This is an optimization exercise on Yosys and OpenROAD, whose aim is a short achievable clock period and few clock cycles, not a production implementation. The RTL was checked by simulation tests, not by an equivalence proof against the original design. Not every run is shown, and edits may drop behaviour that the tests do not exercise. Power and IR drop assume default switching activity.

File: run.sh
#!/bin/bash
# synth_recipe.tcl (not shown) runs the flow's synth.tcl, then flattens the netlist and writes it again
# the make line also repeats each setting of config.mk as NAME=value (left out here)
make -C /OpenROAD-flow-scripts/flow DESIGN_CONFIG=/design/flow/config.mk WORK_HOME=/design/flow/orfs CLKGATE_MAP_FILE= SYNTH_SCRIPT=/design/flow/synth_recipe.tcl finish
File: config.mk
export PLATFORM = sky130hd
export DESIGN_NAME = bird
export DESIGN_NICKNAME = bird
export VERILOG_FILES = /design/flow/design.v
export SDC_FILE = /design/flow/constraint.sdc
export NUM_CORES = 4
export LEC_CHECK = 0
export CAP_MARGIN = 20
export CORE_MARGIN = 2
export CORE_UTILIZATION = 40
export SLEW_MARGIN = 20
File: design.v
module bird (
		input clk,
		input [15:0] data_in,
		output reg [15:0] data_out,
		output reg [15:0] address,
		output memwt,
		input rst
		);
reg [15:0] pc, ir;  
reg [4:0] state;  
reg [15:0] regbank [7:0]; 
reg zeroflag;  
reg [15:0] result;  
localparam	FETCH=4'b0000,
		LDI=4'b0001, 	 
		LD=4'b0010,		 
		ST=4'b0011,		 
		JZ=4'b0100,		 
		JMP=4'b0101,	 
		JMP2=4'b0110,	 
		ALU=4'b0111,	 
		PUSH=4'b1000,	 
		POP1=4'b1001,	 
		CALL=4'b1010,	 
		RET1=4'b1011,	 
		POP2=4'b1100,	 
		RET2=4'b1101,	 
		CALL2=4'b1110;	 
wire zeroresult; 
always @(posedge clk)
	if (rst)
		begin
			state <= FETCH;
			zeroflag <= 0;
			pc <= 0;
		end
	else
	case(state) 
		FETCH: 
			begin
				if ( data_in[15:12]==JZ)  
					if (zeroflag)   
						state <= JMP;
					else
						state <= FETCH;  
			else
				state <= data_in[15:12];  
				ir<=data_in;  
				pc<=pc+1;  
			end
		LDI:
			begin
				regbank[ ir[2:0] ] <= data_in;  
				pc<=pc+1;  
				state <= FETCH;
			end
		LD:
			begin
				regbank[ir[2:0]] <= data_in;
				state <= FETCH;  
				end 
		ST:
			begin
				state <= FETCH;  
			end
		JMP:
            begin
                pc <= pc+data_in;
                state <= FETCH;
            end
		ALU:
			begin
				regbank[ir[2:0]]<=result;
				zeroflag<=zeroresult;
				state <= FETCH;
			end
		PUSH:
			begin
				 regbank[7]<=regbank[7]-1;
				 state <= FETCH;
			end
		POP1:
			begin
				regbank[7]<=regbank[7]+1;
				state <= POP2;
			end
		POP2: 
			begin
				regbank[ir[2:0]] <= data_in;
				state <= FETCH;
			end
		CALL: 
			begin
				regbank[7] <=regbank[7] - 1; 
				state <= CALL2;
			end 
		CALL2:
			begin
				pc <= pc+data_in;
				state <= FETCH;
			end
		RET1:  
			begin 
				regbank[7]<=regbank[7]+1;
				state <= RET2;
			end
		RET2:  
			begin
				pc <= data_in;
				state <= FETCH;
			end
		default:
			begin
				state<= FETCH;
			end
	endcase
always @*
	case (state)
		LD:	address=regbank[ir[5:3]];
		ST:	address=regbank[ir[5:3]];
		PUSH:	address=regbank[7];
		POP2:	address=regbank[7];	 
		CALL:	address=regbank[7];	 
		RET2:	address=regbank[7];	 
		default: address=pc;
	endcase
assign memwt=(state==ST)|| (state==CALL) || (state==PUSH);  
always @*
	case (state)
		CALL: data_out = pc;  
		default: data_out = regbank[ir[8:6]];
	endcase
always @*  
	case (ir[11:9])
		3'h0: result = regbank[ir[8:6]]+regbank[ir[5:3]];  
		3'h1: result = regbank[ir[8:6]]-regbank[ir[5:3]];  
		3'h2: result = regbank[ir[8:6]]&regbank[ir[5:3]];  
		3'h3: result = regbank[ir[8:6]]|regbank[ir[5:3]];  
		3'h4: result = regbank[ir[8:6]]^regbank[ir[5:3]];  
		3'h7: case (ir[8:6])
			3'h0: result = !regbank[ir[5:3]];
			3'h1: result = regbank[ir[5:3]];
			3'h2: result = regbank[ir[5:3]]+1;
			3'h3: result = regbank[ir[5:3]]-1;
			default: result=16'h0000;
		     endcase
		default: result=16'h0000;
	endcase
assign zeroresult = ~|result;
endmodule
File: constraint.sdc
create_clock -name core_clock -period 7.0 [get_ports {clk}]
set_input_delay 1.4000 -clock core_clock [delete_from_list [all_inputs] [get_ports {clk}]]
set_output_delay 1.4000 -clock core_clock [all_outputs]
set_load 0.01 [all_outputs]
Run 1, drive-strength map:
(2 px per um)
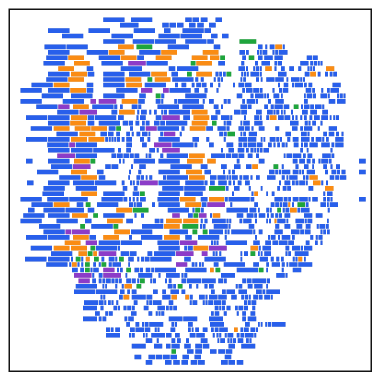
- green: x3 and x4 (cells 45)
- purple: x6 and larger (cells 32)
- orange: x2 (cells 89)
- blue: x1 and smaller (cells 1,070)

Run 1, clock distribution:
(4 px per um)
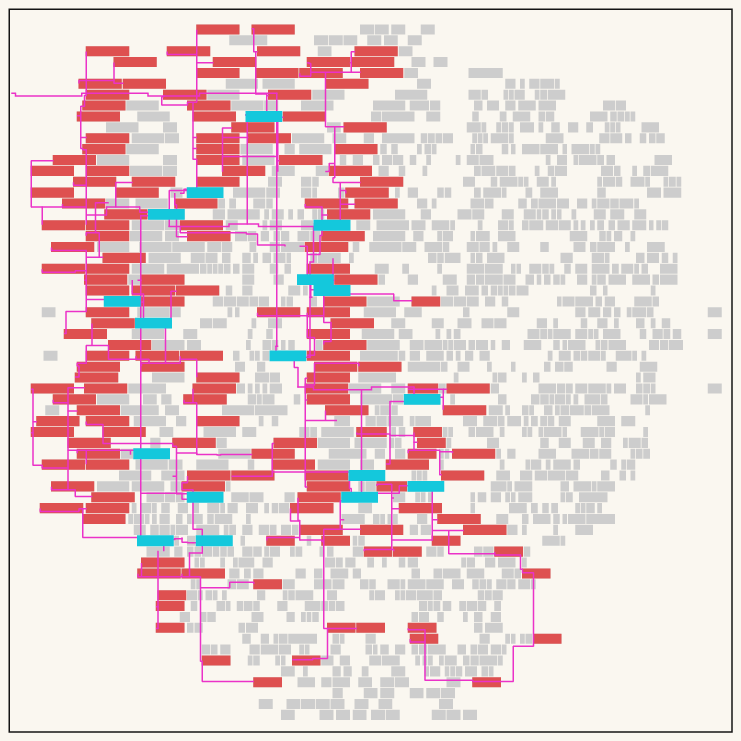
- red: flip-flops (count 167)
- cyan: clock-net drivers (count 17)
- magenta: clock wires (length 2,050 um)
- routed clock nets: 18

==> impl_metrics.toml, run 1 <==
[power_and_ir_drop]
ir_drop_mv = 0.1963
fin_total_pwr_uw = 3868

[synth]
synth_ff_type = "edfxtp_1"
synthDominantCellAreaShare = 0.3382
yosys_register_bits = 167
yosysTopAreaCell = "edfxtp_1"
async_flop_share = 0
yosys_warnings = 1
avgSynthCellArea_um2 = 10.46
netlist_instances = 1188
seq_area_frac_synth = 0.3816
netlist_area_mm2 = 0.01243
yosysMostFrequentCell = "edfxtp_1"

[floorplanning]
num_io_pins = 51
dieArea_mm2 = 0.03251
initial_core_util = 0.4064
die-height_um = 180.3

[sta]
rsz0062_at_grt = "no"
tns_ns = 0
worst_pin_slew_ns = 1.108
maxSlewHeadroom = 0.2610
max_freq_ghz = 0.1694
hold_viol = 0
period_needed_ns = 5.902
finalWorstSetupSlack_ns = 1.098
finalSetupViolCount = 0

[critical_path]
critPathLaunchType = "register"
crit_path_end = "regbank[2][13]$_DFFE_PP_"
worst-setup-path-type = "reg2reg"
crit_arrival_ns = 5.99
r2r_slack_ns = 1.10
endpoint_kind = "register"

[final_layout]
fin_nets = 1322
fill_cells = 2845
regArea_mm2 = 0.004748
nMultiInputCombCells = 899
design_area_mm2 = 0.01404
layout.cells.non_filler = 1632
clock_cell_area_share = 0.04428
inv_count = 52
seq_cell_count = 167
multi_input_area_share = 0.5134

[global_routing]
globalRouteTotalUtil = 0.2440
grt_pass1_wl_um = 60350
grt_pass1_vias = 9671

[routing]
met3_length_um = 2793
dr_wl_met2_um = 19210
ant_nets = 0
drt-initial-drc-count = 1014
met1_length_um = 16670
drc = 0

[min_path]
worstHoldPathCells = 2

[cts]
post_cts_buffers = 0
cts_max_level = 4
clock-sinks = 167
postCtsHoldBufs = 0

[placed_design]
placed_cell_area_mm2 = 0.01342
port_buffers = 50

[run_status]
run_status = "timing/DRC/antenna clean"

[job]
max_cap_violations = 0
Testbench counts for the RTL of run 1, summed over its fixed seeds: cycles 112,848.
Run 1, routing congestion:
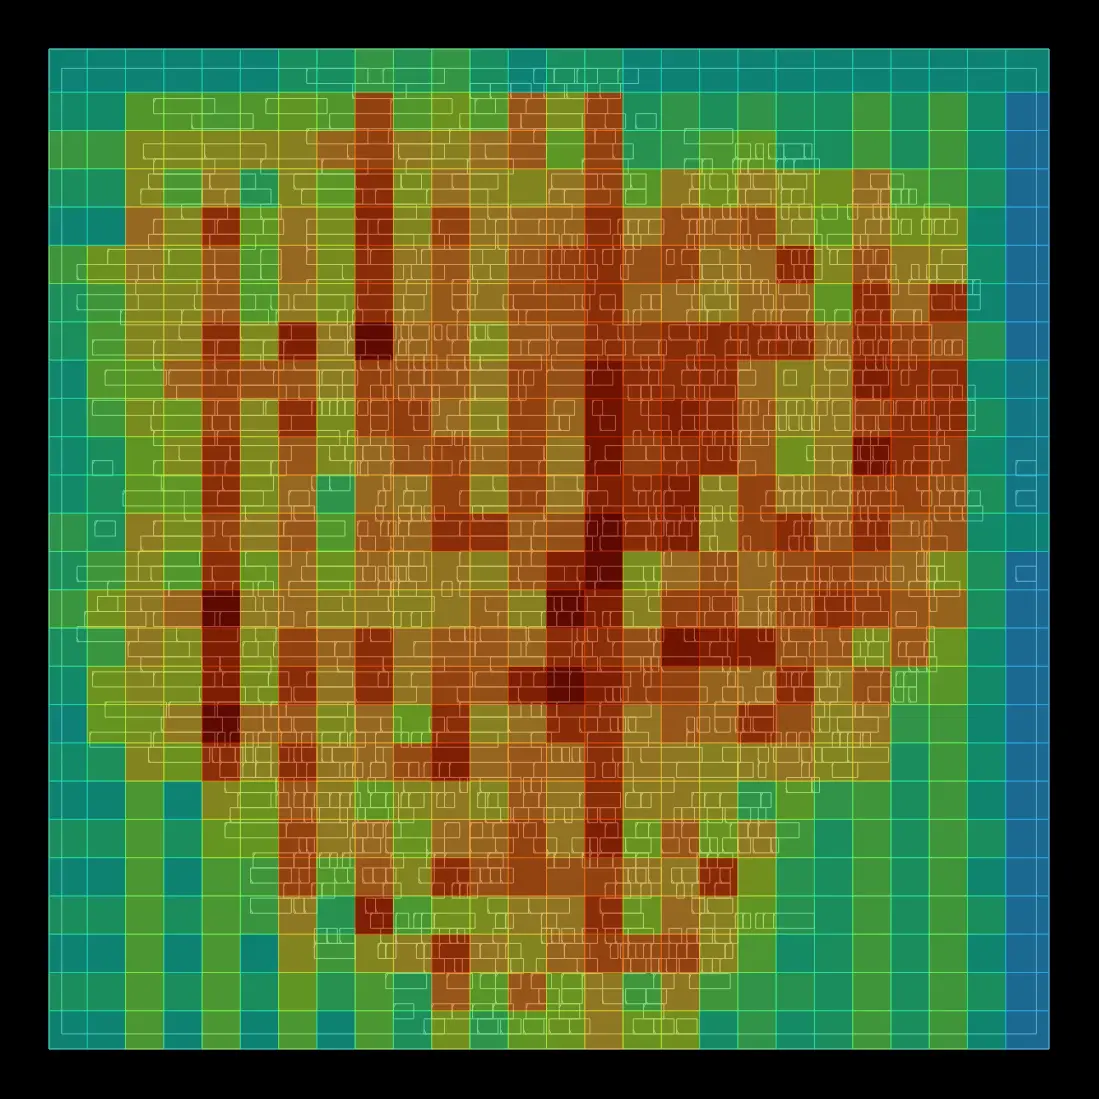
met1 usage: 0.3197
met2 global-route usage: 0.4084
routed len/inst: 24.55 um
final core utilization: 0.4591
grt peak-use layer: met2

Run 1, routed metal per tile:
(2 px per um) 36 x 36 tiles, from white (low) to dark blue (high), scaled to the fullest tile. Values are wire area over tile area, all layers added.
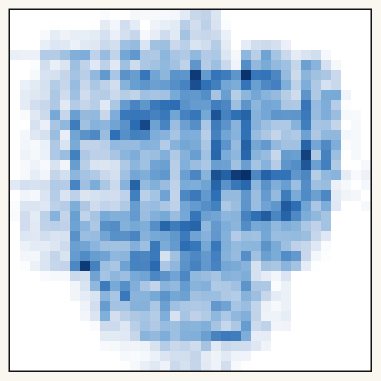
- tiles over half the peak: 21%
- mean over tiles: 0.20
- densest ninth of the die: centre
- fullest tile: 0.71

-- run 1: logic make-up after synthesis --
family	after synthesis	share of synthesized area
AND/OR/NAND/NOR	347	0.1367
AO/OA/AOI/OAI	301	0.1563
flip-flops	167	0.3816
buffers and inverters	122	0.03935
multiplexers	119	0.1668
adder cells (fa/ha/maj)	81	0.08333
XOR/XNOR	51	0.03593
-- run 1: power by group --
part / internal (uW) / switching (uW) / leakage, uW
Clock: 491 / 481 / 0.000300
Combinational: 720 / 962 / 0.00344
Sequential: 1130 / 88.1 / 0.00149
-- run 1: state kept, by name, summed over array words and instances, names as in the netlist, named ones only --
| signal | flops |
|---|---|
| ir | 12 |
| pc | 16 |
| regbank | 128 |
| state | 4 |
| zeroflag | 1 |
-- run 1: critical path, stage by stage (launching register included) --
cell and delay, ns:
dfxtp_2 0.72, buf_4 0.38, mux4_2 0.53, mux2i_1 0.66, nand4_1 0.29, nor3_1 0.40, nor2_1 0.11, xnor2_1 0.16
ha_1 0.34, and3_1 0.16, a21oi_1 0.12, o21ai_0 0.13, nor2_1 0.15, xor2_1 0.16, nor2_1 0.06, or4_4 0.55
mux2i_1 0.28, o21ai_0 0.33
## Run 2: files that changed since run 1, shown whole
==> design.v <==
module bird (
		input clk,
		input [15:0] data_in,
		output reg [15:0] data_out,
		output reg [15:0] address,
		output memwt,
		input rst
		);
reg sF;      
reg sIMM;    
reg sLDD;    
reg sSTW;    
reg sPUSH;   
reg sPOPR;   
reg sCALLW;  
reg sOFF;    
reg sRETR;   
reg sFIX;    
reg fix_ret;
reg [15:0] pc;
reg [127:0] rf;           
reg [15:0] r7p1;          
reg r7s;
reg zf;
reg as_pc, as_p1;
reg [7:0] as_r;
reg ds_pc;
reg [7:0] ds_r;
reg wt_q;
reg [7:0] rd_oh;          
reg exv;
reg [2:0] ex_f, ex_u, ex_rd;
reg [7:0] ex_rd_oh;
reg [15:0] opa, opb, res_q;
reg fwda, fwdb;
localparam CW = 4;
localparam CN = 1 << CW;
reg [CN-1:0] c_v, c_call;
reg [16-CW-1:0] c_tag [0:CN-1];
reg [15:0] c_d [0:CN-1];
reg [15:0] c_d1 [0:CN-1];
function [15:0] rsel(input [127:0] v, input [2:0] i);
	rsel = v[16*i +: 16];
endfunction
function [7:0] oh8(input [2:0] i);
	oh8 = 8'd1 << i;
endfunction
wire [15:0] r7 = rf[127:112];
integer k;
always @* begin
	address = ({16{as_pc}} & pc) | ({16{as_p1}} & r7p1);
	data_out = {16{ds_pc}} & pc;
	for (k = 0; k < 8; k = k + 1) begin
		address = address | ({16{as_r[k]}} & rf[16*k +: 16]);
		data_out = data_out | ({16{ds_r[k]}} & rf[16*k +: 16]);
	end
end
assign memwt = wt_q;
wire [15:0] a = fwda ? res_q : opa;
wire [15:0] b = fwdb ? res_q : opb;
reg [15:0] result;
reg zres;
always @* begin
	case (ex_f)
		3'h0: result = a + b;
		3'h1: result = a - b;
		3'h2: result = a & b;
		3'h3: result = a | b;
		3'h4: result = a ^ b;
		3'h7: case (ex_u)
			3'h0: result = {15'd0, b == 16'd0};
			3'h1: result = b;
			3'h2: result = b + 16'd1;
			3'h3: result = b - 16'd1;
			default: result = 16'h0000;
			endcase
		default: result = 16'h0000;
	endcase
	case (ex_f)
		3'h0: zres = (a ^ b) == {a[14:0] | b[14:0], 1'b0};
		3'h1: zres = a == b;
		3'h2: zres = (a & b) == 16'd0;
		3'h3: zres = (a | b) == 16'd0;
		3'h4: zres = a == b;
		3'h7: case (ex_u)
			3'h0: zres = b != 16'd0;
			3'h1: zres = b == 16'd0;
			3'h2: zres = b == 16'hFFFF;
			3'h3: zres = b == 16'd1;
			default: zres = 1'b1;
			endcase
		default: zres = 1'b1;
	endcase
end
wire zf_now = exv ? zres : zf;
wire [3:0] op = data_in[15:12];
wire isLDI = op == 4'd1;
wire isLD  = op == 4'd2;
wire isST  = op == 4'd3;
wire isJZ  = op == 4'd4;
wire isJMP = op == 4'd5;
wire isALU = op == 4'd7;
wire isPUSH = op == 4'd8;
wire isPOP = op == 4'd9;
wire isCALL = op == 4'd10;
wire isRET = op == 4'd11;
wire [CW-1:0] cidx = r7p1[CW-1:0];
wire chit = c_v[cidx] && c_tag[cidx] == r7p1[15:CW];
wire [15:0] cd = c_d[cidx];
wire [15:0] cd1 = c_d1[cidx];
wire ccall = c_call[cidx];
wire r7busy = r7s | (exv & ex_rd_oh[7]);
wire pop_fast = sF & isPOP & ~r7busy & chit;
wire ret_fast = sF & isRET & ~r7busy & chit & ccall;
wire jz_skip = isJZ & ~zf_now;
wire [2:0] d_rd = data_in[2:0];
wire [2:0] d_ra = data_in[5:3];
wire [2:0] d_rs = data_in[8:6];
reg nF, nIMM, nLDD, nSTW, nPUSH, nPOPR, nCALLW, nOFF, nRETR, nFIX;
always @* begin
	{nF, nIMM, nLDD, nSTW, nPUSH, nPOPR, nCALLW, nOFF, nRETR, nFIX} = 10'd0;
	if (sF) begin
		if (isLDI) nIMM = 1;
		else if (isLD) nLDD = 1;
		else if (isST) nSTW = 1;
		else if (isJZ) begin
			if (zf_now) nOFF = 1; else nF = 1;
		end
		else if (isJMP) nOFF = 1;
		else if (isPUSH) nPUSH = 1;
		else if (isPOP) begin
			if (r7busy) nFIX = 1; else if (chit) nF = 1; else nPOPR = 1;
		end
		else if (isCALL) nCALLW = 1;
		else if (isRET) begin
			if (r7busy) nFIX = 1; else if (chit & ccall) nF = 1; else nRETR = 1;
		end
		else nF = 1;
	end
	else if (sFIX) begin
		if (fix_ret) nRETR = 1; else nPOPR = 1;
	end
	else if (sCALLW) nOFF = 1;
	else nF = 1;
end
integer i;
reg [15:0] wd;
always @(posedge clk) begin
	if (rst) begin
		{sF, sIMM, sLDD, sSTW, sPUSH, sPOPR, sCALLW, sOFF, sRETR, sFIX} <= 10'b1000000000;
		pc <= 16'd0;
		zf <= 1'b0;
		exv <= 1'b0;
		r7s <= 1'b1;
		as_pc <= 1'b1; as_p1 <= 1'b0; as_r <= 8'd0;
		ds_pc <= 1'b0;
		wt_q <= 1'b0;
		c_v <= {CN{1'b0}};
	end else begin
		{sF, sIMM, sLDD, sSTW, sPUSH, sPOPR, sCALLW, sOFF, sRETR, sFIX} <=
			{nF, nIMM, nLDD, nSTW, nPUSH, nPOPR, nCALLW, nOFF, nRETR, nFIX};
		as_pc <= nF | nIMM | nOFF | nFIX;
		as_p1 <= nPOPR | nRETR;
		as_r <= ({8{nLDD | nSTW}} & oh8(d_ra)) | {nPUSH | nCALLW, 7'd0};
		ds_pc <= nCALLW;
		wt_q <= nSTW | nPUSH | nCALLW;
		if (sF) begin
			if (isJZ & ~zf_now) pc <= pc + 16'd2;
			else if (ret_fast) pc <= cd1;
			else pc <= pc + 16'd1;
		end
		else if (sIMM) pc <= pc + 16'd1;
		else if (sOFF) pc <= pc + data_in;
		else if (sRETR) pc <= data_in;
		exv <= sF & isALU;
		if (exv) begin
			zf <= zres;
			res_q <= result;
		end
		if (pop_fast | ret_fast | sPOPR | sRETR) r7p1 <= r7p1 + 16'd1;
		else if (sPUSH | sCALLW) r7p1 <= r7;
		else if (sFIX) r7p1 <= r7 + 16'd1;
		if (sPUSH | sCALLW | sFIX) r7s <= 1'b0;
		else if ((exv & ex_rd_oh[7] & ~pop_fast & ~ret_fast) |
		         ((sIMM | sLDD | sPOPR) & rd_oh[7]) | (pop_fast & d_rd == 3'd7))
			r7s <= 1'b1;
		if (wt_q) begin
			if (sPUSH | sCALLW) begin
				c_v[address[CW-1:0]] <= 1'b1;
				c_tag[address[CW-1:0]] <= address[15:CW];
				c_d[address[CW-1:0]] <= data_out;
				c_d1[address[CW-1:0]] <= pc + 16'd1;
				c_call[address[CW-1:0]] <= sCALLW;
			end else if (c_v[address[CW-1:0]] && c_tag[address[CW-1:0]] == address[15:CW]) begin
				c_d[address[CW-1:0]] <= data_out;
				c_call[address[CW-1:0]] <= 1'b0;
			end
		end
	end
	if (sF) fix_ret <= isRET;
	if (sF) begin
		rd_oh <= oh8(d_rd);
		ds_r <= isCALL ? 8'd0 : oh8(d_rs);
	end
	if (sF & isALU) begin
		ex_f <= data_in[11:9];
		ex_u <= data_in[8:6];
		ex_rd <= d_rd;
		ex_rd_oh <= oh8(d_rd);
		opa <= rsel(rf, d_rs);
		opb <= rsel(rf, d_ra);
		fwda <= exv & (ex_rd == d_rs);
		fwdb <= exv & (ex_rd == d_ra);
	end
	for (i = 0; i < 8; i = i + 1) begin
		if (exv & ex_rd_oh[i] & ~(pop_fast & d_rd == i))
			rf[16*i +: 16] <= result;
		else if (pop_fast & d_rd == i)
			rf[16*i +: 16] <= cd;
		else if ((sIMM | sLDD | sPOPR) & rd_oh[i])
			rf[16*i +: 16] <= data_in;
		else if (i == 7) begin
			if (pop_fast | ret_fast | sPOPR | sRETR) rf[127:112] <= r7p1;
			else if (sPUSH | sCALLW) rf[127:112] <= r7 - 16'd1;
		end
	end
end
endmodule
Run 2, clock distribution:
(2 px per um)
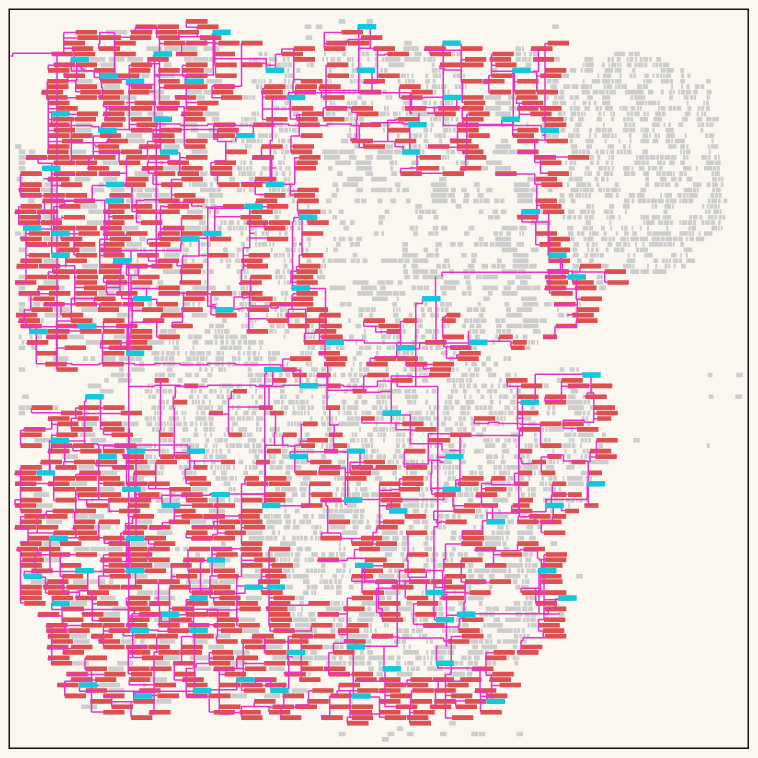
- magenta: clock wires (length 12,600 um)
- red: flip-flops (count 1,007)
- cyan: clock-net drivers (count 101)
- flops lie: spread over the die

Run 2, routed metal per tile:
(1 px per um) 37 x 37 tiles, from white (low) to dark blue (high), scaled to the fullest tile. Values are wire area over tile area, all layers added.
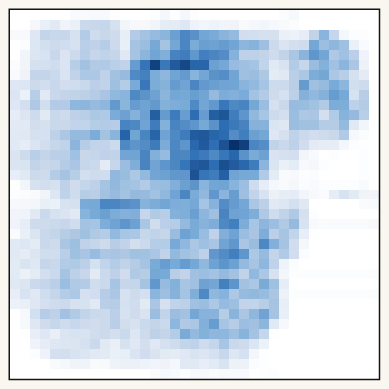
- mean over tiles: 0.24
- fullest tile: 0.92
- densest ninth of the die: centre
- nearly empty tiles: 20%
routed len/inst: 32.25 um
WL final: 191,400 um

==> run 2 against run 1 <==
Clock power increased to 6.0 times the previous value. Critical path depth fell by 4. Register-to-register slack got worse by 0.04 ns. Final area rose to 4.3 times the previous value. Combinational power increased by 21%. Largest power group is now registers. Via count grew to 3.8 times the previous value. Utilization shrank 0.54 points. Count of clock-buffer cells in the layout is 104 higher. Non-clock buffer count grew 136. Routed wire length rose to 4.8 times the previous value. First-iteration DRC count rose to 5.8 times the previous value.
==> impl_metrics.toml, run 2 <==
[global_routing]
grt_pass1_wl_um = 272600
use_met1 = 0.3748
globalRouteTotalUtil = 0.2762
grt_start_max_net_pins = 86
use_met2 = 0.4181
busiest_layer = "met2"
grt_overflow = 0
use_met3 = 0.06718
grt_pass1_vias = 37170

[final_layout]
final_layout_size_suffix_gt1_frac = 0.1819
clock_cell_area_share = 0.05900
fin_nets = 4194
multi_input_area_share = 0.3713
layout_common_cells = "948 x edfxtp_1, 283 x nand2_1, 269 x mux4_2, 238 x nor2_1, 218 x o21ai_0"
buffers = 222
layout_commonest_cell = "edfxtp_1"
nMultiInputCombCells = 2647
buf_share = 0.02967
multi_input_area_mm2 = 0.02220
synthToLayoutAreaGrowth_pct = 12.34
fill_cells = 11730
inv_count = 117
seq_cell_count = 1007
clock_buffers = 121
seq_area_frac = 0.4960
regArea_mm2 = 0.02966

[critical_path]
slowest_delay_ns = 0.87
crit_chain = "a22oi_1, nand3_1, nor2_4, inv_2, buf_4, a2111oi_0, or4_1, o21ai_0, a2111o_1, a211oi_1, nand4_1, buf_4, a211oi_4"
cp_num_buf_inv = 3
critPathLaunchType = "register"
crit_path_end = "c_d[2][14]$_DFFE_PP_"
path_common_cell = "buf_4"
reg2reg_depth = 13
rr_endpoint = "c_d[2][14]$_DFFE_PP_"
worst-setup-path-type = "reg2reg"
startpoint = "as_r[4]$_SDFF_PP0_"
path_delay_family = "compound AO/OA/AOI/OAI gates"
crit_arrival_ns = 6.29
endpoint_kind = "register"
path_depth = 13
worstPathMaxFanout = 42
timing.critical_path.slowest_stage_cell = "a211oi_4"
r2r_slack_ns = 1.06

[power_and_ir_drop]
ir_drop_mv = 0.2303
fin_total_pwr_uw = 14770
leakage_uw = 0.01950
p_seq_uw = 6920
p_comb_frac = 0.138
intPower_uw = 10820
seqPwrFrac = 0.468
p_clk_frac = 0.393
top_power_group = "registers"
power_density_mw_per_mm2 = 247.0
p_comb_uw = 2040
pg_clk_uw = 5810
switching_share = 0.2677
power.switching_uw = 3955

[cts]
post_cts_buffers = 0
clock-sinks = 1007
ctsResizeCount = 0
postCtsHoldBufs = 0
cts_tree = "built"
clk_latency_ns = 0.75
clockBufferDepth = 3
cts_max_level = 3
numCtsBuffers = 101
cts.clk_slew.worst_paths_ns = 0.06

[synth]
async_flop_share = 0
netlist-cell-type-count = 91
yosys_warnings = 1
synthTopCellsByArea = "edfxtp_1 53%, mux4_2 11%, dfxtp_1 2.2%, o21ai_0 2.1%, nand2_1 2.0%"
yosys_register_bits = 1007
synth_fp_nets = 4212
seq_area_frac_synth = 0.5570
synth-simple-area-share = 0.09261
synthMuxAreaShare = 0.1488
yosysTopAreaCell = "edfxtp_1"
synth_fa_ha_area_frac = 0.01923
ys_top_cells_by_count = "948 x edfxtp_1, 283 x nand2_1, 269 x mux4_2"
synth_top_family_by_area = "multiplexers"
synthDominantCellAreaShare = 0.5348
yosysMostFrequentCell = "edfxtp_1"
synth_ff_type = "edfxtp_1"
avgSynthCellArea_um2 = 12.94
synth_xor_area_frac = 0.02402
netlist_area_mm2 = 0.05323
synth_compound_area_frac = 0.1238
netlist_instances = 4114

[floorplanning]
dieArea_mm2 = 0.1360
tap_cells = 1755
die_width_um = 368.8
die-height_um = 368.8
num_io_pins = 51
initial_core_util = 0.4039
rows = 133

[placed_design]
dp_hpwl_um = 127900
finalWeightedCongestion = 1.031
port_buffers = 50

[run_status]
run_status = "timing/DRC/antenna clean"

[sta]
tns_ns = 0
maxSlewHeadroom = 0.2267
hold_viol = 0
finalSetupViolCount = 0
fin_crit_sh = 0.8483
report.final.slew_viol_count = 0
max_freq_ghz = 0.1684
worst_pin_slew_ns = 1.157
period_needed_ns = 5.938
finClkSkew_ns = 0.03924
rsz0062_at_grt = "no"

[routing]
dr_wl_met2_um = 85350
via_per_inst = 6.535
vias = 38770
drc = 0
drt-initial-drc-count = 5832
met3_length_um = 20070
met1_length_um = 76140
ant_nets = 0
top_layer = "met5"

[min_path]
hp-class = "reg2reg"

[job]
max_cap_violations = 0
Testbench counts for the RTL of run 2, summed over its fixed seeds: cycles 82,373.
==> run 2: how the worst min path moves through the flow <==
stage	from	to	slack, ns	depth (start not counted)
after CTS	c_v[0]$_SDFFE_PP0P_	c_v[0]$_SDFFE_PP0P_	0.48	2
final	c_v[0]$_SDFFE_PP0P_	c_v[0]$_SDFFE_PP0P_	0.49	2
after global placement	c_v[0]$_SDFFE_PP0P_	c_v[0]$_SDFFE_PP0P_	0.47	2
after detailed placement	c_v[0]$_SDFFE_PP0P_	c_v[0]$_SDFFE_PP0P_	0.47	2
after floorplan	c_v[0]$_SDFFE_PP0P_	c_v[0]$_SDFFE_PP0P_	0.44	2
after global routing	c_v[0]$_SDFFE_PP0P_	c_v[0]$_SDFFE_PP0P_	0.50	2
==> run 2: per-stage QoR <==
step                      cells  hold slack, ns  worst slack (ns)  cell area (um2)  utilization
after global placement     5748          0.4652             1.336            56220       0.4265
after global routing       5933          0.4978            0.9266            59800       0.4538
after CTS                  5933          0.4818             1.283            59770       0.4535
after floorplan            4114          0.4434             1.420            53230            -
after detailed placement   5748          0.4709             1.257            56240       0.4267
final                      5933          0.4858             1.062            59800       0.4538
Run 2, routing congestion:
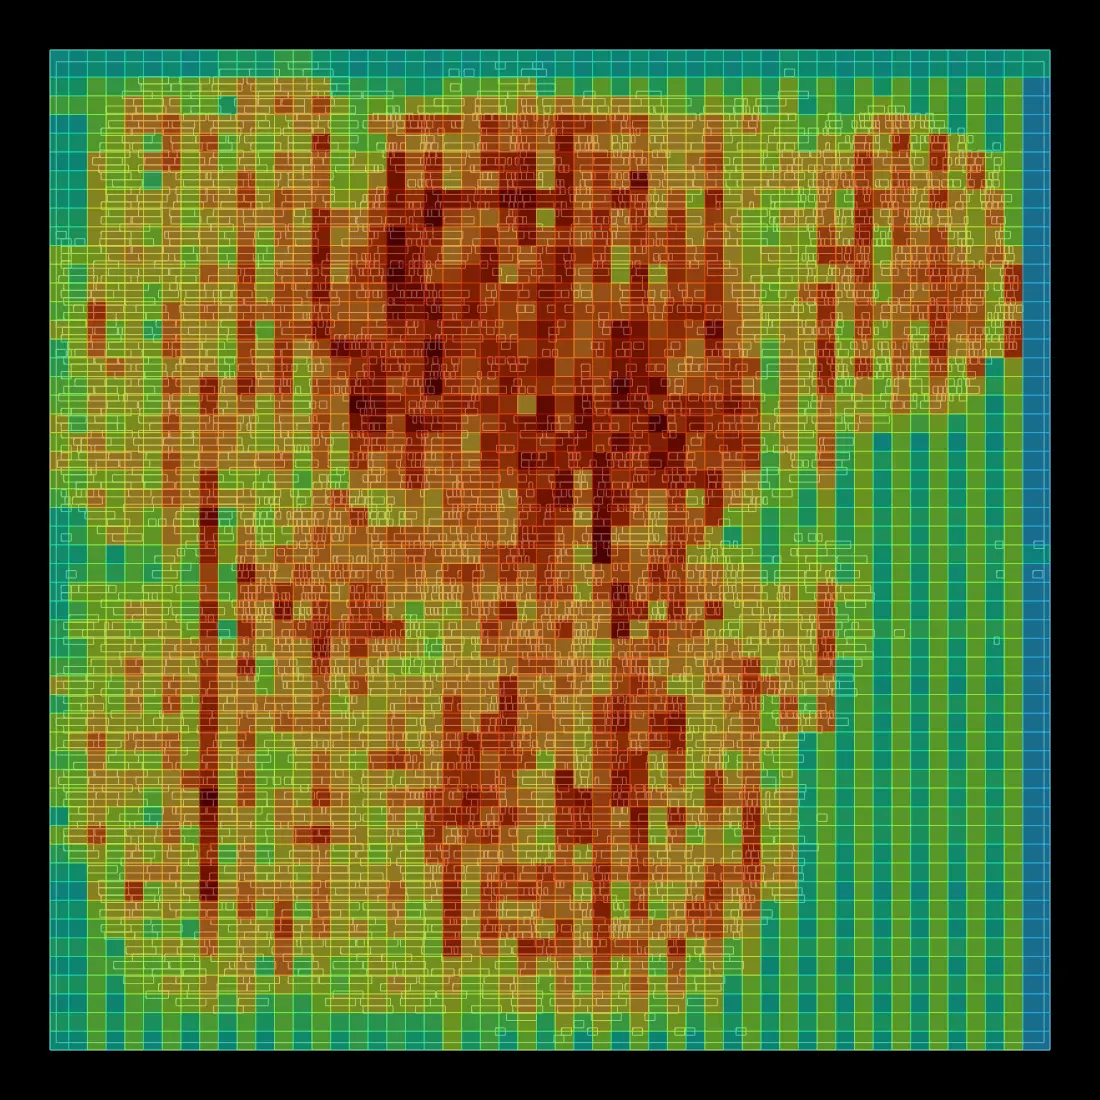

--- run 3 (diff from run 2) ---
--- a/config.mk
+++ b/config.mk
@@ -6,6 +6,8 @@
 export NUM_CORES = 4
 export LEC_CHECK = 0
+export ABC_CLOCK_PERIOD_IN_PS = 3000
 export CAP_MARGIN = 20
 export CORE_MARGIN = 2
 export CORE_UTILIZATION = 40
+export SETUP_SLACK_MARGIN = 4
 export SLEW_MARGIN = 20
Run 3, routing congestion:
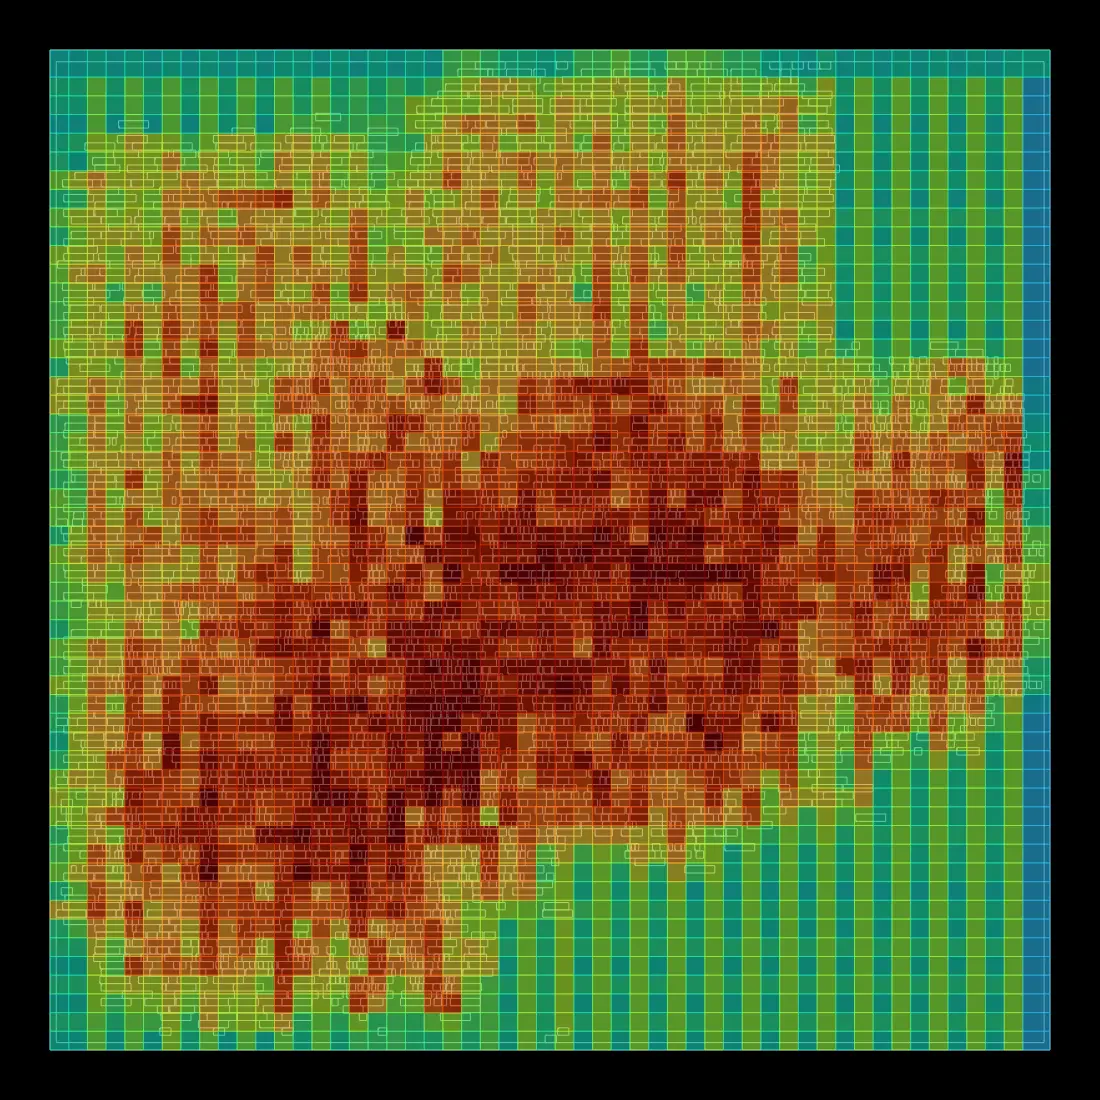
GR Util All Layers: 0.3059
M3 GR Usage: 0.1127

==> run 3 against run 2 <==
Maximum frequency up 36%. Die area unchanged. Global-route usage rose by 3.0 points.
==> impl_metrics.toml, run 3 <==
[global_routing]
grt_pass1_wl_um = 301100
grt_overflow = 0
grt_start_max_net_pins = 53
grt_pass1_vias = 41340

[critical_path]
endpoint_kind = "register"
crit_arrival_ns = 4.79
crit_path_end = "c_d[7][15]$_DFFE_PP_"
worstPathMaxFanout = 10
startpoint = "rf[19]$_DFFE_PP_"
worst-setup-path-type = "reg2reg"
r2r_slack_ns = 2.64
rr_endpoint = "c_d[7][15]$_DFFE_PP_"
critPathLaunchType = "register"

[power_and_ir_drop]
p_comb_uw = 3070
seqPwrFrac = 0.437
power.switching_uw = 4410
intPower_uw = 11330
p_seq_uw = 6870
ir_drop_mv = 0.2284
power_density_mw_per_mm2 = 219.0
leakage_uw = 0.02463
fin_total_pwr_uw = 15740
top_power_group = "registers"
p_clk_frac = 0.368
p_comb_frac = 0.195

[sta]
worst_pin_slew_ns = 1.189
whs_ns = 0.5059
maxSlewHeadroom = 0.2018
tns_ns = 0
report.final.slew_viol_count = 0
max_freq_ghz = 0.2295
finalSetupViolCount = 0
rsz0062_at_grt = "yes"
hold_viol = 0
fin_crit_sh = 0.6226
finalWorstSetupSlack_ns = 2.642
finClkSkew_ns = 0.06211

[floorplanning]
die_width_um = 368.8
rows = 133
die-height_um = 368.8
dieArea_mm2 = 0.1360
tap_cells = 1755
num_io_pins = 51
initial_core_util = 0.4039

[final_layout]
final_layout_size_suffix_gt1_frac = 0.4022
fin_util = 0.5453
buf_share = 0.1352
fill_cells = 10480
nMultiInputCombCells = 2681
regArea_mm2 = 0.02970
layout_commonest_cell = "edfxtp_1"
layout_common_cells = "948 x edfxtp_1, 443 x buf_4, 269 x mux4_2, 241 x nand2_1, 205 x nor2_1"
multi_input_area_mm2 = 0.02615
seq_cell_count = 1007
seq_area_frac = 0.4132
layout.cells.non_filler = 6610
synthToLayoutAreaGrowth_pct = 35.01
design_area_mm2 = 0.07187
inv_count = 124
fin_nets = 4863
buffers = 848

[placed_design]
finalWeightedCongestion = 0.9872
port_buffers = 50
dp_hpwl_um = 123000
dp_slack_ns = 1.468
placed_cell_area_mm2 = 0.05736

[cts]
cts.clk_slew.worst_paths_ns = 0.06
post_cts_buffers = 436
clockBufferDepth = 3
postCtsHoldBufs = 0
clock-sinks = 1007
numCtsBuffers = 103
ctsResizeCount = 910
root_buffer = "clkbuf_16"
cts_tree = "built"
cts_max_level = 3
clk_latency_ns = 0.78

[routing]
avgRoutedWirePerCell_um = 33.19
drc = 0
routed_wl_um = 219400
vias = 44220
drt-initial-drc-count = 6645
ant_nets = 0
via_per_inst = 6.689

[min_path]
hp-start = "c_v[15]$_SDFFE_PP0P_"
hp-class = "reg2reg"

[run_status]
run_status = "timing/DRC/antenna clean"

[synth]
synth_ff_type = "edfxtp_1"
synthTopCellsByArea = "edfxtp_1 53%, mux4_2 11%, dfxtp_1 2.2%, o21ai_0 2.1%, nand2_1 2.0%"
netlist-cell-type-count = 91
yosysTopAreaCell = "edfxtp_1"
yosys_warnings = 1
netlist_area_mm2 = 0.05323
synthDominantCellAreaShare = 0.5348
async_flop_share = 0
yosys_register_bits = 1007
ys_top_cells_by_count = "948 x edfxtp_1, 283 x nand2_1, 269 x mux4_2"
seq_area_frac_synth = 0.5570
netlist_instances = 4114
yosysMostFrequentCell = "edfxtp_1"

[job]
max_cap_violations = 0
Run 3, clock distribution:
(2 px per um)
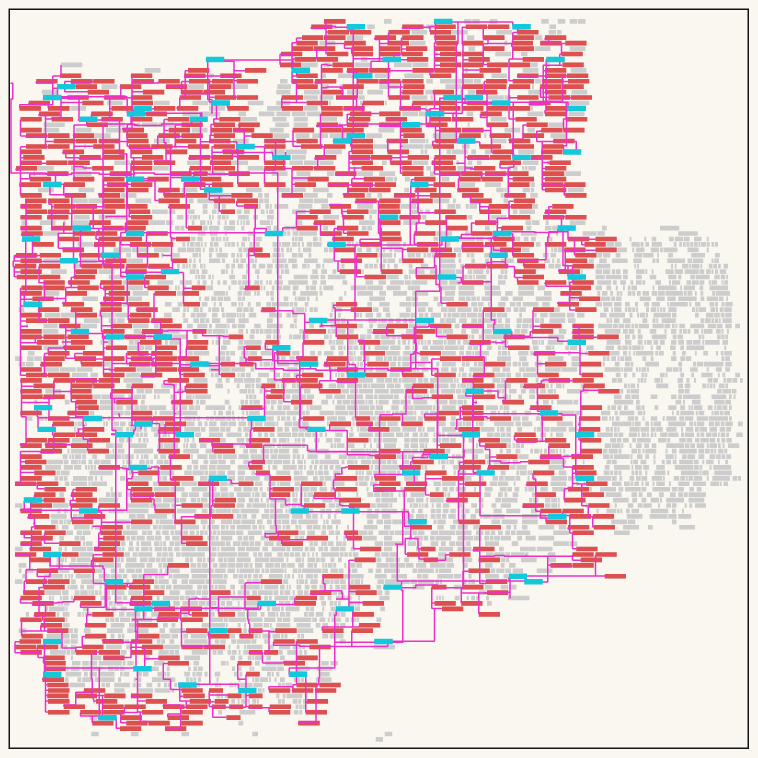
- magenta: clock wires (length 12,800 um)
- red: flip-flops (count 1,007)
- cyan: clock-net drivers (count 103)
- flops lie: spread over the die

## run 3: cell counts after synthesis
No cell type changed its count.
## run 3: critical path, stage by stage (launching register included)
cell       delay (ns)
edfxtp_1         0.48
a22oi_2          0.39
and2_4           0.24
buf_4            0.14
bufbuf_16        0.28
and3_1           0.22
a2111oi_4        0.07
nor4_2           0.46
o221ai_1         0.21
a2bb2oi_1        0.19
a211oi_2         0.23
nand4_1          0.13
buf_6            0.20
buf_12           0.17
a211oi_4         0.29
buf_4            0.17
buf_12           0.13
## run 3: metal layers
metal | GRT usage | vias to the layer above | part of all wire | routed length [um]
li1 | - | 17730 | - | -
met1 | 0.3764 | 21870 | 0.35 | 76150
met2 | 0.4545 | 3491 | 0.43 | 93380
met3 | 0.1127 | 1103 | 0.14 | 30850
met4 | 0.1933 | 20 | 0.086 | 18850
met5 | 0 | - | 0.00060 | 131
## run 3: cells by family after synthesis
family / share of synthesized area
AND/OR/NAND/NOR: 0.09261
flip-flops: 0.5570
AO/OA/AOI/OAI: 0.1238
buffers and inverters: 0.03458
multiplexers: 0.1488
XOR/XNOR: 0.02402
adder cells (fa/ha/maj): 0.01923
Run 3, routed metal per tile:
(1 px per um) 37 x 37 tiles, from white (low) to dark blue (high), scaled to the fullest tile. Values are wire area over tile area, all layers added.
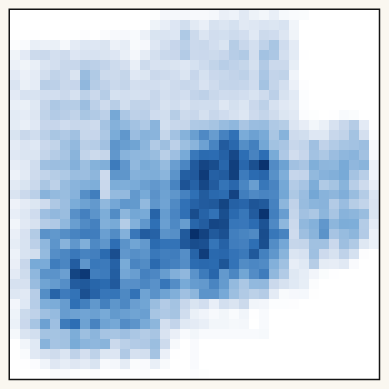

==> run 4: a larger rewrite; changed files in full <==
==> design.v <==
module bird (
		input clk,
		input [15:0] data_in,
		output reg [15:0] data_out,
		output reg [15:0] address,
		output memwt,
		input rst
		);
reg sF;      
reg sIMM;    
reg sLDD;    
reg sSTW;    
reg sPUSH;   
reg sPOPR;   
reg sCALLW;  
reg sOFF;    
reg sRETR;   
reg sFIX;    
reg fix_ret;
reg [15:0] pc;
reg [127:0] rf;           
reg [15:0] r7p1;          
reg r7s;
reg zf;
reg as_pc;
reg [15:0] aq;            
reg [15:0] dq;            
reg wt_q;
reg [7:0] rd_oh;          
reg exv;
reg [2:0] ex_f, ex_u, ex_rd;
reg [7:0] ex_rd_oh;
reg [15:0] opa, opb;       
localparam CN = 16;
reg [CN-1:0] c_v, c_call;
reg [15:0] c_a [0:CN-1];
reg [15:0] c_d [0:CN-1];
reg [15:0] c_d1 [0:CN-1];
function [15:0] rsel(input [127:0] v, input [2:0] i);
	rsel = v[16*i +: 16];
endfunction
function [7:0] oh8(input [2:0] i);
	oh8 = 8'd1 << i;
endfunction
wire [15:0] r7 = rf[127:112];
always @* begin
	address = as_pc ? pc : aq;
	data_out = dq;
end
assign memwt = wt_q;
wire [15:0] a = opa;
wire [15:0] b = opb;
reg [15:0] result;
reg zres;
always @* begin
	case (ex_f)
		3'h0: result = a + b;
		3'h1: result = a - b;
		3'h2: result = a & b;
		3'h3: result = a | b;
		3'h4: result = a ^ b;
		3'h7: case (ex_u)
			3'h0: result = {15'd0, b == 16'd0};
			3'h1: result = b;
			3'h2: result = b + 16'd1;
			3'h3: result = b - 16'd1;
			default: result = 16'h0000;
			endcase
		default: result = 16'h0000;
	endcase
	case (ex_f)
		3'h0: zres = (a ^ b) == {a[14:0] | b[14:0], 1'b0};
		3'h1: zres = a == b;
		3'h2: zres = (a & b) == 16'd0;
		3'h3: zres = (a | b) == 16'd0;
		3'h4: zres = a == b;
		3'h7: case (ex_u)
			3'h0: zres = b != 16'd0;
			3'h1: zres = b == 16'd0;
			3'h2: zres = b == 16'hFFFF;
			3'h3: zres = b == 16'd1;
			default: zres = 1'b1;
			endcase
		default: zres = 1'b1;
	endcase
end
wire zf_now = exv ? zres : zf;
wire [15:0] opa_n = (exv & ex_rd == data_in[8:6]) ? result : rsel(rf, data_in[8:6]);
wire [15:0] opb_n = (exv & ex_rd == data_in[5:3]) ? result : rsel(rf, data_in[5:3]);
wire [15:0] r7_n = (exv & ex_rd_oh[7]) ? result : r7;
wire [3:0] op = data_in[15:12];
wire isLDI = op == 4'd1;
wire isLD  = op == 4'd2;
wire isST  = op == 4'd3;
wire isJZ  = op == 4'd4;
wire isJMP = op == 4'd5;
wire isALU = op == 4'd7;
wire isPUSH = op == 4'd8;
wire isPOP = op == 4'd9;
wire isCALL = op == 4'd10;
wire isRET = op == 4'd11;
wire [3:0] cidx = r7p1[3:0];
wire chit = c_v[cidx];
wire [15:0] cd = c_d[cidx];
wire [15:0] cd1 = c_d1[cidx];
wire ccall = c_call[cidx];
wire r7busy = r7s | (exv & ex_rd_oh[7]);
wire pop_fast = sF & isPOP & ~r7busy & chit & ~(exv & ex_rd == d_rd);
wire ret_fast = sF & isRET & ~r7busy & chit & ccall;
wire jz_skip = isJZ & ~zf_now;
wire [2:0] d_rd = data_in[2:0];
wire [2:0] d_ra = data_in[5:3];
wire [2:0] d_rs = data_in[8:6];
reg nF, nIMM, nLDD, nSTW, nPUSH, nPOPR, nCALLW, nOFF, nRETR, nFIX;
always @* begin
	{nF, nIMM, nLDD, nSTW, nPUSH, nPOPR, nCALLW, nOFF, nRETR, nFIX} = 10'd0;
	if (sF) begin
		if (isLDI) nIMM = 1;
		else if (isLD) nLDD = 1;
		else if (isST) nSTW = 1;
		else if (isJZ) begin
			if (zf_now) nOFF = 1; else nF = 1;
		end
		else if (isJMP) nOFF = 1;
		else if (isPUSH) nPUSH = 1;
		else if (isPOP) begin
			if (r7busy) nFIX = 1; else if (chit & ~(exv & ex_rd == d_rd)) nF = 1; else nPOPR = 1;
		end
		else if (isCALL) nCALLW = 1;
		else if (isRET) begin
			if (r7busy) nFIX = 1; else if (chit & ccall) nF = 1; else nRETR = 1;
		end
		else nF = 1;
	end
	else if (sFIX) begin
		if (fix_ret) nRETR = 1; else nPOPR = 1;
	end
	else if (sCALLW) nOFF = 1;
	else nF = 1;
end
integer i;
reg [15:0] wd;
always @(posedge clk) begin
	if (rst) begin
		{sF, sIMM, sLDD, sSTW, sPUSH, sPOPR, sCALLW, sOFF, sRETR, sFIX} <= 10'b1000000000;
		pc <= 16'd0;
		zf <= 1'b0;
		exv <= 1'b0;
		r7s <= 1'b1;
		as_pc <= 1'b1;
		wt_q <= 1'b0;
		c_v <= {CN{1'b0}};
	end else begin
		{sF, sIMM, sLDD, sSTW, sPUSH, sPOPR, sCALLW, sOFF, sRETR, sFIX} <=
			{nF, nIMM, nLDD, nSTW, nPUSH, nPOPR, nCALLW, nOFF, nRETR, nFIX};
		as_pc <= nF | nIMM | nOFF | nFIX;
		wt_q <= nSTW | nPUSH | nCALLW;
		if (sF) begin
			if (isJZ & ~zf_now) pc <= pc + 16'd2;
			else if (ret_fast) pc <= cd1;
			else pc <= pc + 16'd1;
		end
		else if (sIMM) pc <= pc + 16'd1;
		else if (sOFF) pc <= pc + data_in;
		else if (sRETR) pc <= data_in;
		exv <= sF & isALU;
		if (exv) zf <= zres;
		if (pop_fast | ret_fast | sPOPR | sRETR) r7p1 <= r7p1 + 16'd1;
		else if (sPUSH | sCALLW) r7p1 <= r7;
		else if (sFIX) r7p1 <= r7 + 16'd1;
		if (sPUSH | sCALLW | sFIX) r7s <= 1'b0;
		else if ((exv & ex_rd_oh[7] & ~pop_fast & ~ret_fast) |
		         ((sIMM | sLDD | sPOPR) & rd_oh[7]) | (pop_fast & d_rd == 3'd7))
			r7s <= 1'b1;
		if ((exv & ex_rd_oh[7]) | ((sIMM | sLDD | sPOPR) & rd_oh[7]) | (pop_fast & d_rd == 3'd7))
			c_v <= {CN{1'b0}};
		else begin
			if (sPUSH | sCALLW) c_v[r7[3:0]] <= 1'b1;
			if (pop_fast | ret_fast | sPOPR | sRETR) c_v[cidx] <= 1'b0;
			if (sSTW)
				for (i = 0; i < CN; i = i + 1)
					if (c_a[i] == aq) c_v[i] <= 1'b0;
		end
	end
	if (sPUSH | sCALLW) begin
		c_call[r7[3:0]] <= sCALLW;
		c_a[r7[3:0]] <= r7;
		c_d[r7[3:0]] <= dq;
		c_d1[r7[3:0]] <= pc + 16'd1;
	end
	if (sF) fix_ret <= isRET;
	if (sF) begin
		rd_oh <= oh8(d_rd);
		dq <= isCALL ? pc + 16'd1 : opa_n;
		if (isLD | isST) aq <= opb_n;
		else if (isPUSH | isCALL) aq <= r7_n;
		else aq <= r7p1;
	end
	else if (sFIX) aq <= r7 + 16'd1;
	if (sF & isALU) begin
		ex_f <= data_in[11:9];
		ex_u <= data_in[8:6];
		ex_rd <= d_rd;
		ex_rd_oh <= oh8(d_rd);
		opa <= opa_n;
		opb <= opb_n;
	end
	for (i = 0; i < 8; i = i + 1) begin
		if (exv & ex_rd_oh[i])
			rf[16*i +: 16] <= result;
		else if (pop_fast & d_rd == i)
			rf[16*i +: 16] <= cd;
		else if ((sIMM | sLDD | sPOPR) & rd_oh[i])
			rf[16*i +: 16] <= data_in;
		else if (i == 7) begin
			if (pop_fast | ret_fast | sPOPR | sRETR) rf[127:112] <= r7p1;
			else if (sPUSH | sCALLW) rf[127:112] <= r7 - 16'd1;
		end
	end
end
endmodule
Run 4, routed metal per tile:
(1 px per um) 37 x 37 tiles, from white (low) to dark blue (high), scaled to the fullest tile. Values are wire area over tile area, all layers added.
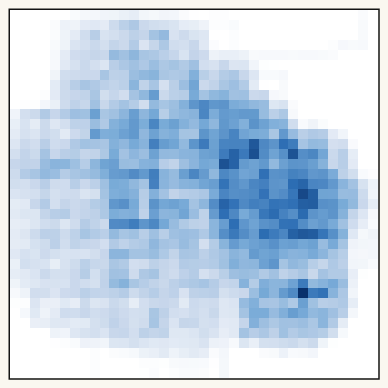
- emptiest ninth of the die: upper right
- densest ninth of the die: centre
- nearly empty tiles: 22%
GR Util All Layers: 0.2661
vias: 37,890
routed len/inst: 30.71 um
WL final: 187,900 um

Run 4, clock distribution:
(2 px per um)
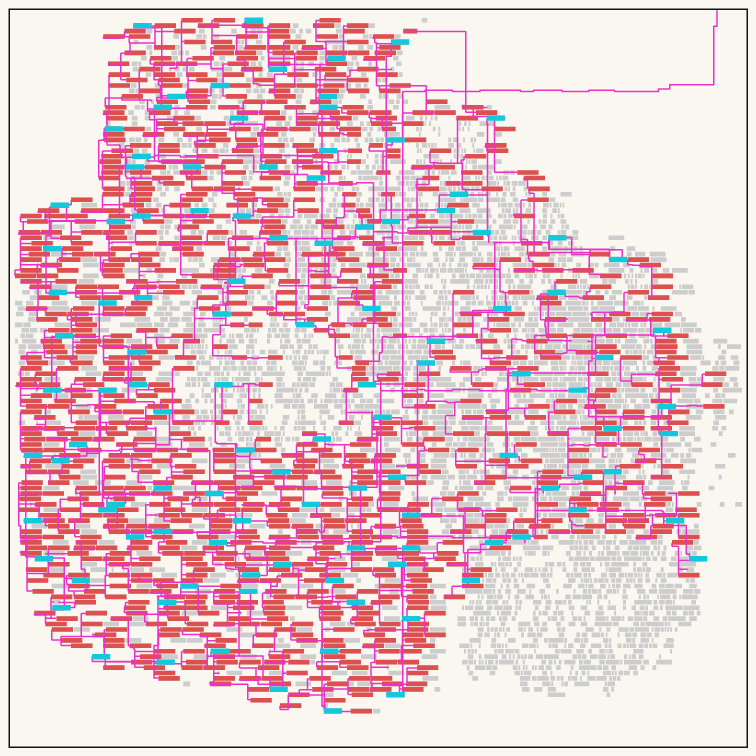
- red: flip-flops (count 1,069)
- cyan: clock-net drivers (count 112)
- magenta: clock wires (length 13,600 um)
- flops lie: spread over the die
- routed clock nets: 113

==> run 4 against run 3 <==
Sequential power grew 6.7%. Register-to-register slack gained 0.87 ns. Flip-flop and latch count increased by 62. First-iteration DRC count shrank 14%. Critical path depth down 4. Routed wire length shrank 14%. Via count decreased by 14%.
==> impl_metrics.toml, run 4 <==
[global_routing]
grt_overflow = 0
use_met3 = 0.05981
use_met2 = 0.3943
grt_start_max_net_pins = 51
grt_pass1_vias = 35130
busiest_layer = "met2"
grt_pass1_wl_um = 260300
use_met1 = 0.3769

[synth]
yosysMostFrequentCell = "edfxtp_1"
ys_top_cells_by_count = "1,018 x edfxtp_1, 351 x xnor2_1, 289 x nand2_1"
seq_area_frac_synth = 0.5953
netlist_area_mm2 = 0.05306
netlist-cell-type-count = 89
yosys_register_bits = 1069
yosysTopAreaCell = "edfxtp_1"
synth_top_family_by_area = "multiplexers"
synthMuxAreaShare = 0.1409
async_flop_share = 0
synth_compound_area_frac = 0.06841
synth_xor_area_frac = 0.06602
synthDominantCellAreaShare = 0.5761
netlist_instances = 3855
synthTopCellsByArea = "edfxtp_1 58%, mux4_2 9.9%, xnor2_1 5.8%, mux2i_1 2.4%, nand2_1 2.0%"
synth-simple-area-share = 0.08307
synth_fa_ha_area_frac = 0.01952
yosys_warnings = 1
synth_ff_type = "edfxtp_1"

[critical_path]
r2r_slack_ns = 3.51
rr_endpoint = "dq[10]$_DFFE_PP_"
timing.critical_path.slowest_stage_cell = "or4_4"
critPathLaunchType = "register"
worst-setup-path-type = "reg2reg"
path_common_cell = "mux2_4"
crit_arrival_ns = 4.11
crit_chain = "ha_4, fa_2, a21o_1, a41o_1, or4_4, buf_4, a31o_1, a21oi_2, mux2_4, and3_4, mux2i_4, mux2_4"
slowest_delay_ns = 0.46
crit_path_end = "dq[10]$_DFFE_PP_"
endpoint_kind = "register"
worstPathMaxFanout = 3
startpoint = "opa[0]$_DFFE_PP_"

[final_layout]
layout_common_cells = "1,018 x edfxtp_1, 348 x xnor2_1, 286 x buf_4, 241 x nand2_1, 233 x mux4_2"
fin_util = 0.5086
seq_area_frac = 0.4723
regArea_mm2 = 0.03162
buf_share = 0.09328
synthToLayoutAreaGrowth_pct = 26.17
nMultiInputCombCells = 2452
layout_commonest_cell = "edfxtp_1"
buffers = 558
clock_buffers = 134
multi_input_area_mm2 = 0.02282
seq_cell_count = 1069
final_layout_size_suffix_gt1_frac = 0.3348
fill_cells = 10860
layout.cells.non_filler = 6117
inv_count = 71
fin_nets = 4363
design_area_mm2 = 0.06695

[power_and_ir_drop]
p_comb_frac = 0.144
fin_total_pwr_uw = 15760
p_clk_frac = 0.391
intPower_uw = 11640
seqPwrFrac = 0.465
leakage_uw = 0.02280
power_density_mw_per_mm2 = 235.4
p_comb_uw = 2270
p_seq_uw = 7330
top_power_group = "registers"
ir_drop_mv = 0.2134
power.switching_uw = 4118

[routing]
drc = 0
met3_length_um = 22900
dr_wl_met2_um = 82640
drt-initial-drc-count = 5719
ant_nets = 0
top_layer = "met5"
via_per_inst = 6.193
met1_length_um = 72690

[sta]
fin_crit_sh = 0.4984
finalWorstSetupSlack_ns = 3.511
maxSlewHeadroom = 0.2838
finalSetupViolCount = 0
worst_pin_slew_ns = 1.064
max_freq_ghz = 0.2866
hold_viol = 0
rsz0062_at_grt = "yes"
finClkSkew_ns = 0.05790
whs_ns = 0.5604
period_needed_ns = 3.489
report.final.slew_viol_count = 0
tns_ns = 0

[cts]
cts.clk_slew.worst_paths_ns = 0.06
cts_max_level = 3
clockBufferDepth = 3
cts_tree = "built"
root_buffer = "clkbuf_16"
postCtsHoldBufs = 0
numCtsBuffers = 112
clock-sinks = 1069
clk_latency_ns = 0.76

[floorplanning]
die_width_um = 368.2
num_io_pins = 51
dieArea_mm2 = 0.1356
die-height_um = 368.2
initial_core_util = 0.4031
rows = 133
tap_cells = 1755

[placed_design]
dp_hpwl_um = 103700
dp_slack_ns = 1.861
finalWeightedCongestion = 0.9074
port_buffers = 50
place_inst = 5495
placed_cell_area_mm2 = 0.05610

[min_path]
hp-start = "c_call[3]$_DFFE_PN_"
hp-class = "reg2reg"

[run_status]
run_status = "timing/DRC/antenna clean"

[job]
max_cap_violations = 0
Testbench counts for the RTL of run 4, summed over its fixed seeds: cycles 82,427.
-- run 4: cell count changes after synthesis, moves of 36 or more --
| cell | before | now |
|---|---|---|
| o21ai_1 | 13 | 53 |
| a31oi_1 | 19 | 56 |
| a22oi_1 | 79 | 3 |
| a211oi_1 | 68 | 26 |
| a211o_1 | 41 | 4 |
| a22o_1 | 38 | 2 |
| mux4_2 | 269 | 233 |
| a21oi_1 | 126 | 173 |
| inv_1 | 112 | 68 |
| o21ai_0 | 220 | 106 |
| edfxtp_1 | 948 | 1018 |
| xnor2_1 | 103 | 351 |
| o22ai_1 | 59 | 21 |
-- run 4: critical path, delay by kind of cell (launching register included) --
| kind | cells | cell delay, ns |
|---|---|---|
| AOI/OAI and AO/OA | 4 | 0.78 |
| DFF | 1 | 0.43 |
| buffers and inverters | 1 | 0.17 |
| muxes | 3 | 0.78 |
| and+or+nand+nor | 2 | 0.68 |
| adders and majority gates | 2 | 0.55 |
-- run 4: repair_timing --
action | in CTS | in global routing
pin swaps | 112 | 118
resized for setup | 630 | 267
setup endpoints to repair | 1024 | 833
cloned | 29 | 15
buffers inserted | 251 | 115
Run 4, routing congestion:
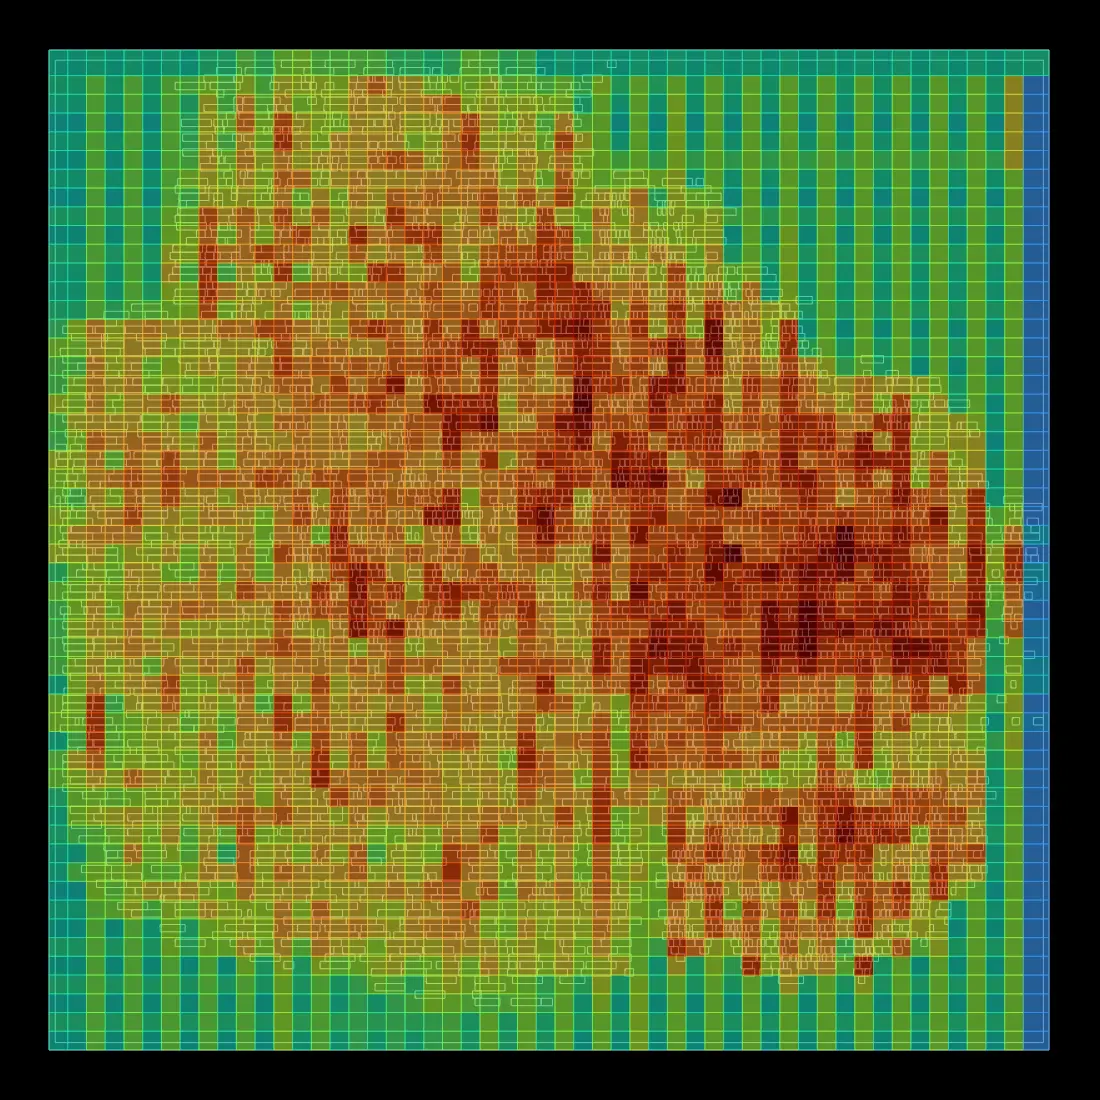

## Run 5: files that changed since run 4, shown whole
==> design.v <==
module bird (
		input clk,
		input [15:0] data_in,
		output reg [15:0] data_out,
		output reg [15:0] address,
		output memwt,
		input rst
		);
reg sF;      
reg sIMM;    
reg sLDD;    
reg sSTW;    
reg sPUSH;   
reg sPOPR;   
reg sCALLW;  
reg sOFF;    
reg sRETR;   
reg sFIX;    
reg fix_ret;
reg [15:0] pc;
reg [15:0] rf [0:7];      
reg [15:0] r7p1;          
reg r7s;
reg zf;
reg as_pc;                
reg [15:0] aq;
reg [15:0] dq;
reg wt_q;
reg [7:0] rd_oh;          
reg exv;
reg [2:0] ex_f, ex_u;
reg [7:0] ex_rd_oh;
reg [15:0] opa, opb;      
localparam CN = 16;
reg [CN-1:0] c_v, c_call;
reg [15:0] c_a [0:CN-1];
reg [15:0] c_d [0:CN-1];
reg [15:0] c_d1 [0:CN-1];
wire [15:0] r7 = rf[7];
always @* begin
	address = as_pc ? pc : aq;
	data_out = dq;
end
assign memwt = wt_q;
wire [15:0] a = opa;
wire [15:0] b = opb;
reg [15:0] result;
reg zres;
always @* begin
	case (ex_f)
		3'h0: result = a + b;
		3'h1: result = a - b;
		3'h2: result = a & b;
		3'h3: result = a | b;
		3'h4: result = a ^ b;
		3'h7: case (ex_u)
			3'h0: result = {15'd0, b == 16'd0};
			3'h1: result = b;
			3'h2: result = b + 16'd1;
			3'h3: result = b - 16'd1;
			default: result = 16'h0000;
			endcase
		default: result = 16'h0000;
	endcase
	case (ex_f)
		3'h0: zres = (a ^ b) == {a[14:0] | b[14:0], 1'b0};
		3'h1: zres = a == b;
		3'h2: zres = (a & b) == 16'd0;
		3'h3: zres = (a | b) == 16'd0;
		3'h4: zres = a == b;
		3'h7: case (ex_u)
			3'h0: zres = b != 16'd0;
			3'h1: zres = b == 16'd0;
			3'h2: zres = b == 16'hFFFF;
			3'h3: zres = b == 16'd1;
			default: zres = 1'b1;
			endcase
		default: zres = 1'b1;
	endcase
end
wire zf_now = exv ? zres : zf;
wire [3:0] op = data_in[15:12];
wire isLDI = op == 4'd1;
wire isLD  = op == 4'd2;
wire isST  = op == 4'd3;
wire isJZ  = op == 4'd4;
wire isJMP = op == 4'd5;
wire isALU = op == 4'd7;
wire isPUSH = op == 4'd8;
wire isPOP = op == 4'd9;
wire isCALL = op == 4'd10;
wire isRET = op == 4'd11;
wire [2:0] d_rd = data_in[2:0];
wire [2:0] d_ra = data_in[5:3];
wire [2:0] d_rs = data_in[8:6];
wire [15:0] opa_n = (exv & ex_rd_oh[d_rs]) ? result : rf[d_rs];
wire [15:0] opb_n = (exv & ex_rd_oh[d_ra]) ? result : rf[d_ra];
wire [15:0] r7_n = (exv & ex_rd_oh[7]) ? result : r7;
wire [3:0] cidx = r7p1[3:0];
wire chit = c_v[cidx];
wire [15:0] cd = c_d[cidx];
wire [15:0] cd1 = c_d1[cidx];
wire ccall = c_call[cidx];
wire r7busy = r7s | (exv & ex_rd_oh[7]);
wire popok = sF & ~r7busy & chit;
wire retok = sF & ~r7busy & chit & ccall;
wire [15:0] pc1 = pc + 16'd1;
wire [15:0] pc2 = pc + 16'd2;
wire [15:0] r7p2 = r7p1 + 16'd1;
wire pop_fast = isPOP & popok;
wire ret_fast = isRET & retok;
wire stk_fast = pop_fast | ret_fast;
wire nIMM = sF & isLDI;
wire nLDD = sF & isLD;
wire nSTW = sF & isST;
wire nPUSH = sF & isPUSH;
wire nCALLW = sF & isCALL;
wire nOFF = sF & ((isJZ & zf_now) | isJMP) | sCALLW;
wire nFIX = sF & (isPOP | isRET) & r7busy;
wire nPOPR = sF & isPOP & ~r7busy & ~chit | sFIX & ~fix_ret;
wire nRETR = sF & isRET & ~r7busy & ~(chit & ccall) | sFIX & fix_ret;
wire nF = ~(nIMM | nLDD | nSTW | nPUSH | nCALLW | nOFF | nFIX | nPOPR | nRETR);
integer i;
always @(posedge clk) begin
	if (rst) begin
		{sF, sIMM, sLDD, sSTW, sPUSH, sPOPR, sCALLW, sOFF, sRETR, sFIX} <= 10'b1000000000;
		pc <= 16'd0;
		zf <= 1'b0;
		exv <= 1'b0;
		r7s <= 1'b1;
		as_pc <= 1'b1;
		wt_q <= 1'b0;
		c_v <= {CN{1'b0}};
	end else begin
		{sF, sIMM, sLDD, sSTW, sPUSH, sPOPR, sCALLW, sOFF, sRETR, sFIX} <=
			{nF, nIMM, nLDD, nSTW, nPUSH, nPOPR, nCALLW, nOFF, nRETR, nFIX};
		as_pc <= nF | nIMM | nOFF | nFIX;
		wt_q <= nSTW | nPUSH | nCALLW;
		if (sF)
			pc <= isJZ ? (zf_now ? pc1 : pc2) : ret_fast ? cd1 : pc1;
		else if (sIMM) pc <= pc1;
		else if (sOFF) pc <= pc + data_in;
		else if (sRETR) pc <= data_in;
		exv <= sF & isALU;
		if (exv) zf <= zres;
		if (stk_fast | sPOPR | sRETR) r7p1 <= r7p2;
		else if (sPUSH | sCALLW) r7p1 <= r7;
		else if (sFIX) r7p1 <= r7 + 16'd1;
		if (sPUSH | sCALLW | sFIX) r7s <= 1'b0;
		else if ((exv & ex_rd_oh[7]) | ((sIMM | sLDD | sPOPR) & rd_oh[7]) | (pop_fast & d_rd == 3'd7))
			r7s <= 1'b1;
		if ((exv & ex_rd_oh[7]) | ((sIMM | sLDD | sPOPR) & rd_oh[7]) | (pop_fast & d_rd == 3'd7))
			c_v <= {CN{1'b0}};
		else begin
			if (sPUSH | sCALLW) c_v[r7[3:0]] <= 1'b1;
			if (stk_fast | sPOPR | sRETR) c_v[cidx] <= 1'b0;
			if (sSTW)
				for (i = 0; i < CN; i = i + 1)
					if (c_a[i] == aq) c_v[i] <= 1'b0;
		end
	end
	if (sPUSH | sCALLW) begin
		c_call[r7[3:0]] <= sCALLW;
		c_a[r7[3:0]] <= r7;
		c_d[r7[3:0]] <= dq;
		c_d1[r7[3:0]] <= pc1;
	end
	if (sF) begin
		fix_ret <= isRET;
		rd_oh <= 8'd1 << d_rd;
		dq <= isCALL ? pc1 : opa_n;
		aq <= (isLD | isST) ? opb_n : (isPUSH | isCALL) ? r7_n : r7p1;
	end
	else if (sFIX) aq <= r7 + 16'd1;
	if (sF & isALU) begin
		ex_f <= data_in[11:9];
		ex_u <= data_in[8:6];
		ex_rd_oh <= 8'd1 << d_rd;
		opa <= opa_n;
		opb <= opb_n;
	end
	for (i = 0; i < 8; i = i + 1) begin
		if (pop_fast & d_rd == i)
			rf[i] <= cd;
		else if (exv & ex_rd_oh[i])
			rf[i] <= result;
		else if ((sIMM | sLDD | sPOPR) & rd_oh[i])
			rf[i] <= data_in;
		else if (i == 7) begin
			if (stk_fast | sPOPR | sRETR) rf[7] <= r7p1;
			else if (sPUSH | sCALLW) rf[7] <= r7 - 16'd1;
		end
	end
end
endmodule
Run 5, routing congestion:
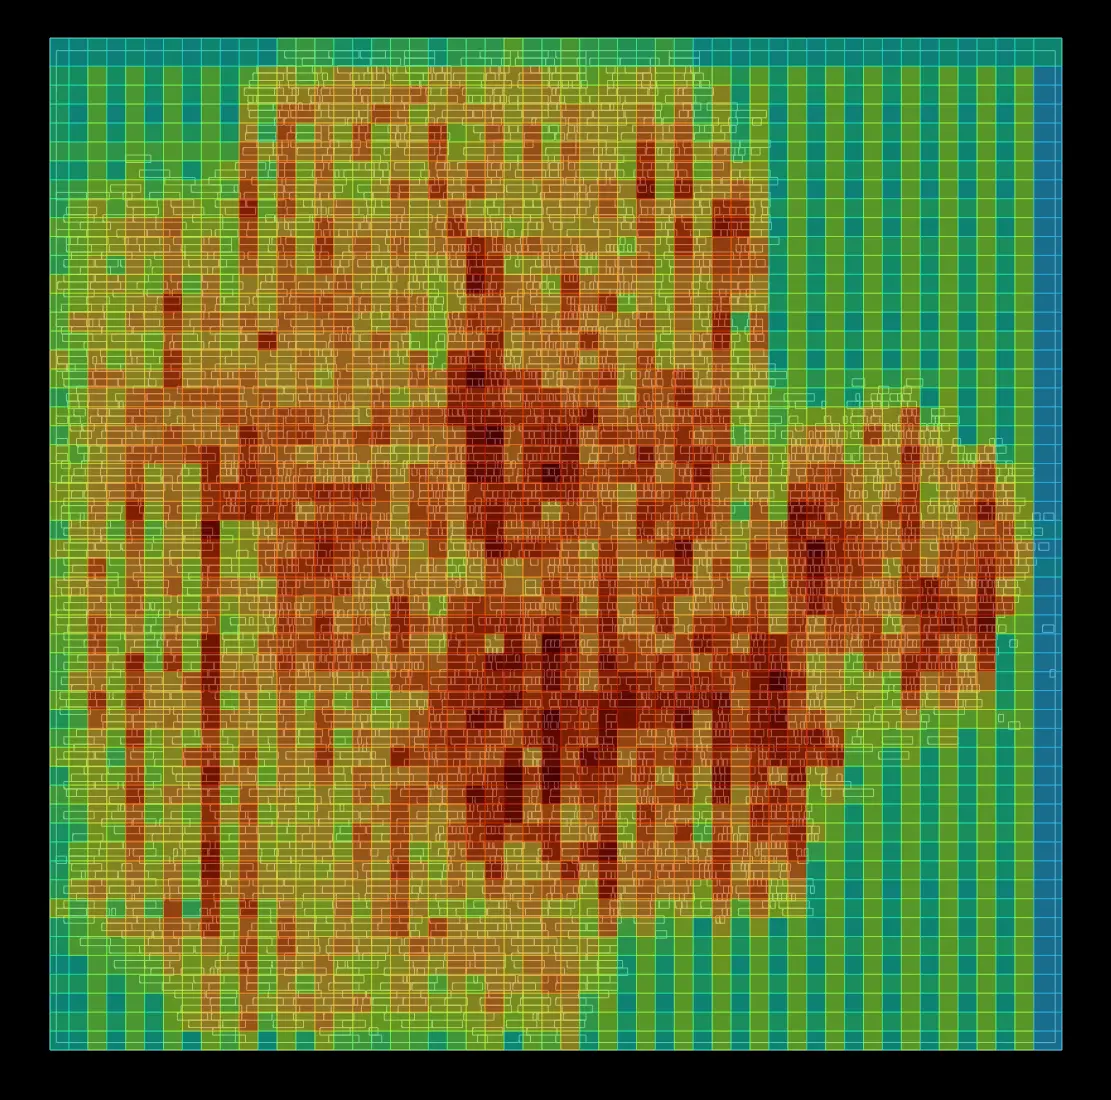
M3 GR Usage: 0.06715
routed len/inst: 30.66 um
GR Util All Layers: 0.2752
met2 global-route usage: 0.4237
met1 usage: 0.3745

Run 5, clock distribution:
(2 px per um)
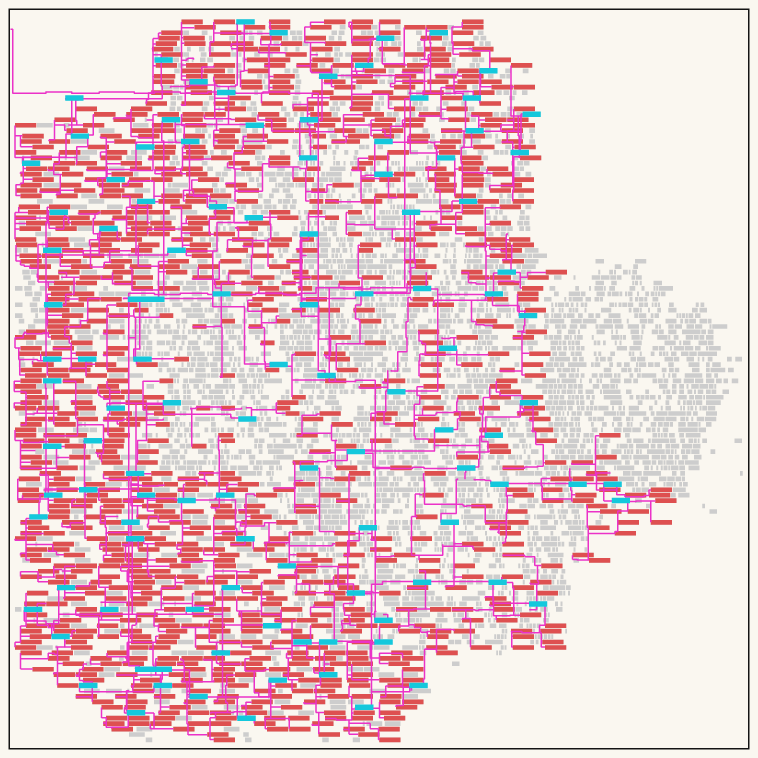
- cyan: clock-net drivers (count 111)
- red: flip-flops (count 1,066)
- magenta: clock wires (length 13,300 um)
- routed clock nets: 112

==> run 5 against run 4 <==
Still clean on timing, DRC and antenna. Flip-flop and latch count fell by 3. Clock skew decreased by 0.021 ns. Register-to-register slack lost 0.20 ns. Synthesized area increased by 0.46%. Sequential share of layout area increased by 0.15 points. Die area is 0.45% higher. Global-route usage increased by 0.92 points. Power is 1.8% lower. Non-clock buffer count fell by 55. Sequential power down 0.7%. Largest cell class unchanged. Largest power group unchanged.
==> impl_metrics.toml, run 5 <==
[run_status]
run_status = "timing/DRC/antenna clean"

[final_layout]
inv_count = 98
fill_cells = 11100
regArea_mm2 = 0.03153
multi_input_area_mm2 = 0.02308
buf_share = 0.08554
nMultiInputCombCells = 2652
synthToLayoutAreaGrowth_pct = 24.83
clock_cell_area_share = 0.05466
layout.cells.non_filler = 6286
layout_common_cells = "1,015 x edfxtp_1, 324 x xnor2_1, 287 x nand2_1, 244 x buf_4, 204 x nor2_1"
buffers = 503
largest_class = "sequential cells"
fin_nets = 4531
final_layout_size_suffix_gt1_frac = 0.2864
seq_area_frac = 0.4739
multi_input_area_share = 0.3469
diodes = 3
clock_buffers = 141
seq_cell_count = 1066
layout_commonest_cell = "edfxtp_1"

[power_and_ir_drop]
p_comb_uw = 2230
switching_share = 0.2629
p_clk_frac = 0.385
power.switching_uw = 4067
pg_clk_uw = 5960
leakage_uw = 0.02234
p_seq_uw = 7280
ir_drop_mv = 0.2185
top_power_group = "registers"
intPower_uw = 11400
power_density_mw_per_mm2 = 232.5
p_comb_frac = 0.144
seqPwrFrac = 0.471

[critical_path]
worstPathMaxFanout = 3
cp_num_buf_inv = 3
path_delay_family = "simple AND/OR/NAND/NOR gates"
path_common_cell = "o211ai_1"
crit_chain = "inv_2, ha_4, or3_4, or4_4, or3b_1, o211ai_1, buf_4, a21oi_2, mux2i_1, o211ai_1, buf_6, o21a_4, mux2_4"
endpoint_kind = "register"
slowest_delay_ns = 0.49
critPathLaunchType = "register"
crit_arrival_ns = 4.18
startpoint = "opb[8]$_DFFE_PP_"
r2r_slack_ns = 3.32
timing.critical_path.slowest_stage_cell = "edfxtp_1"
worst-setup-path-type = "reg2reg"
crit_path_end = "dq[15]$_DFFE_PP_"
reg2reg_depth = 13
rr_endpoint = "dq[15]$_DFFE_PP_"
path_depth = 13
r2r-start = "opb[8]$_DFFE_PP_"
crit_required_ns = 7.49

[floorplanning]
dieArea_mm2 = 0.1362
core_region_area_mm2 = 0.1318
die_width_um = 369.1
num_io_pins = 51
tap_cells = 1755
initial_core_util = 0.4044
die-height_um = 369.1
rows = 133

[cts]
root_buffer = "clkbuf_16"
clockBufferDepth = 3
clock-sinks = 1066
numCtsBuffers = 111
postCtsHoldBufs = 0
clk_latency_ns = 0.77
cts.clk_slew.worst_paths_ns = 0.06
cts_max_level = 3
cts_tree = "built"

[synth]
yosysTopAreaCell = "edfxtp_1"
netlist-cell-type-count = 87
synthDominantCellAreaShare = 0.5718
yosys_warnings = 2
async_flop_share = 0
yosys_register_bits = 1066
seq_area_frac_synth = 0.5909
netlist_instances = 4107
synth_edf_count = 1015
avgSynthCellArea_um2 = 12.98
netlist_area_mm2 = 0.05330
ys_top_cells_by_count = "1,015 x edfxtp_1, 336 x nand2_1, 330 x xnor2_1"
synthTopCellsByArea = "edfxtp_1 57%, mux4_2 7.7%, xnor2_1 5.4%, mux2i_1 2.6%, nand2_1 2.4%"
synth_ff_type = "edfxtp_1"
yosysMostFrequentCell = "edfxtp_1"
synth_fp_nets = 4206

[global_routing]
busiest_layer = "met2"
grt_start_max_net_pins = 49
grt_overflow = 0
grt_pass1_wl_um = 271700
grt_pass1_vias = 37630
antenna_found_initial = 8

[placed_design]
port_buffers = 50
place_inst = 5727
finalWeightedCongestion = 0.9694
dp_hpwl_um = 109700

[min_path]
worstHoldPathCells = 2
hold_end = "r7s$_SDFFE_PP1P_"
hp-start = "r7s$_SDFFE_PP1P_"
hp-class = "reg2reg"

[sta]
worst_pin_slew_ns = 1.210
rsz0062_at_grt = "yes"
finClkSkew_ns = 0.03673
period_needed_ns = 3.684
fin_crit_sh = 0.5263
max_freq_ghz = 0.2714
maxSlewHeadroom = 0.1932
tns_ns = 0
report.final.slew_viol_count = 0
finalSetupViolCount = 0
hold_viol = 0

[routing]
met3_length_um = 21950
met1_length_um = 76040
ant_nets = 0
dr_wl_met2_um = 86580
routed_wl_um = 192700
drc = 0
drt-initial-drc-count = 5934
vias = 39550
via_per_inst = 6.291
first_pass_iters = 6
top_layer = "met5"

[job]
max_cap_violations = 0
Testbench counts for the RTL of run 5, summed over its fixed seeds: cycles 82,373.
-- run 5: cell families (layout without fill, tap and decap cells) --
group                      count (synthesis)  count (layout)  share of synthesized area
xor gates and xnor gates                 380             380                    0.06244
and+or+nand+nor                         1006            1011                    0.08898
DFF                                     1066            1066                     0.5909
muxes                                    369             369                     0.1132
buffers and inverters                    404             810                    0.02939
AOI/OAI and AO/OA                        801             811                    0.09563
adders and majority gates                 81              81                    0.01944
other                                      0               3                          0
-- run 5: metrics by stage --
| step | instance area [um2] | util | hold slack (ns) | total power [uW] | setup slack (ns) |
|---|---|---|---|---|---|
| 2_1_floorplan | 54370 | - | 0.4371 | 8465 | 3.284 |
| 3_3_place_gp | 56420 | 0.4281 | 0.4654 | 9145 | 1.780 |
| 3_5_place_dp | 56450 | 0.4283 | 0.4958 | 9160 | 1.706 |
| 4_1_cts | 65040 | 0.4935 | 0.5196 | 15380 | 3.349 |
| 5_1_grt | 66530 | 0.5048 | 0.5559 | 15840 | 3.270 |
| 6_report | 66540 | 0.5049 | 0.5177 | 15470 | 3.316 |
-- run 5: repair_timing --
item                                    in CTS  in global routing
pin swaps                                  157                109
endpoints found under the setup margin     615                764
gates cloned                                36                  8
resized for setup                          643                263
buffers inserted                           261                 42
Run 5, routed metal per tile:
(1 px per um) 37 x 37 tiles, from white (low) to dark blue (high), scaled to the fullest tile. Values are wire area over tile area, all layers added.
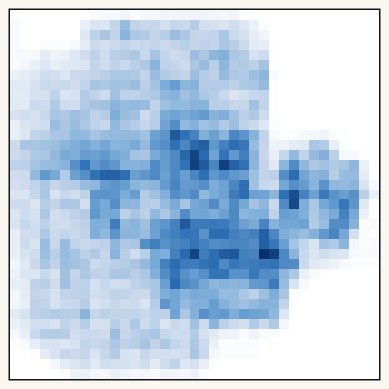

--- run 6 (diff from run 5) ---
--- a/design.v
+++ b/design.v
@@ -29,7 +29,9 @@
 reg [7:0] rd_oh;          
 reg exv;
-reg [2:0] ex_f, ex_u;
 reg [7:0] ex_rd_oh;
 reg [15:0] opa, opb;      
+reg [15:0] opx, opy;      
+reg cin;
+reg s_arith, s_and, s_or, s_xor, s_mov, s_not;   
 localparam CN = 16;
 reg [CN-1:0] c_v, c_call;
@@ -43,40 +45,34 @@
 end
 assign memwt = wt_q;
+function [15:0] ksadd(input [15:0] x, input [15:0] y, input cin);
+	reg [15:0] g, p, gn, pn;
+	integer d, j;
+	begin
+		p = x ^ y;
+		g = x & y;
+		g[0] = g[0] | (p[0] & cin);
+		for (d = 1; d < 16; d = d * 2) begin
+			gn = g; pn = p;
+			for (j = d; j < 16; j = j + 1) begin
+				gn[j] = g[j] | (p[j] & g[j-d]);
+				pn[j] = p[j] & p[j-d];
+			end
+			g = gn; p = pn;
+		end
+		ksadd = (x ^ y) ^ {g[14:0], cin};
+	end
+endfunction
 wire [15:0] a = opa;
 wire [15:0] b = opb;
-reg [15:0] result;
-reg zres;
-always @* begin
-	case (ex_f)
-		3'h0: result = a + b;
-		3'h1: result = a - b;
-		3'h2: result = a & b;
-		3'h3: result = a | b;
-		3'h4: result = a ^ b;
-		3'h7: case (ex_u)
-			3'h0: result = {15'd0, b == 16'd0};
-			3'h1: result = b;
-			3'h2: result = b + 16'd1;
-			3'h3: result = b - 16'd1;
-			default: result = 16'h0000;
-			endcase
-		default: result = 16'h0000;
-	endcase
-	case (ex_f)
-		3'h0: zres = (a ^ b) == {a[14:0] | b[14:0], 1'b0};
-		3'h1: zres = a == b;
-		3'h2: zres = (a & b) == 16'd0;
-		3'h3: zres = (a | b) == 16'd0;
-		3'h4: zres = a == b;
-		3'h7: case (ex_u)
-			3'h0: zres = b != 16'd0;
-			3'h1: zres = b == 16'd0;
-			3'h2: zres = b == 16'hFFFF;
-			3'h3: zres = b == 16'd1;
-			default: zres = 1'b1;
-			endcase
-		default: zres = 1'b1;
-	endcase
-end
+wire [15:0] sum = ksadd(opx, opy, cin);
+wire [15:0] result = ({16{s_arith}} & sum) | ({16{s_and}} & (a & b)) |
+	({16{s_or}} & (a | b)) | ({16{s_xor}} & (a ^ b)) | ({16{s_mov}} & b) |
+	{15'd0, s_not & (b == 16'd0)};
+wire zres = s_arith ? ((opx ^ opy) == {opx[14:0] | opy[14:0], cin}) :
+	s_and ? ((a & b) == 16'd0) :
+	s_or ? ((a | b) == 16'd0) :
+	s_xor ? (a == b) :
+	s_mov ? (b == 16'd0) :
+	s_not ? (b != 16'd0) : 1'b1;
 wire zf_now = exv ? zres : zf;
 wire [3:0] op = data_in[15:12];
@@ -94,4 +90,6 @@
 wire [2:0] d_ra = data_in[5:3];
 wire [2:0] d_rs = data_in[8:6];
+wire [2:0] d_f = data_in[11:9];
+wire [2:0] d_u = data_in[8:6];
 wire [15:0] opa_n = (exv & ex_rd_oh[d_rs]) ? result : rf[d_rs];
 wire [15:0] opb_n = (exv & ex_rd_oh[d_ra]) ? result : rf[d_ra];
@@ -140,5 +138,5 @@
 			pc <= isJZ ? (zf_now ? pc1 : pc2) : ret_fast ? cd1 : pc1;
 		else if (sIMM) pc <= pc1;
-		else if (sOFF) pc <= pc + data_in;
+		else if (sOFF) pc <= ksadd(pc, data_in, 1'b0);
 		else if (sRETR) pc <= data_in;
 		exv <= sF & isALU;
@@ -174,9 +172,16 @@
 	else if (sFIX) aq <= r7 + 16'd1;
 	if (sF & isALU) begin
-		ex_f <= data_in[11:9];
-		ex_u <= data_in[8:6];
 		ex_rd_oh <= 8'd1 << d_rd;
 		opa <= opa_n;
 		opb <= opb_n;
+		opx <= (d_f == 3'd7) ? {16{d_u == 3'd3}} : opa_n;
+		opy <= (d_f == 3'd1) ? ~opb_n : opb_n;
+		cin <= (d_f == 3'd1) | (d_f == 3'd7 & d_u == 3'd2);
+		s_arith <= (d_f == 3'd0) | (d_f == 3'd1) | (d_f == 3'd7 & (d_u == 3'd2 | d_u == 3'd3));
+		s_and <= d_f == 3'd2;
+		s_or <= d_f == 3'd3;
+		s_xor <= d_f == 3'd4;
+		s_mov <= d_f == 3'd7 & d_u == 3'd1;
+		s_not <= d_f == 3'd7 & d_u == 3'd0;
 	end
 	for (i = 0; i < 8; i = i + 1) begin
Run 6, routed metal per tile:
(1 px per um) 37 x 37 tiles, from white (low) to dark blue (high), scaled to the fullest tile. Values are wire area over tile area, all layers added.
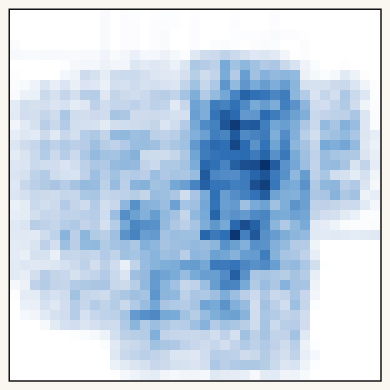
- fullest tile: 0.89
- tiles over half the peak: 14%
- emptiest ninth of the die: upper left
- nearly empty tiles: 23%

==> run 6 against run 5 <==
Still clean on timing, DRC and antenna. First-iteration DRC count is 9.4% lower. Sequential share of layout area up 2.1 points. Worst hold slack improved by 0.035 ns. Register-to-register slack gained 0.41 ns. Sequential power increased by 3.3%. Largest power group unchanged. Highest routed layer unchanged.
==> impl_metrics.toml, run 6 <==
[floorplanning]
core_region_area_mm2 = 0.1333
die_width_um = 370.4
initial_core_util = 0.4028
rows = 134
dieArea_mm2 = 0.1372
die-height_um = 370.4
num_io_pins = 51

[synth]
netlist_instances = 4050
synthDominantCellAreaShare = 0.5862
yosys_warnings = 2
synthTopCellsByArea = "edfxtp_1 59%, mux4_2 7.5%, xnor2_1 4.1%, o21ai_0 2.4%, nand2_1 2.3%"
avgSynthCellArea_um2 = 13.26
netlist_area_mm2 = 0.05369
synth_edf_count = 1048
yosys_register_bits = 1099
yosysTopAreaCell = "edfxtp_1"
netlist-cell-type-count = 90
yosysMostFrequentCell = "edfxtp_1"
seq_area_frac_synth = 0.6052
ys_top_cells_by_count = "1,048 x edfxtp_1, 329 x nand2_1, 254 x o21ai_0, 254 x xnor2_1, 234 x clkbuf_1"
synth_fp_nets = 4159
synth_ff_type = "edfxtp_1"
async_flop_share = 0

[sta]
fin_crit_sh = 0.4678
whs_ns = 0.5529
rsz0062_at_grt = "yes"
finClkSkew_ns = 0.06687
max_freq_ghz = 0.3054
period_needed_ns = 3.274
report.final.slew_viol_count = 0
hold_viol = 0
finalWorstSetupSlack_ns = 3.726
finalSetupViolCount = 0
tns_ns = 0
worst_pin_slew_ns = 1.166
maxSlewHeadroom = 0.2226

[power_and_ir_drop]
p_clk_frac = 0.389
power_density_mw_per_mm2 = 243.4
top_power_group = "registers"
pg_clk_uw = 6220
p_comb_frac = 0.141
seqPwrFrac = 0.470
switching_share = 0.2602
ir_drop_mv = 0.2360
p_comb_uw = 2250
power.switching_uw = 4159
p_seq_uw = 7520
intPower_uw = 11830
fin_total_pwr_uw = 15990
leakage_uw = 0.02197

[placed_design]
finalWeightedCongestion = 0.9467
port_buffers = 50
dp_hpwl_um = 106800
placed_cell_area_mm2 = 0.05693
place_inst = 5697
dp_slack_ns = 1.646

[critical_path]
slowest_delay_ns = 0.43
path_delay_family = "compound AO/OA/AOI/OAI gates"
timing.critical_path.slowest_stage_cell = "fa_2"
crit_required_ns = 7.46
crit_chain = "fa_2, inv_2, fa_2, nor2b_2, o31a_1, o21a_1, o21ai_2, nor3b_2, o31ai_2, buf_4, mux2_4, o221a_4"
r2r_slack_ns = 3.73
worst-setup-path-type = "reg2reg"
rr_endpoint = "aq[12]$_DFFE_PP_"
endpoint_kind = "register"
path_common_cell = "fa_2"
crit_path_end = "aq[12]$_DFFE_PP_"
startpoint = "cin$_DFFE_PP_"
crit_arrival_ns = 3.74
path_depth = 12
critPathLaunchType = "register"
reg2reg_depth = 12
worstPathMaxFanout = 5
r2r-start = "cin$_DFFE_PP_"
cp_num_buf_inv = 2

[final_layout]
fill_cells = 11420
fin_nets = 4408
layout.cells.non_filler = 6164
design_area_mm2 = 0.06567
final_layout_size_suffix_gt1_frac = 0.2699
layout_common_cells = "1,048 x edfxtp_1, 294 x nand2_1, 250 x xnor2_1, 229 x buf_4, 185 x nor2_1"
layout_commonest_cell = "edfxtp_1"

[cts]
numCtsBuffers = 115
root_buffer = "clkbuf_16"
cts_tree = "built"
clockBufferDepth = 3
cts.clk_slew.worst_paths_ns = 0.06
clock-sinks = 1099
cts_max_level = 3
ctsResizeCount = 544
post_cts_buffers = 171
clk_latency_ns = 0.77
postCtsHoldBufs = 0

[global_routing]
grt_overflow = 0
grt_pass1_wl_um = 259200
grt_pass1_vias = 36170
antenna_found_initial = 11
grt_start_max_net_pins = 69

[routing]
drt-initial-drc-count = 5378
first_pass_iters = 9
drc = 0
vias = 37670
routed_wl_um = 183200
avgRoutedWirePerCell_um = 29.72
ant_nets = 0
via_per_inst = 6.111

[min_path]
hold_end = "c_v[12]$_SDFF_PP0_"
hp-class = "reg2reg"
hp-start = "c_v[12]$_SDFF_PP0_"
worstHoldPathCells = 2

[run_status]
run_status = "timing/DRC/antenna clean"

[job]
max_cap_violations = 0
Testbench counts for the RTL of run 6, summed over its fixed seeds: cycles 82,373.
Run 6, routing congestion:
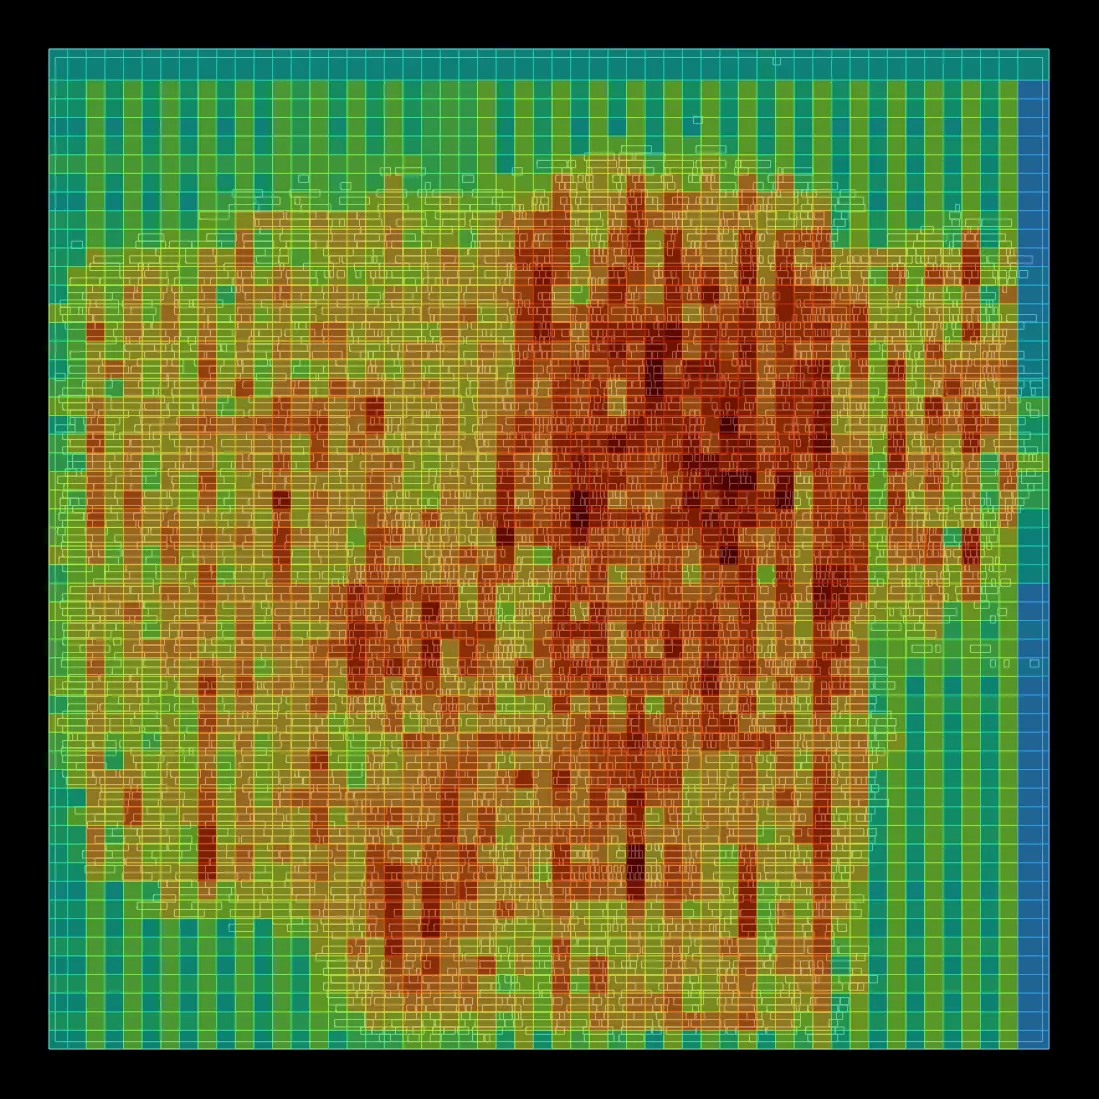
M3 GR Usage: 0.06466
final core utilization: 0.4927
met1 usage: 0.3585
met2 global-route usage: 0.4019
GR Util All Layers: 0.2619

run 6: cell count changes after synthesis, sizes merged, moves of 20 or more:
cell / delta
nor2: -32
inv: +37
xor2: +75
a31oi: -20
o211ai: +44
mux2i: -44
edfxtp: +33
xnor2: -76
run 6: layout make-up:
type                            instances  area, um2  area share
Multi-Input combinational cell       2527      21990      0.3348
Antenna cell                            2      5.005  0.00007621
Clock buffer                          149       3192     0.04860
Tap cell                             1768       2212     0.03368
Timing Repair Buffer                  421       4606     0.07013
Sequential cell                      1099      32520      0.4952
Inverter                              135      519.2    0.007907
Clock inverter                         63      633.1    0.009640
run 6: kinds of logic after synthesis:
family	after synthesis	share of synthesized area
DFF	1099	0.6052
buffers and inverters	434	0.03200
muxes	325	0.1036
xor gates and xnor gates	379	0.06183
and+or+nand+nor	915	0.07956
adders and majority gates	91	0.02163
AOI/OAI and AO/OA	807	0.09618
run 6: per-layer routing:
layer | global-route usage | part of all wire
met1 | 0.3585 | 0.39
met2 | 0.4019 | 0.45
met3 | 0.06466 | 0.12
met4 | 0.1004 | 0.042
met5 | 0 | 0.00057
Run 6, clock distribution:
(2 px per um)
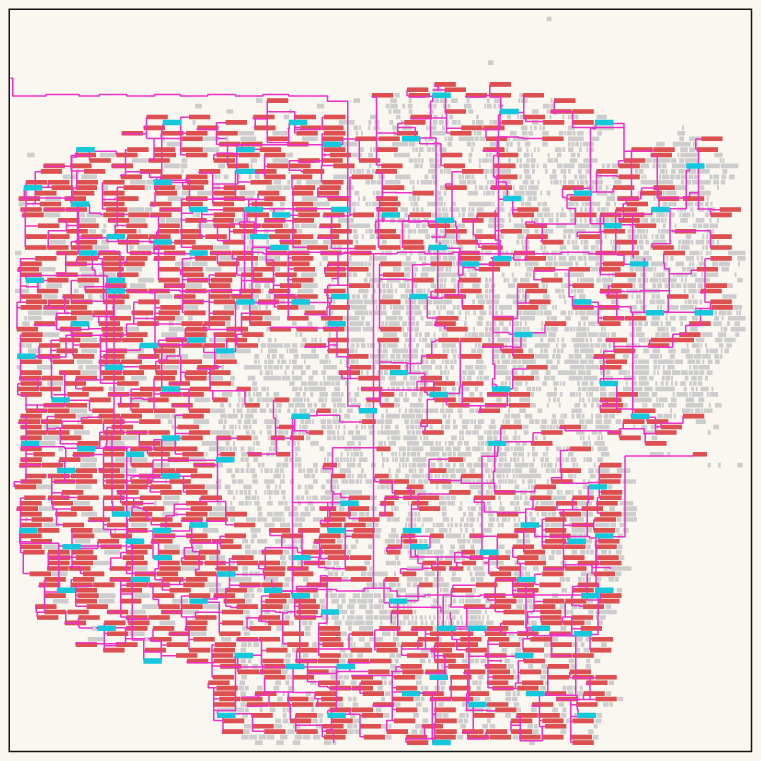

--- run 7 (diff from run 6) ---
--- a/design.v
+++ b/design.v
@@ -34,9 +34,8 @@
 reg cin;
 reg s_arith, s_and, s_or, s_xor, s_mov, s_not;   
-localparam CN = 16;
+localparam CW = 3;
+localparam CN = 1 << CW;
 reg [CN-1:0] c_v, c_call;
-reg [15:0] c_a [0:CN-1];
 reg [15:0] c_d [0:CN-1];
-reg [15:0] c_d1 [0:CN-1];
 wire [15:0] r7 = rf[7];
 always @* begin
@@ -95,11 +94,10 @@
 wire [15:0] opb_n = (exv & ex_rd_oh[d_ra]) ? result : rf[d_ra];
 wire [15:0] r7_n = (exv & ex_rd_oh[7]) ? result : r7;
-wire [3:0] cidx = r7p1[3:0];
+wire [CW-1:0] cidx = r7p1[CW-1:0];
 wire chit = c_v[cidx];
 wire [15:0] cd = c_d[cidx];
-wire [15:0] cd1 = c_d1[cidx];
 wire ccall = c_call[cidx];
 wire r7busy = r7s | (exv & ex_rd_oh[7]);
-wire popok = sF & ~r7busy & chit;
+wire popok = sF & ~r7busy & chit & ~ccall;
 wire retok = sF & ~r7busy & chit & ccall;
 wire [15:0] pc1 = pc + 16'd1;
@@ -116,5 +114,5 @@
 wire nOFF = sF & ((isJZ & zf_now) | isJMP) | sCALLW;
 wire nFIX = sF & (isPOP | isRET) & r7busy;
-wire nPOPR = sF & isPOP & ~r7busy & ~chit | sFIX & ~fix_ret;
+wire nPOPR = sF & isPOP & ~r7busy & ~(chit & ~ccall) | sFIX & ~fix_ret;
 wire nRETR = sF & isRET & ~r7busy & ~(chit & ccall) | sFIX & fix_ret;
 wire nF = ~(nIMM | nLDD | nSTW | nPUSH | nCALLW | nOFF | nFIX | nPOPR | nRETR);
@@ -136,5 +134,5 @@
 		wt_q <= nSTW | nPUSH | nCALLW;
 		if (sF)
-			pc <= isJZ ? (zf_now ? pc1 : pc2) : ret_fast ? cd1 : pc1;
+			pc <= isJZ ? (zf_now ? pc1 : pc2) : ret_fast ? cd : pc1;
 		else if (sIMM) pc <= pc1;
 		else if (sOFF) pc <= ksadd(pc, data_in, 1'b0);
@@ -151,16 +149,13 @@
 			c_v <= {CN{1'b0}};
 		else begin
-			if (sPUSH | sCALLW) c_v[r7[3:0]] <= 1'b1;
+			if (sPUSH | sCALLW) c_v[r7[CW-1:0]] <= 1'b1;
 			if (stk_fast | sPOPR | sRETR) c_v[cidx] <= 1'b0;
-			if (sSTW)
-				for (i = 0; i < CN; i = i + 1)
-					if (c_a[i] == aq) c_v[i] <= 1'b0;
+			if (sSTW & (aq[15:CW] == r7p1[15:CW] | aq[15:CW] == r7p1[15:CW] + 1'b1))
+				c_v[aq[CW-1:0]] <= 1'b0;
 		end
 	end
 	if (sPUSH | sCALLW) begin
-		c_call[r7[3:0]] <= sCALLW;
-		c_a[r7[3:0]] <= r7;
-		c_d[r7[3:0]] <= dq;
-		c_d1[r7[3:0]] <= pc1;
+		c_call[r7[CW-1:0]] <= sCALLW;
+		c_d[r7[CW-1:0]] <= sCALLW ? pc1 : dq;
 	end
 	if (sF) begin
Run 7, clock distribution:
(3 px per um)
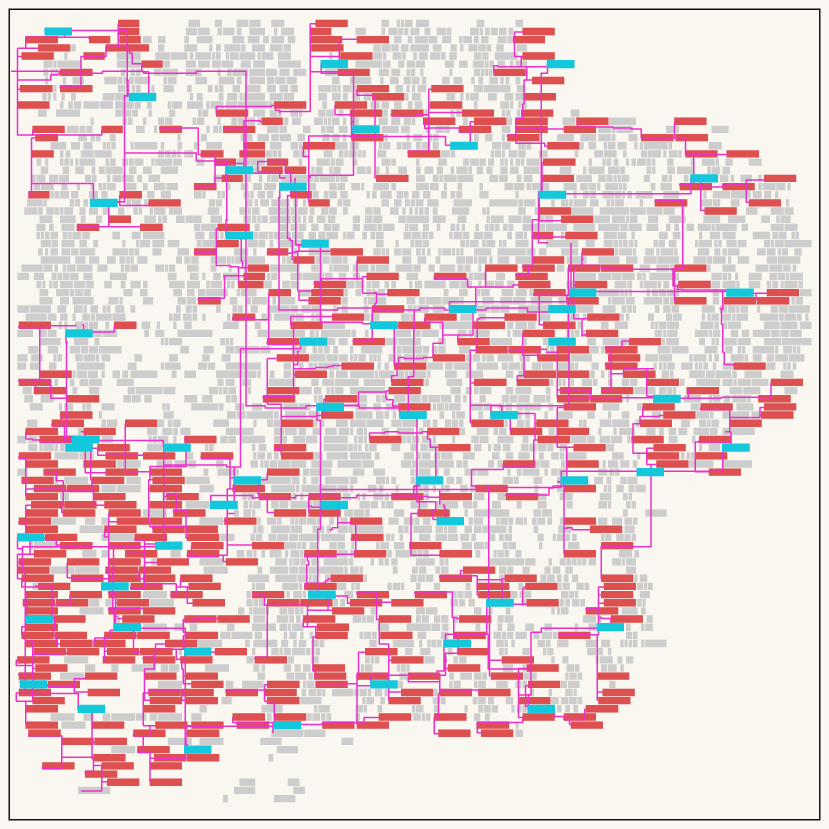
- cyan: clock-net drivers (count 52)
- magenta: clock wires (length 6,480 um)
- red: flip-flops (count 442)
- flops lie: spread over the die
- routed clock nets: 53

==> run 7 against run 6 <==
Sequential power shrank 58%. Utilization is 4.1 points higher. Sequential share of layout area shrank 15 points. Critical endpoint is now pc[15]$_SDFFE_PP0P_. Final area down 43%. Register-to-register slack is essentially flat. Synthesized area fell by 47%. Clock power down 55%. Cell count decreased by 34%. Count of clock-buffer cells in the layout is 84 lower. Critical path depth shrank 1.
==> impl_metrics.toml, run 7 <==
[floorplanning]
die_width_um = 269.7
die-height_um = 269.7
tap_cells = 940
core_region_area_mm2 = 0.06991
num_io_pins = 51
initial_core_util = 0.4038
dieArea_mm2 = 0.07271

[routing]
first_pass_iters = 7
top_layer = "met5"
met3_length_um = 14990
drt-initial-drc-count = 3612
routed_wl_um = 123100
drc = 0
met1_length_um = 45140

[global_routing]
grt_pass1_wl_um = 172900
antenna_found_initial = 7
busiest_layer = "met2"
use_met1 = 0.4057
grt_start_max_net_pins = 49
grt_overflow = 0
use_met2 = 0.4915

[synth]
synth_fa_ha_area_frac = 0.04246
avgSynthCellArea_um2 = 9.792
yosysTopAreaCell = "edfxtp_1"
synthTopCellsByArea = "edfxtp_1 43%, ha_1 4.0%, nand2_1 4.0%, mux4_2 3.9%, o21ai_0 3.7%"
synth_compound_area_frac = 0.1929
ys_top_cells_by_count = "400 x edfxtp_1, 303 x nand2_1, 240 x nor2_1"
synth_xor_area_frac = 0.04592
seq_area_frac_synth = 0.4553
yosysMostFrequentCell = "edfxtp_1"
synth_edf_count = 400
yosys_register_bits = 442
synthMuxAreaShare = 0.08018
netlist_instances = 2883
yosys_warnings = 2

[critical_path]
rr_endpoint = "aq[14]$_DFFE_PP_"
r2r-start = "opx[0]$_DFFE_PP_"
reg2reg_depth = 13
r2r_slack_ns = 3.74
path_common_cell = "a22oi_2"
critPathLaunchType = "input port"
path_delay_family = "compound AO/OA/AOI/OAI gates"
cp_num_buf_inv = 1
timing.critical_path.slowest_stage_cell = "a311oi_4"
slowest_delay_ns = 0.36
crit_required_ns = 7.49
worst-setup-path-type = "in2reg"

[final_layout]
multi_input_area_mm2 = 0.01671
diodes = 0
design_area_mm2 = 0.03732
clock_buffers = 65
final_layout_size_suffix_gt1_frac = 0.3081
layout_common_cells = "400 x edfxtp_1, 244 x nand2_1, 207 x buf_4, 200 x nor2_1, 125 x o21ai_0"
fin_nets = 3218
layout.cells.non_filler = 4088
nMultiInputCombCells = 2073
buf_share = 0.1150
multi_input_area_share = 0.4476
buffers = 394
layout_commonest_cell = "edfxtp_1"

[cts]
clockBufferDepth = 3
ctsResizeCount = 509
root_buffer = "clkbuf_16"
clock-sinks = 442
cts_max_level = 2
cts_tree = "built"
numCtsBuffers = 52
clk_latency_ns = 0.65
cts.clk_slew.worst_paths_ns = 0.06
post_cts_buffers = 158

[sta]
fin_crit_sh = 0.4870
rsz0062_at_grt = "yes"
report.final.slew_viol_count = 0
worst_pin_slew_ns = 1.121
maxSlewHeadroom = 0.2500
finClkSkew_ns = 0.04744
finalWorstSetupSlack_ns = 3.591
whs_ns = 0.5488

[power_and_ir_drop]
seqPwrFrac = 0.422
fin_total_pwr_uw = 7461
top_power_group = "registers"
power_density_mw_per_mm2 = 199.9
switching_share = 0.3006
leakage_uw = 0.01351
p_seq_uw = 3150
p_comb_uw = 1540
ir_drop_mv = 0.2494

[placed_design]
dp_slack_ns = 2.078
port_buffers = 50
place_inst = 3716
dp_hpwl_um = 77990

[min_path]
hold_end = "pc[14]$_SDFFE_PP0P_"
worstHoldPathCells = 2
hp-start = "pc[14]$_SDFFE_PP0P_"
hp-class = "reg2reg"

[run_status]
run_status = "timing/DRC/antenna clean"

[job]
max_cap_violations = 0
Testbench counts for the RTL of run 7, summed over its fixed seeds: cycles 82,373.
Run 7, routing congestion:
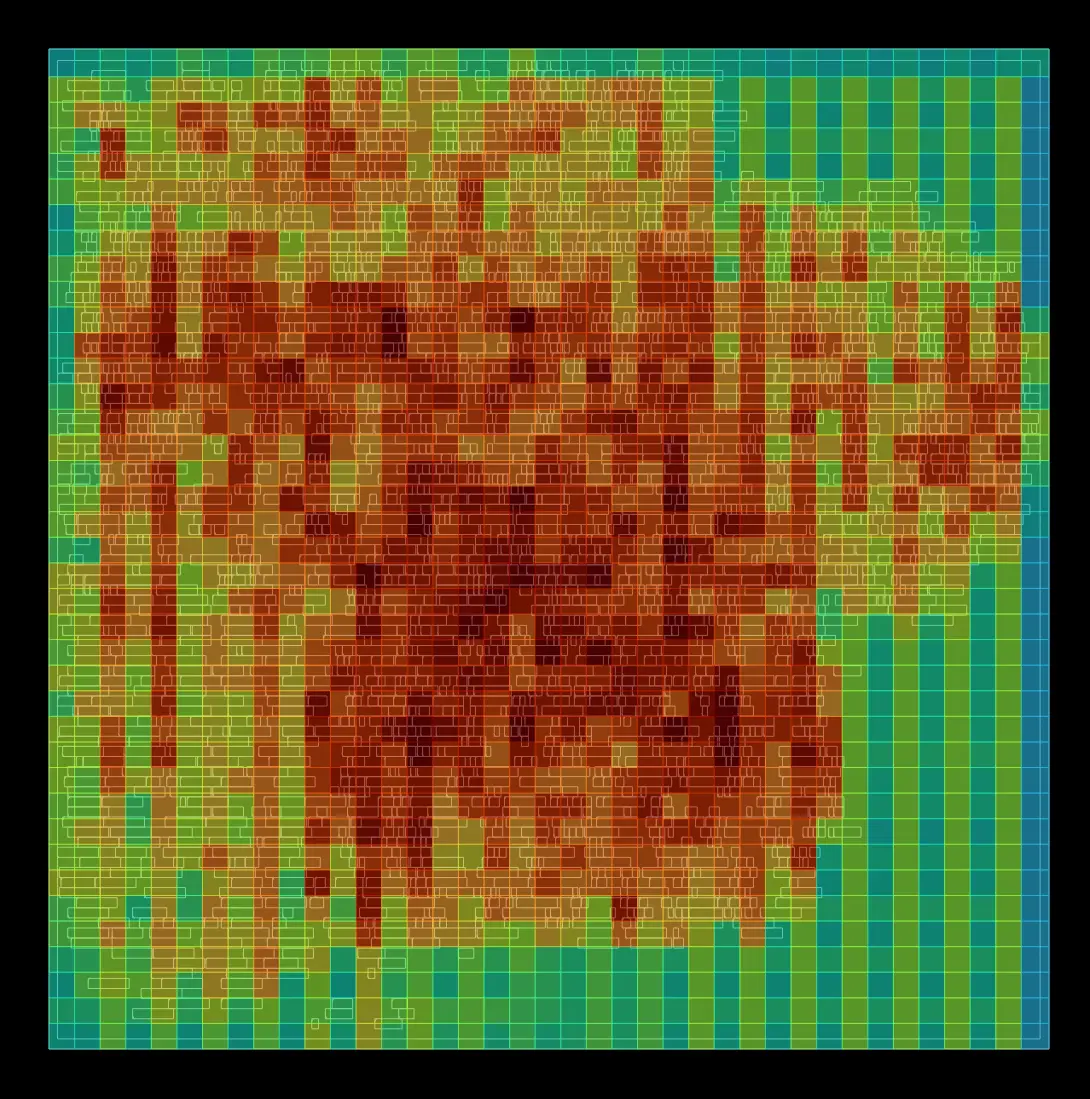
M3 GR Usage: 0.08879
GR Util All Layers: 0.3215
final core utilization: 0.5339

## run 7: cell count changes in the layout (fill, tap and decap cells not counted), moves of 22 or more
| cell | previous run | this run |
|---|---|---|
| a21oi_1 | 147 | 105 |
| buf_12 | 67 | 43 |
| buf_4 | 229 | 207 |
| clkbuf_16 | 121 | 53 |
| edfxtp_1 | 1048 | 400 |
| mux4_2 | 178 | 49 |
| nand2_1 | 294 | 244 |
| nand2_2 | 14 | 40 |
| nand4_1 | 57 | 19 |
| nor4_1 | 44 | 9 |
| o211ai_1 | 74 | 121 |
| xnor2_1 | 250 | 69 |
| xor2_1 | 119 | 65 |
## run 7: worst max-delay path by stage
stage,start,endpoint,depth (start not counted)
2_1_floorplan,data_in[6],pc[15]$_SDFFE_PP0P_,10
3_3_place_gp,data_in[12],rf[5][7]$_DFFE_PP_,8
3_5_place_dp,data_in[12],rf[5][4]$_DFFE_PP_,8
4_1_cts,data_in[6],pc[15]$_SDFFE_PP0P_,12
5_1_grt,data_in[10],pc[15]$_SDFFE_PP0P_,11
6_report,data_in[7],pc[15]$_SDFFE_PP0P_,11
Run 7, routed metal per tile:
(1.5 px per um) 27 x 27 tiles, from white (low) to dark blue (high), scaled to the fullest tile. Values are wire area over tile area, all layers added.
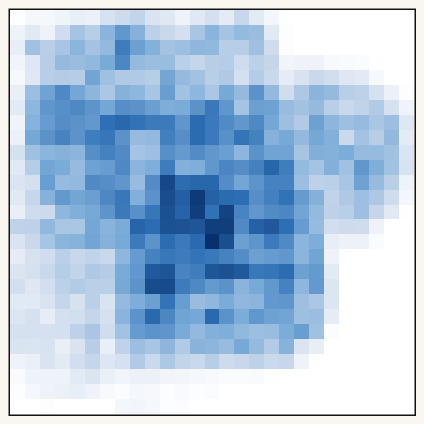

--- run 8 (diff from run 7) ---
--- a/design.v
+++ b/design.v
@@ -162,9 +162,8 @@
 		fix_ret <= isRET;
 		rd_oh <= 8'd1 << d_rd;
-		dq <= isCALL ? pc1 : opa_n;
-		aq <= (isLD | isST) ? opb_n : (isPUSH | isCALL) ? r7_n : r7p1;
 	end
-	else if (sFIX) aq <= r7 + 16'd1;
-	if (sF & isALU) begin
+	dq <= isCALL ? pc1 : opa_n;
+	aq <= sFIX ? r7 + 16'd1 : (isLD | isST) ? opb_n : (isPUSH | isCALL) ? r7_n : r7p1;
+	begin
 		ex_rd_oh <= 8'd1 << d_rd;
 		opa <= opa_n;
Run 8, routed metal per tile:
(1.5 px per um) 27 x 27 tiles, from white (low) to dark blue (high), scaled to the fullest tile. Values are wire area over tile area, all layers added.
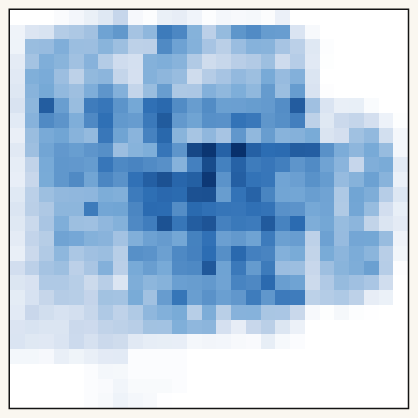
- fullest tile: 0.84
- mean over tiles: 0.28
- emptiest ninth of the die: lower right
- nearly empty tiles: 22%

Run 8, clock distribution:
(3 px per um)
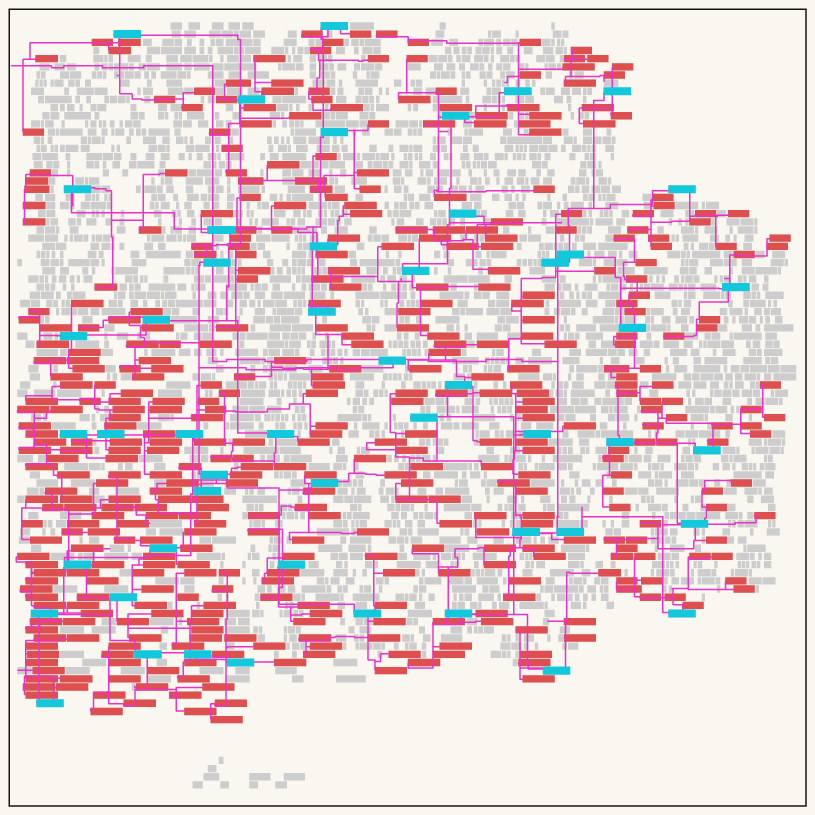
- red: flip-flops (count 442)
- cyan: clock-net drivers (count 50)
- magenta: clock wires (length 6,310 um)
- flops lie: spread over the die

==> run 8 against run 7 <==
Routed wire length is 9.5% lower. Sequential share of layout area is 0.54 points higher. Count of clock-buffer cells in the layout is 10 higher. Die area is 3.4% lower. Maximum frequency is 5.2% higher. Worst hold slack worse by 0.013 ns. Sequential power is 2% lower. Global-route usage is 1.6 points lower. Flip-flop and latch count stayed put. Setup slack better by 0.17 ns. Critical endpoint is now pc[10]$_SDFFE_PP0P_.
==> impl_metrics.toml, run 8 <==
[sta]
finalSetupViolCount = 0
worst_pin_slew_ns = 1.167
rsz0062_at_grt = "yes"
period_needed_ns = 3.240
finalWorstSetupSlack_ns = 3.760
hold_viol = 0
report.final.slew_viol_count = 0
whs_ns = 0.5363
max_freq_ghz = 0.3086
fin_crit_sh = 0.4628
tns_ns = 0
maxSlewHeadroom = 0.2066
finClkSkew_ns = 0.04751

[final_layout]
fin_nets = 3051
fin_util = 0.4996
final_layout_size_suffix_gt1_frac = 0.2238
design_area_mm2 = 0.03361
layout_common_cells = "305 x nand2_1, 289 x edfxtp_1, 214 x nor2_1, 206 x o21ai_0, 147 x a21oi_1"
layout.cells.non_filler = 3858
layout_commonest_cell = "nand2_1"
synthToLayoutAreaGrowth_pct = 23.25

[cts]
root_buffer = "clkbuf_16"
cts_max_level = 2
clk_latency_ns = 0.65
cts.clk_slew.worst_paths_ns = 0.06
numCtsBuffers = 50
clock-sinks = 442
cts_tree = "built"
postCtsHoldBufs = 0
clockBufferDepth = 3

[routing]
avgRoutedWirePerCell_um = 28.88
drt-initial-drc-count = 3406
first_pass_iters = 5
vias = 24630
drc = 0
routed_wl_um = 111400
via_per_inst = 6.383
ant_nets = 0

[synth]
yosysMostFrequentCell = "nand2_1"
synthMuxAreaShare = 0.1059
synth_fp_nets = 2968
synthTopCellsByArea = "edfxtp_1 32%, dfxtp_1 11%, mux4_2 5.7%, o21ai_0 4.8%, nand2_1 4.6%"
synth-simple-area-share = 0.1397
netlist_instances = 2856
synth_fa_ha_area_frac = 0.04396
seq_area_frac_synth = 0.4306
synthDominantCellAreaShare = 0.3183
synth_edf_count = 289
avgSynthCellArea_um2 = 9.548
synth_xor_area_frac = 0.04529
yosys_warnings = 2
netlist_area_mm2 = 0.02727
ys_top_cells_by_count = "332 x nand2_1, 289 x edfxtp_1, 260 x o21ai_0"
yosys_register_bits = 442
async_flop_share = 0
yosysTopAreaCell = "edfxtp_1"
synth_top_family_by_area = "compound AO/OA/AOI/OAI gates"
netlist-cell-type-count = 94
synth_ff_type = "edfxtp_1"
synth_compound_area_frac = 0.1836

[min_path]
worstHoldPathCells = 2
hp-start = "r7s$_SDFFE_PP1P_"
hp-class = "reg2reg"
hold_end = "r7s$_SDFFE_PP1P_"

[floorplanning]
die_width_um = 265.1
core_region_area_mm2 = 0.06728
die-height_um = 265.1
initial_core_util = 0.4053
num_io_pins = 51
rows = 95
dieArea_mm2 = 0.07028

[critical_path]
r2r-start = "opx[0]$_DFF_P_"
slowest_delay_ns = 0.51
crit_path_end = "pc[10]$_SDFFE_PP0P_"
rr_endpoint = "dq[12]$_DFF_P_"
crit_chain = "clkdlybuf4s50_1, buf_4, inv_1, nand2_2, a21oi_2, o21ai_0, a31oi_1, o21ai_2, nor3b_2, or4b_1"
worstPathMaxFanout = 18
endpoint_kind = "register"
startpoint = "rst"
cp_num_buf_inv = 3
path_depth = 10
crit_required_ns = 7.52
critPathLaunchType = "input port"
reg2reg_depth = 13
timing.critical_path.slowest_stage_cell = "or4b_1"
path_delay_family = "buffers and inverters"
worst-setup-path-type = "in2reg"
r2r_slack_ns = 3.78

[global_routing]
antenna_found_initial = 5
use_met3 = 0.09119
busiest_layer = "met2"
use_met2 = 0.4680
use_met1 = 0.3841
grt_pass1_wl_um = 158500
grt_pass1_vias = 23420
grt_overflow = 0
globalRouteTotalUtil = 0.3054
grt_start_max_net_pins = 51

[run_status]
run_status = "timing/DRC/antenna clean"

[job]
max_cap_violations = 0

[power_and_ir_drop]
p_comb_frac = 0.237
switching_share = 0.3187
seqPwrFrac = 0.405
power_density_mw_per_mm2 = 226.3
intPower_uw = 5182
p_clk_frac = 0.359
power.switching_uw = 2425
leakage_uw = 0.01226
ir_drop_mv = 0.2015
fin_total_pwr_uw = 7607

[placed_design]
dp_slack_ns = 1.814
dp_hpwl_um = 72220
placed_cell_area_mm2 = 0.02877
port_buffers = 50
finalWeightedCongestion = 0.9387
place_inst = 3610
Testbench counts for the RTL of run 8, summed over its fixed seeds: cycles 82,373.
[run 8: cells by family after synthesis]
kind of cell | after synthesis
flip-flops | 442
AND/OR/NAND/NOR | 838
XOR/XNOR | 141
buffers and inverters | 357
adder cells (fa/ha/maj) | 94
multiplexers | 197
AO/OA/AOI/OAI | 787
[run 8: power groups by stage]
stage	combinational [uW]	sequential (uW)	clock [uW]
4_1_cts	1590	3070	2740
3_3_place_gp	1360	3120	0
3_5_place_dp	1390	3120	0
6_report	1800	3080	2730
2_1_floorplan	917	3030	0
5_1_grt	1890	3080	2840
[run 8: per-layer routing]
metal,part of all wire,vias up
met5,0.00093,-
met4,0.060,6
met3,0.12,333
met2,0.44,1626
met1,0.37,12010
li1,-,10660
[run 8: final cells by class]
type / count / area (um2)
fill: 6082 / 33670
multi-input combinational: 2067 / 15830
sequential: 442 / 11780
clock inverter: 19 / 215.2
antenna: 4 / 10.01
clock buffer: 75 / 1483
tap: 873 / 1092
inverter: 132 / 511.7
timing repair buffer: 246 / 2686
[run 8: timing repair]
action,CTS,global route
pin swaps,57,60
resized for setup,340,150
setup endpoints to repair,446,217
buffers inserted,87,41
gates cloned,15,6
Run 8, drive-strength map:
(2 px per um)
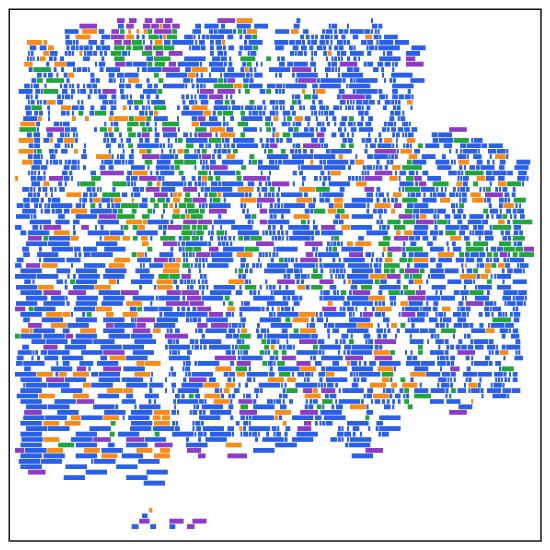

--- run 9 (diff from run 8) ---
--- a/config.mk
+++ b/config.mk
@@ -9,5 +9,5 @@
 export CAP_MARGIN = 20
 export CORE_MARGIN = 2
-export CORE_UTILIZATION = 40
-export SETUP_SLACK_MARGIN = 4
+export CORE_UTILIZATION = 35
+export SETUP_SLACK_MARGIN = 5
 export SLEW_MARGIN = 20
Run 9, drive-strength map:
(1.5 px per um)
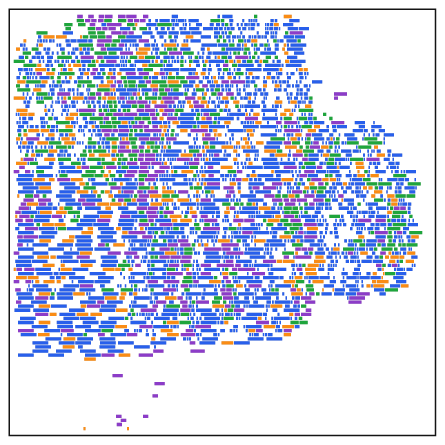
- orange: x2 (cells 371)
- green: x3 and x4 (cells 445)
- blue: x1 and smaller (cells 2,028)
- purple: x6 and larger (cells 341)
post-route design area: 0.03848 mm2
area grow syn2layout: 41.12%
bufs w/o clock: 434
post-layout worst setup margin: 3.810 ns

Run 9, routing congestion:
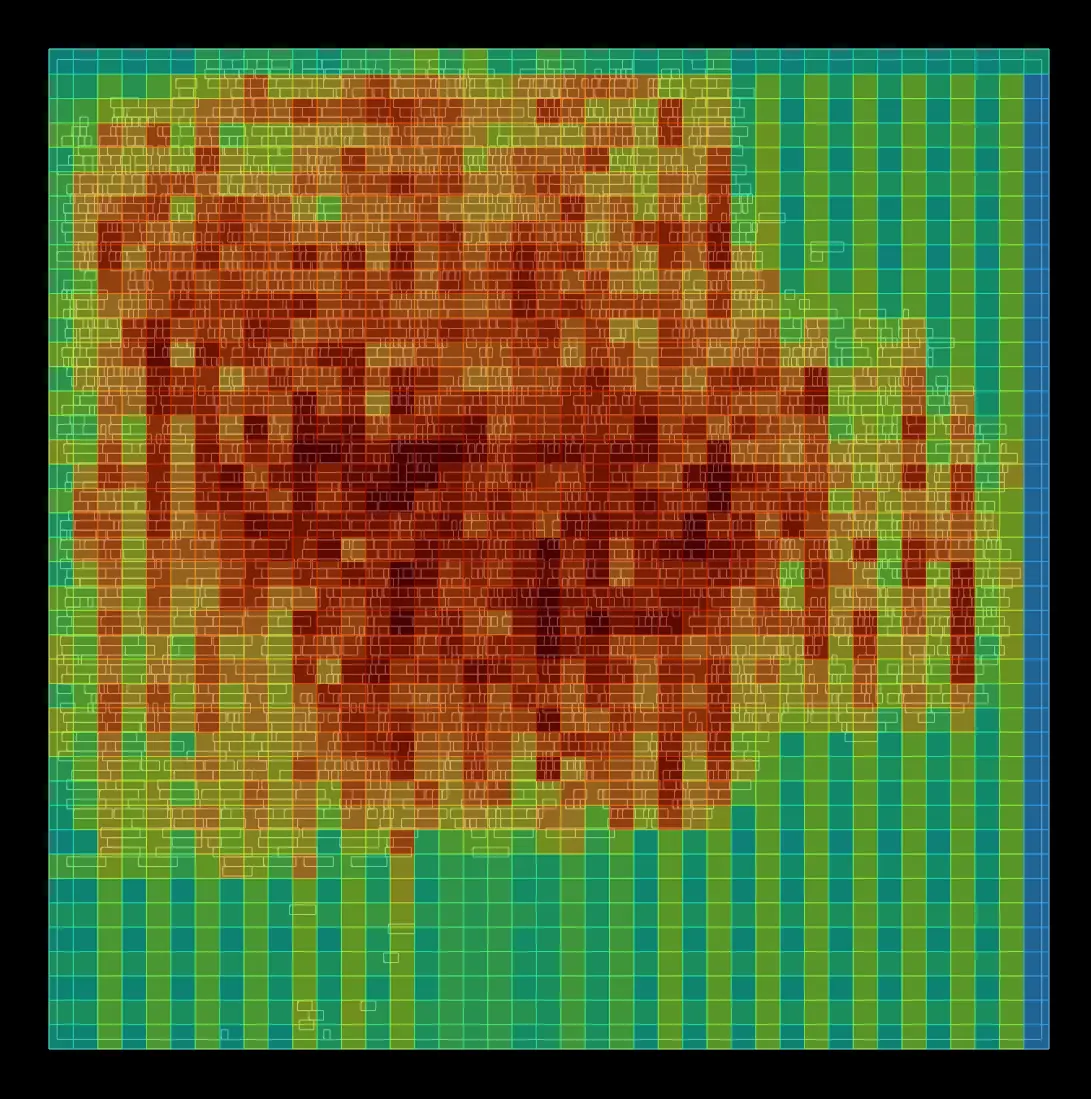
met1 usage: 0.3619
GR Util All Layers: 0.2895
final core utilization: 0.4976
routed len/inst: 28.68 um
M3 GR Usage: 0.09767

==> run 9 against run 8 <==
Still clean. Count of clock-buffer cells in the layout fell by 9. Worst hold slack got worse by 0.0089 ns. Routed wire length increased by 8.8%. Final area up 14%. Non-clock buffer count rose by 188. Power grew 6.9%. Clock power up 4%. Cell count increased by 9.5%. Clock skew grew 0.017 ns. First-iteration DRC count grew 7.5%. Combinational power rose by 23%. Maximum frequency rose by 1.6%. Critical path type is now reg2reg. Highest routed layer unchanged.
==> impl_metrics.toml, run 9 <==
[floorplanning]
dieArea_mm2 = 0.08016
die-height_um = 283.1
tap_cells = 1040
initial_core_util = 0.3526
die_width_um = 283.1
num_io_pins = 51
core_region_area_mm2 = 0.07734
rows = 102

[global_routing]
grt_pass1_vias = 24950
grt_overflow = 0
grt_start_max_net_pins = 38
antenna_found_initial = 2
grt_pass1_wl_um = 172100

[sta]
rsz0062_at_grt = "yes"
whs_ns = 0.5274
max_freq_ghz = 0.3135
hold_viol = 0
maxSlewHeadroom = 0.2327
finalSetupViolCount = 0
period_needed_ns = 3.190
report.final.slew_viol_count = 0
fin_crit_sh = 0.4557
finClkSkew_ns = 0.06406
tns_ns = 0

[routing]
via_per_inst = 6.272
drt-initial-drc-count = 3663
vias = 26510
routed_wl_um = 121200
ant_nets = 0
first_pass_iters = 9
drc = 0

[critical_path]
critPathLaunchType = "register"
crit_required_ns = 7.34
endpoint_kind = "register"
worst-setup-path-type = "reg2reg"
timing.critical_path.slowest_stage_cell = "fa_2"
crit_chain = "fa_2, buf_4, buf_6, buf_6, a211oi_4, buf_4, buf_6, o21ai_4, a211oi_4, buf_4, o41a_4, buf_8, a21oi_1, a21oi_1, o21ai_1"
path_delay_family = "compound AO/OA/AOI/OAI gates"
slowest_delay_ns = 0.42
worstPathMaxFanout = 7

[final_layout]
inv_count = 132
buf_share = 0.1335
largest_class = "multi-input combinational cells"
layout_commonest_cell = "edfxtp_1"
fin_nets = 3256
clock_cell_area_share = 0.04490
layout_common_cells = "289 x edfxtp_1, 281 x nand2_1, 186 x buf_4, 168 x nor2_1, 145 x o21ai_1"
fill_cells = 6774
layout.cells.non_filler = 4226
nMultiInputCombCells = 2085
diodes = 1
multi_input_area_share = 0.4661
final_layout_size_suffix_gt1_frac = 0.3633
regArea_mm2 = 0.01182
multi_input_area_mm2 = 0.01794
seq_area_frac = 0.3072
seq_cell_count = 442

[placed_design]
port_buffers = 50
dp_hpwl_um = 71030
place_inst = 3780
finalWeightedCongestion = 0.9207
dp_slack_ns = 1.889
placed_cell_area_mm2 = 0.02957

[power_and_ir_drop]
p_clk_frac = 0.348
fin_total_pwr_uw = 8129
switching_share = 0.3234
leakage_uw = 0.01402
p_comb_frac = 0.273
power.switching_uw = 2628
power_density_mw_per_mm2 = 211.2
seqPwrFrac = 0.379
intPower_uw = 5500

[cts]
clk_latency_ns = 0.67
ctsResizeCount = 809
cts_max_level = 2
clockBufferDepth = 3
clock-sinks = 442
root_buffer = "clkbuf_16"
cts_tree = "built"
numCtsBuffers = 49
cts.clk_slew.worst_paths_ns = 0.07
post_cts_buffers = 242
postCtsHoldBufs = 0

[synth]
synth_fa_ha_area_frac = 0.04396
yosys_register_bits = 442
synth_ff_type = "edfxtp_1"
synth_xor_area_frac = 0.04529
synth_top_family_by_area = "compound AO/OA/AOI/OAI gates"
avgSynthCellArea_um2 = 9.548
synthTopCellsByArea = "edfxtp_1 32%, dfxtp_1 11%, mux4_2 5.7%, o21ai_0 4.8%, nand2_1 4.6%"
netlist_instances = 2856
synth_compound_area_frac = 0.1836
synth_fp_nets = 2968
synthDominantCellAreaShare = 0.3183
yosysTopAreaCell = "edfxtp_1"
seq_area_frac_synth = 0.4306
ys_top_cells_by_count = "332 x nand2_1, 289 x edfxtp_1, 260 x o21ai_0"
synth_edf_count = 289
synthMuxAreaShare = 0.1059
netlist_area_mm2 = 0.02727
async_flop_share = 0
yosys_warnings = 2
synth-simple-area-share = 0.1397
yosysMostFrequentCell = "nand2_1"
netlist-cell-type-count = 94

[run_status]
run_status = "timing/DRC/antenna clean"

[job]
max_cap_violations = 0

[min_path]
hp-class = "reg2reg"
[run 9: cell counts after synthesis]
No cell type changed its count.
[run 9: power groups by stage]
stage / Combinational (uW) / Clock, uW / Sequential [uW]
detailed placement: 1430 / 0 / 3130
floorplan: 1000 / 0 / 3030
finish: 2220 / 2830 / 3080
CTS: 1970 / 2820 / 3070
global placement: 1420 / 0 / 3130
global route: 2310 / 2920 / 3090
[run 9: final timing paths]
kind,startpoint,depth (start not counted),slack (ns),end
hold / removal,r7s$_SDFFE_PP1P_,2,0.53,r7s$_SDFFE_PP1P_
hold reg to reg,r7s$_SDFFE_PP1P_,2,0.53,r7s$_SDFFE_PP1P_
setup reg to reg,cin$_DFF_P_,15,3.81,rf[0][13]$_DFFE_PP_
setup / recovery,cin$_DFF_P_,15,3.81,rf[0][13]$_DFFE_PP_
[run 9: per-layer routing]
metal,vias to the layer above,wire length (um),track usage
met2,2050,51880,0.4349
met3,557,16620,0.09767
met5,-,34,0
met4,4,9133,0.1687
li1,11140,-,-
met1,12750,43520,0.3619

-- static timing again, ports no longer ideal --
The results above use ideal ports. As a check the final layouts listed here were re-extracted and re-timed, cells and wires unchanged. Step 1 sets driving cells, clkbuf_16 on the clock port and buf_2 on the other inputs (assumed; they add their load-dependent delay and slew). Step 2, shift: input delay + t, output delay - t, t = (earliest + latest rising clock arrival at the registers) / 2. This alone moves slack from input paths to output paths. a / b / c = no drivers / after step 1 / after step 2; a / b = the first two.
| run | t (ns) | setup WS [ns] | worst setup path after step 2 | clock arrival spread, ns | worst slew at a driven data input, ns |
|---|---|---|---|---|---|
| run 1 | 0.487 | 1.098 / 1.098 / 1.098 | register to register | 0.012 / 0.013 | 0.04 |
| run 2 | 0.808 | 1.062 / 1.062 / 1.062 | register to register | 0.041 / 0.041 | 0.07 |
| run 3 | 0.814 | 2.642 / 2.642 / 2.263 | input to register | 0.062 / 0.062 | 0.15 |
| run 4 | 0.814 | 3.511 / 3.511 / 2.883 | input to register | 0.058 / 0.058 | 0.16 |
| run 5 | 0.827 | 3.316 / 3.316 / 2.845 | input to register | 0.042 / 0.041 | 0.08 |
| run 6 | 0.810 | 3.726 / 3.726 / 3.073 | input to register | 0.067 / 0.067 | 0.19 |
| run 7 | 0.695 | 3.591 / 3.606 / 2.911 | input to register | 0.048 / 0.048 | 0.07 |
| run 8 | 0.693 | 3.760 / 3.779 / 3.096 | input to register | 0.048 / 0.047 | 0.06 |
| run 9 | 0.702 | 3.810 / 3.810 / 3.196 | input to register | 0.064 / 0.065 | 0.10 |
After both steps setup and hold are still met in every run listed. For run 7, which loses most, drivers alone change the setup slack by +0.015 ns; drivers and shift together by -0.680 ns.
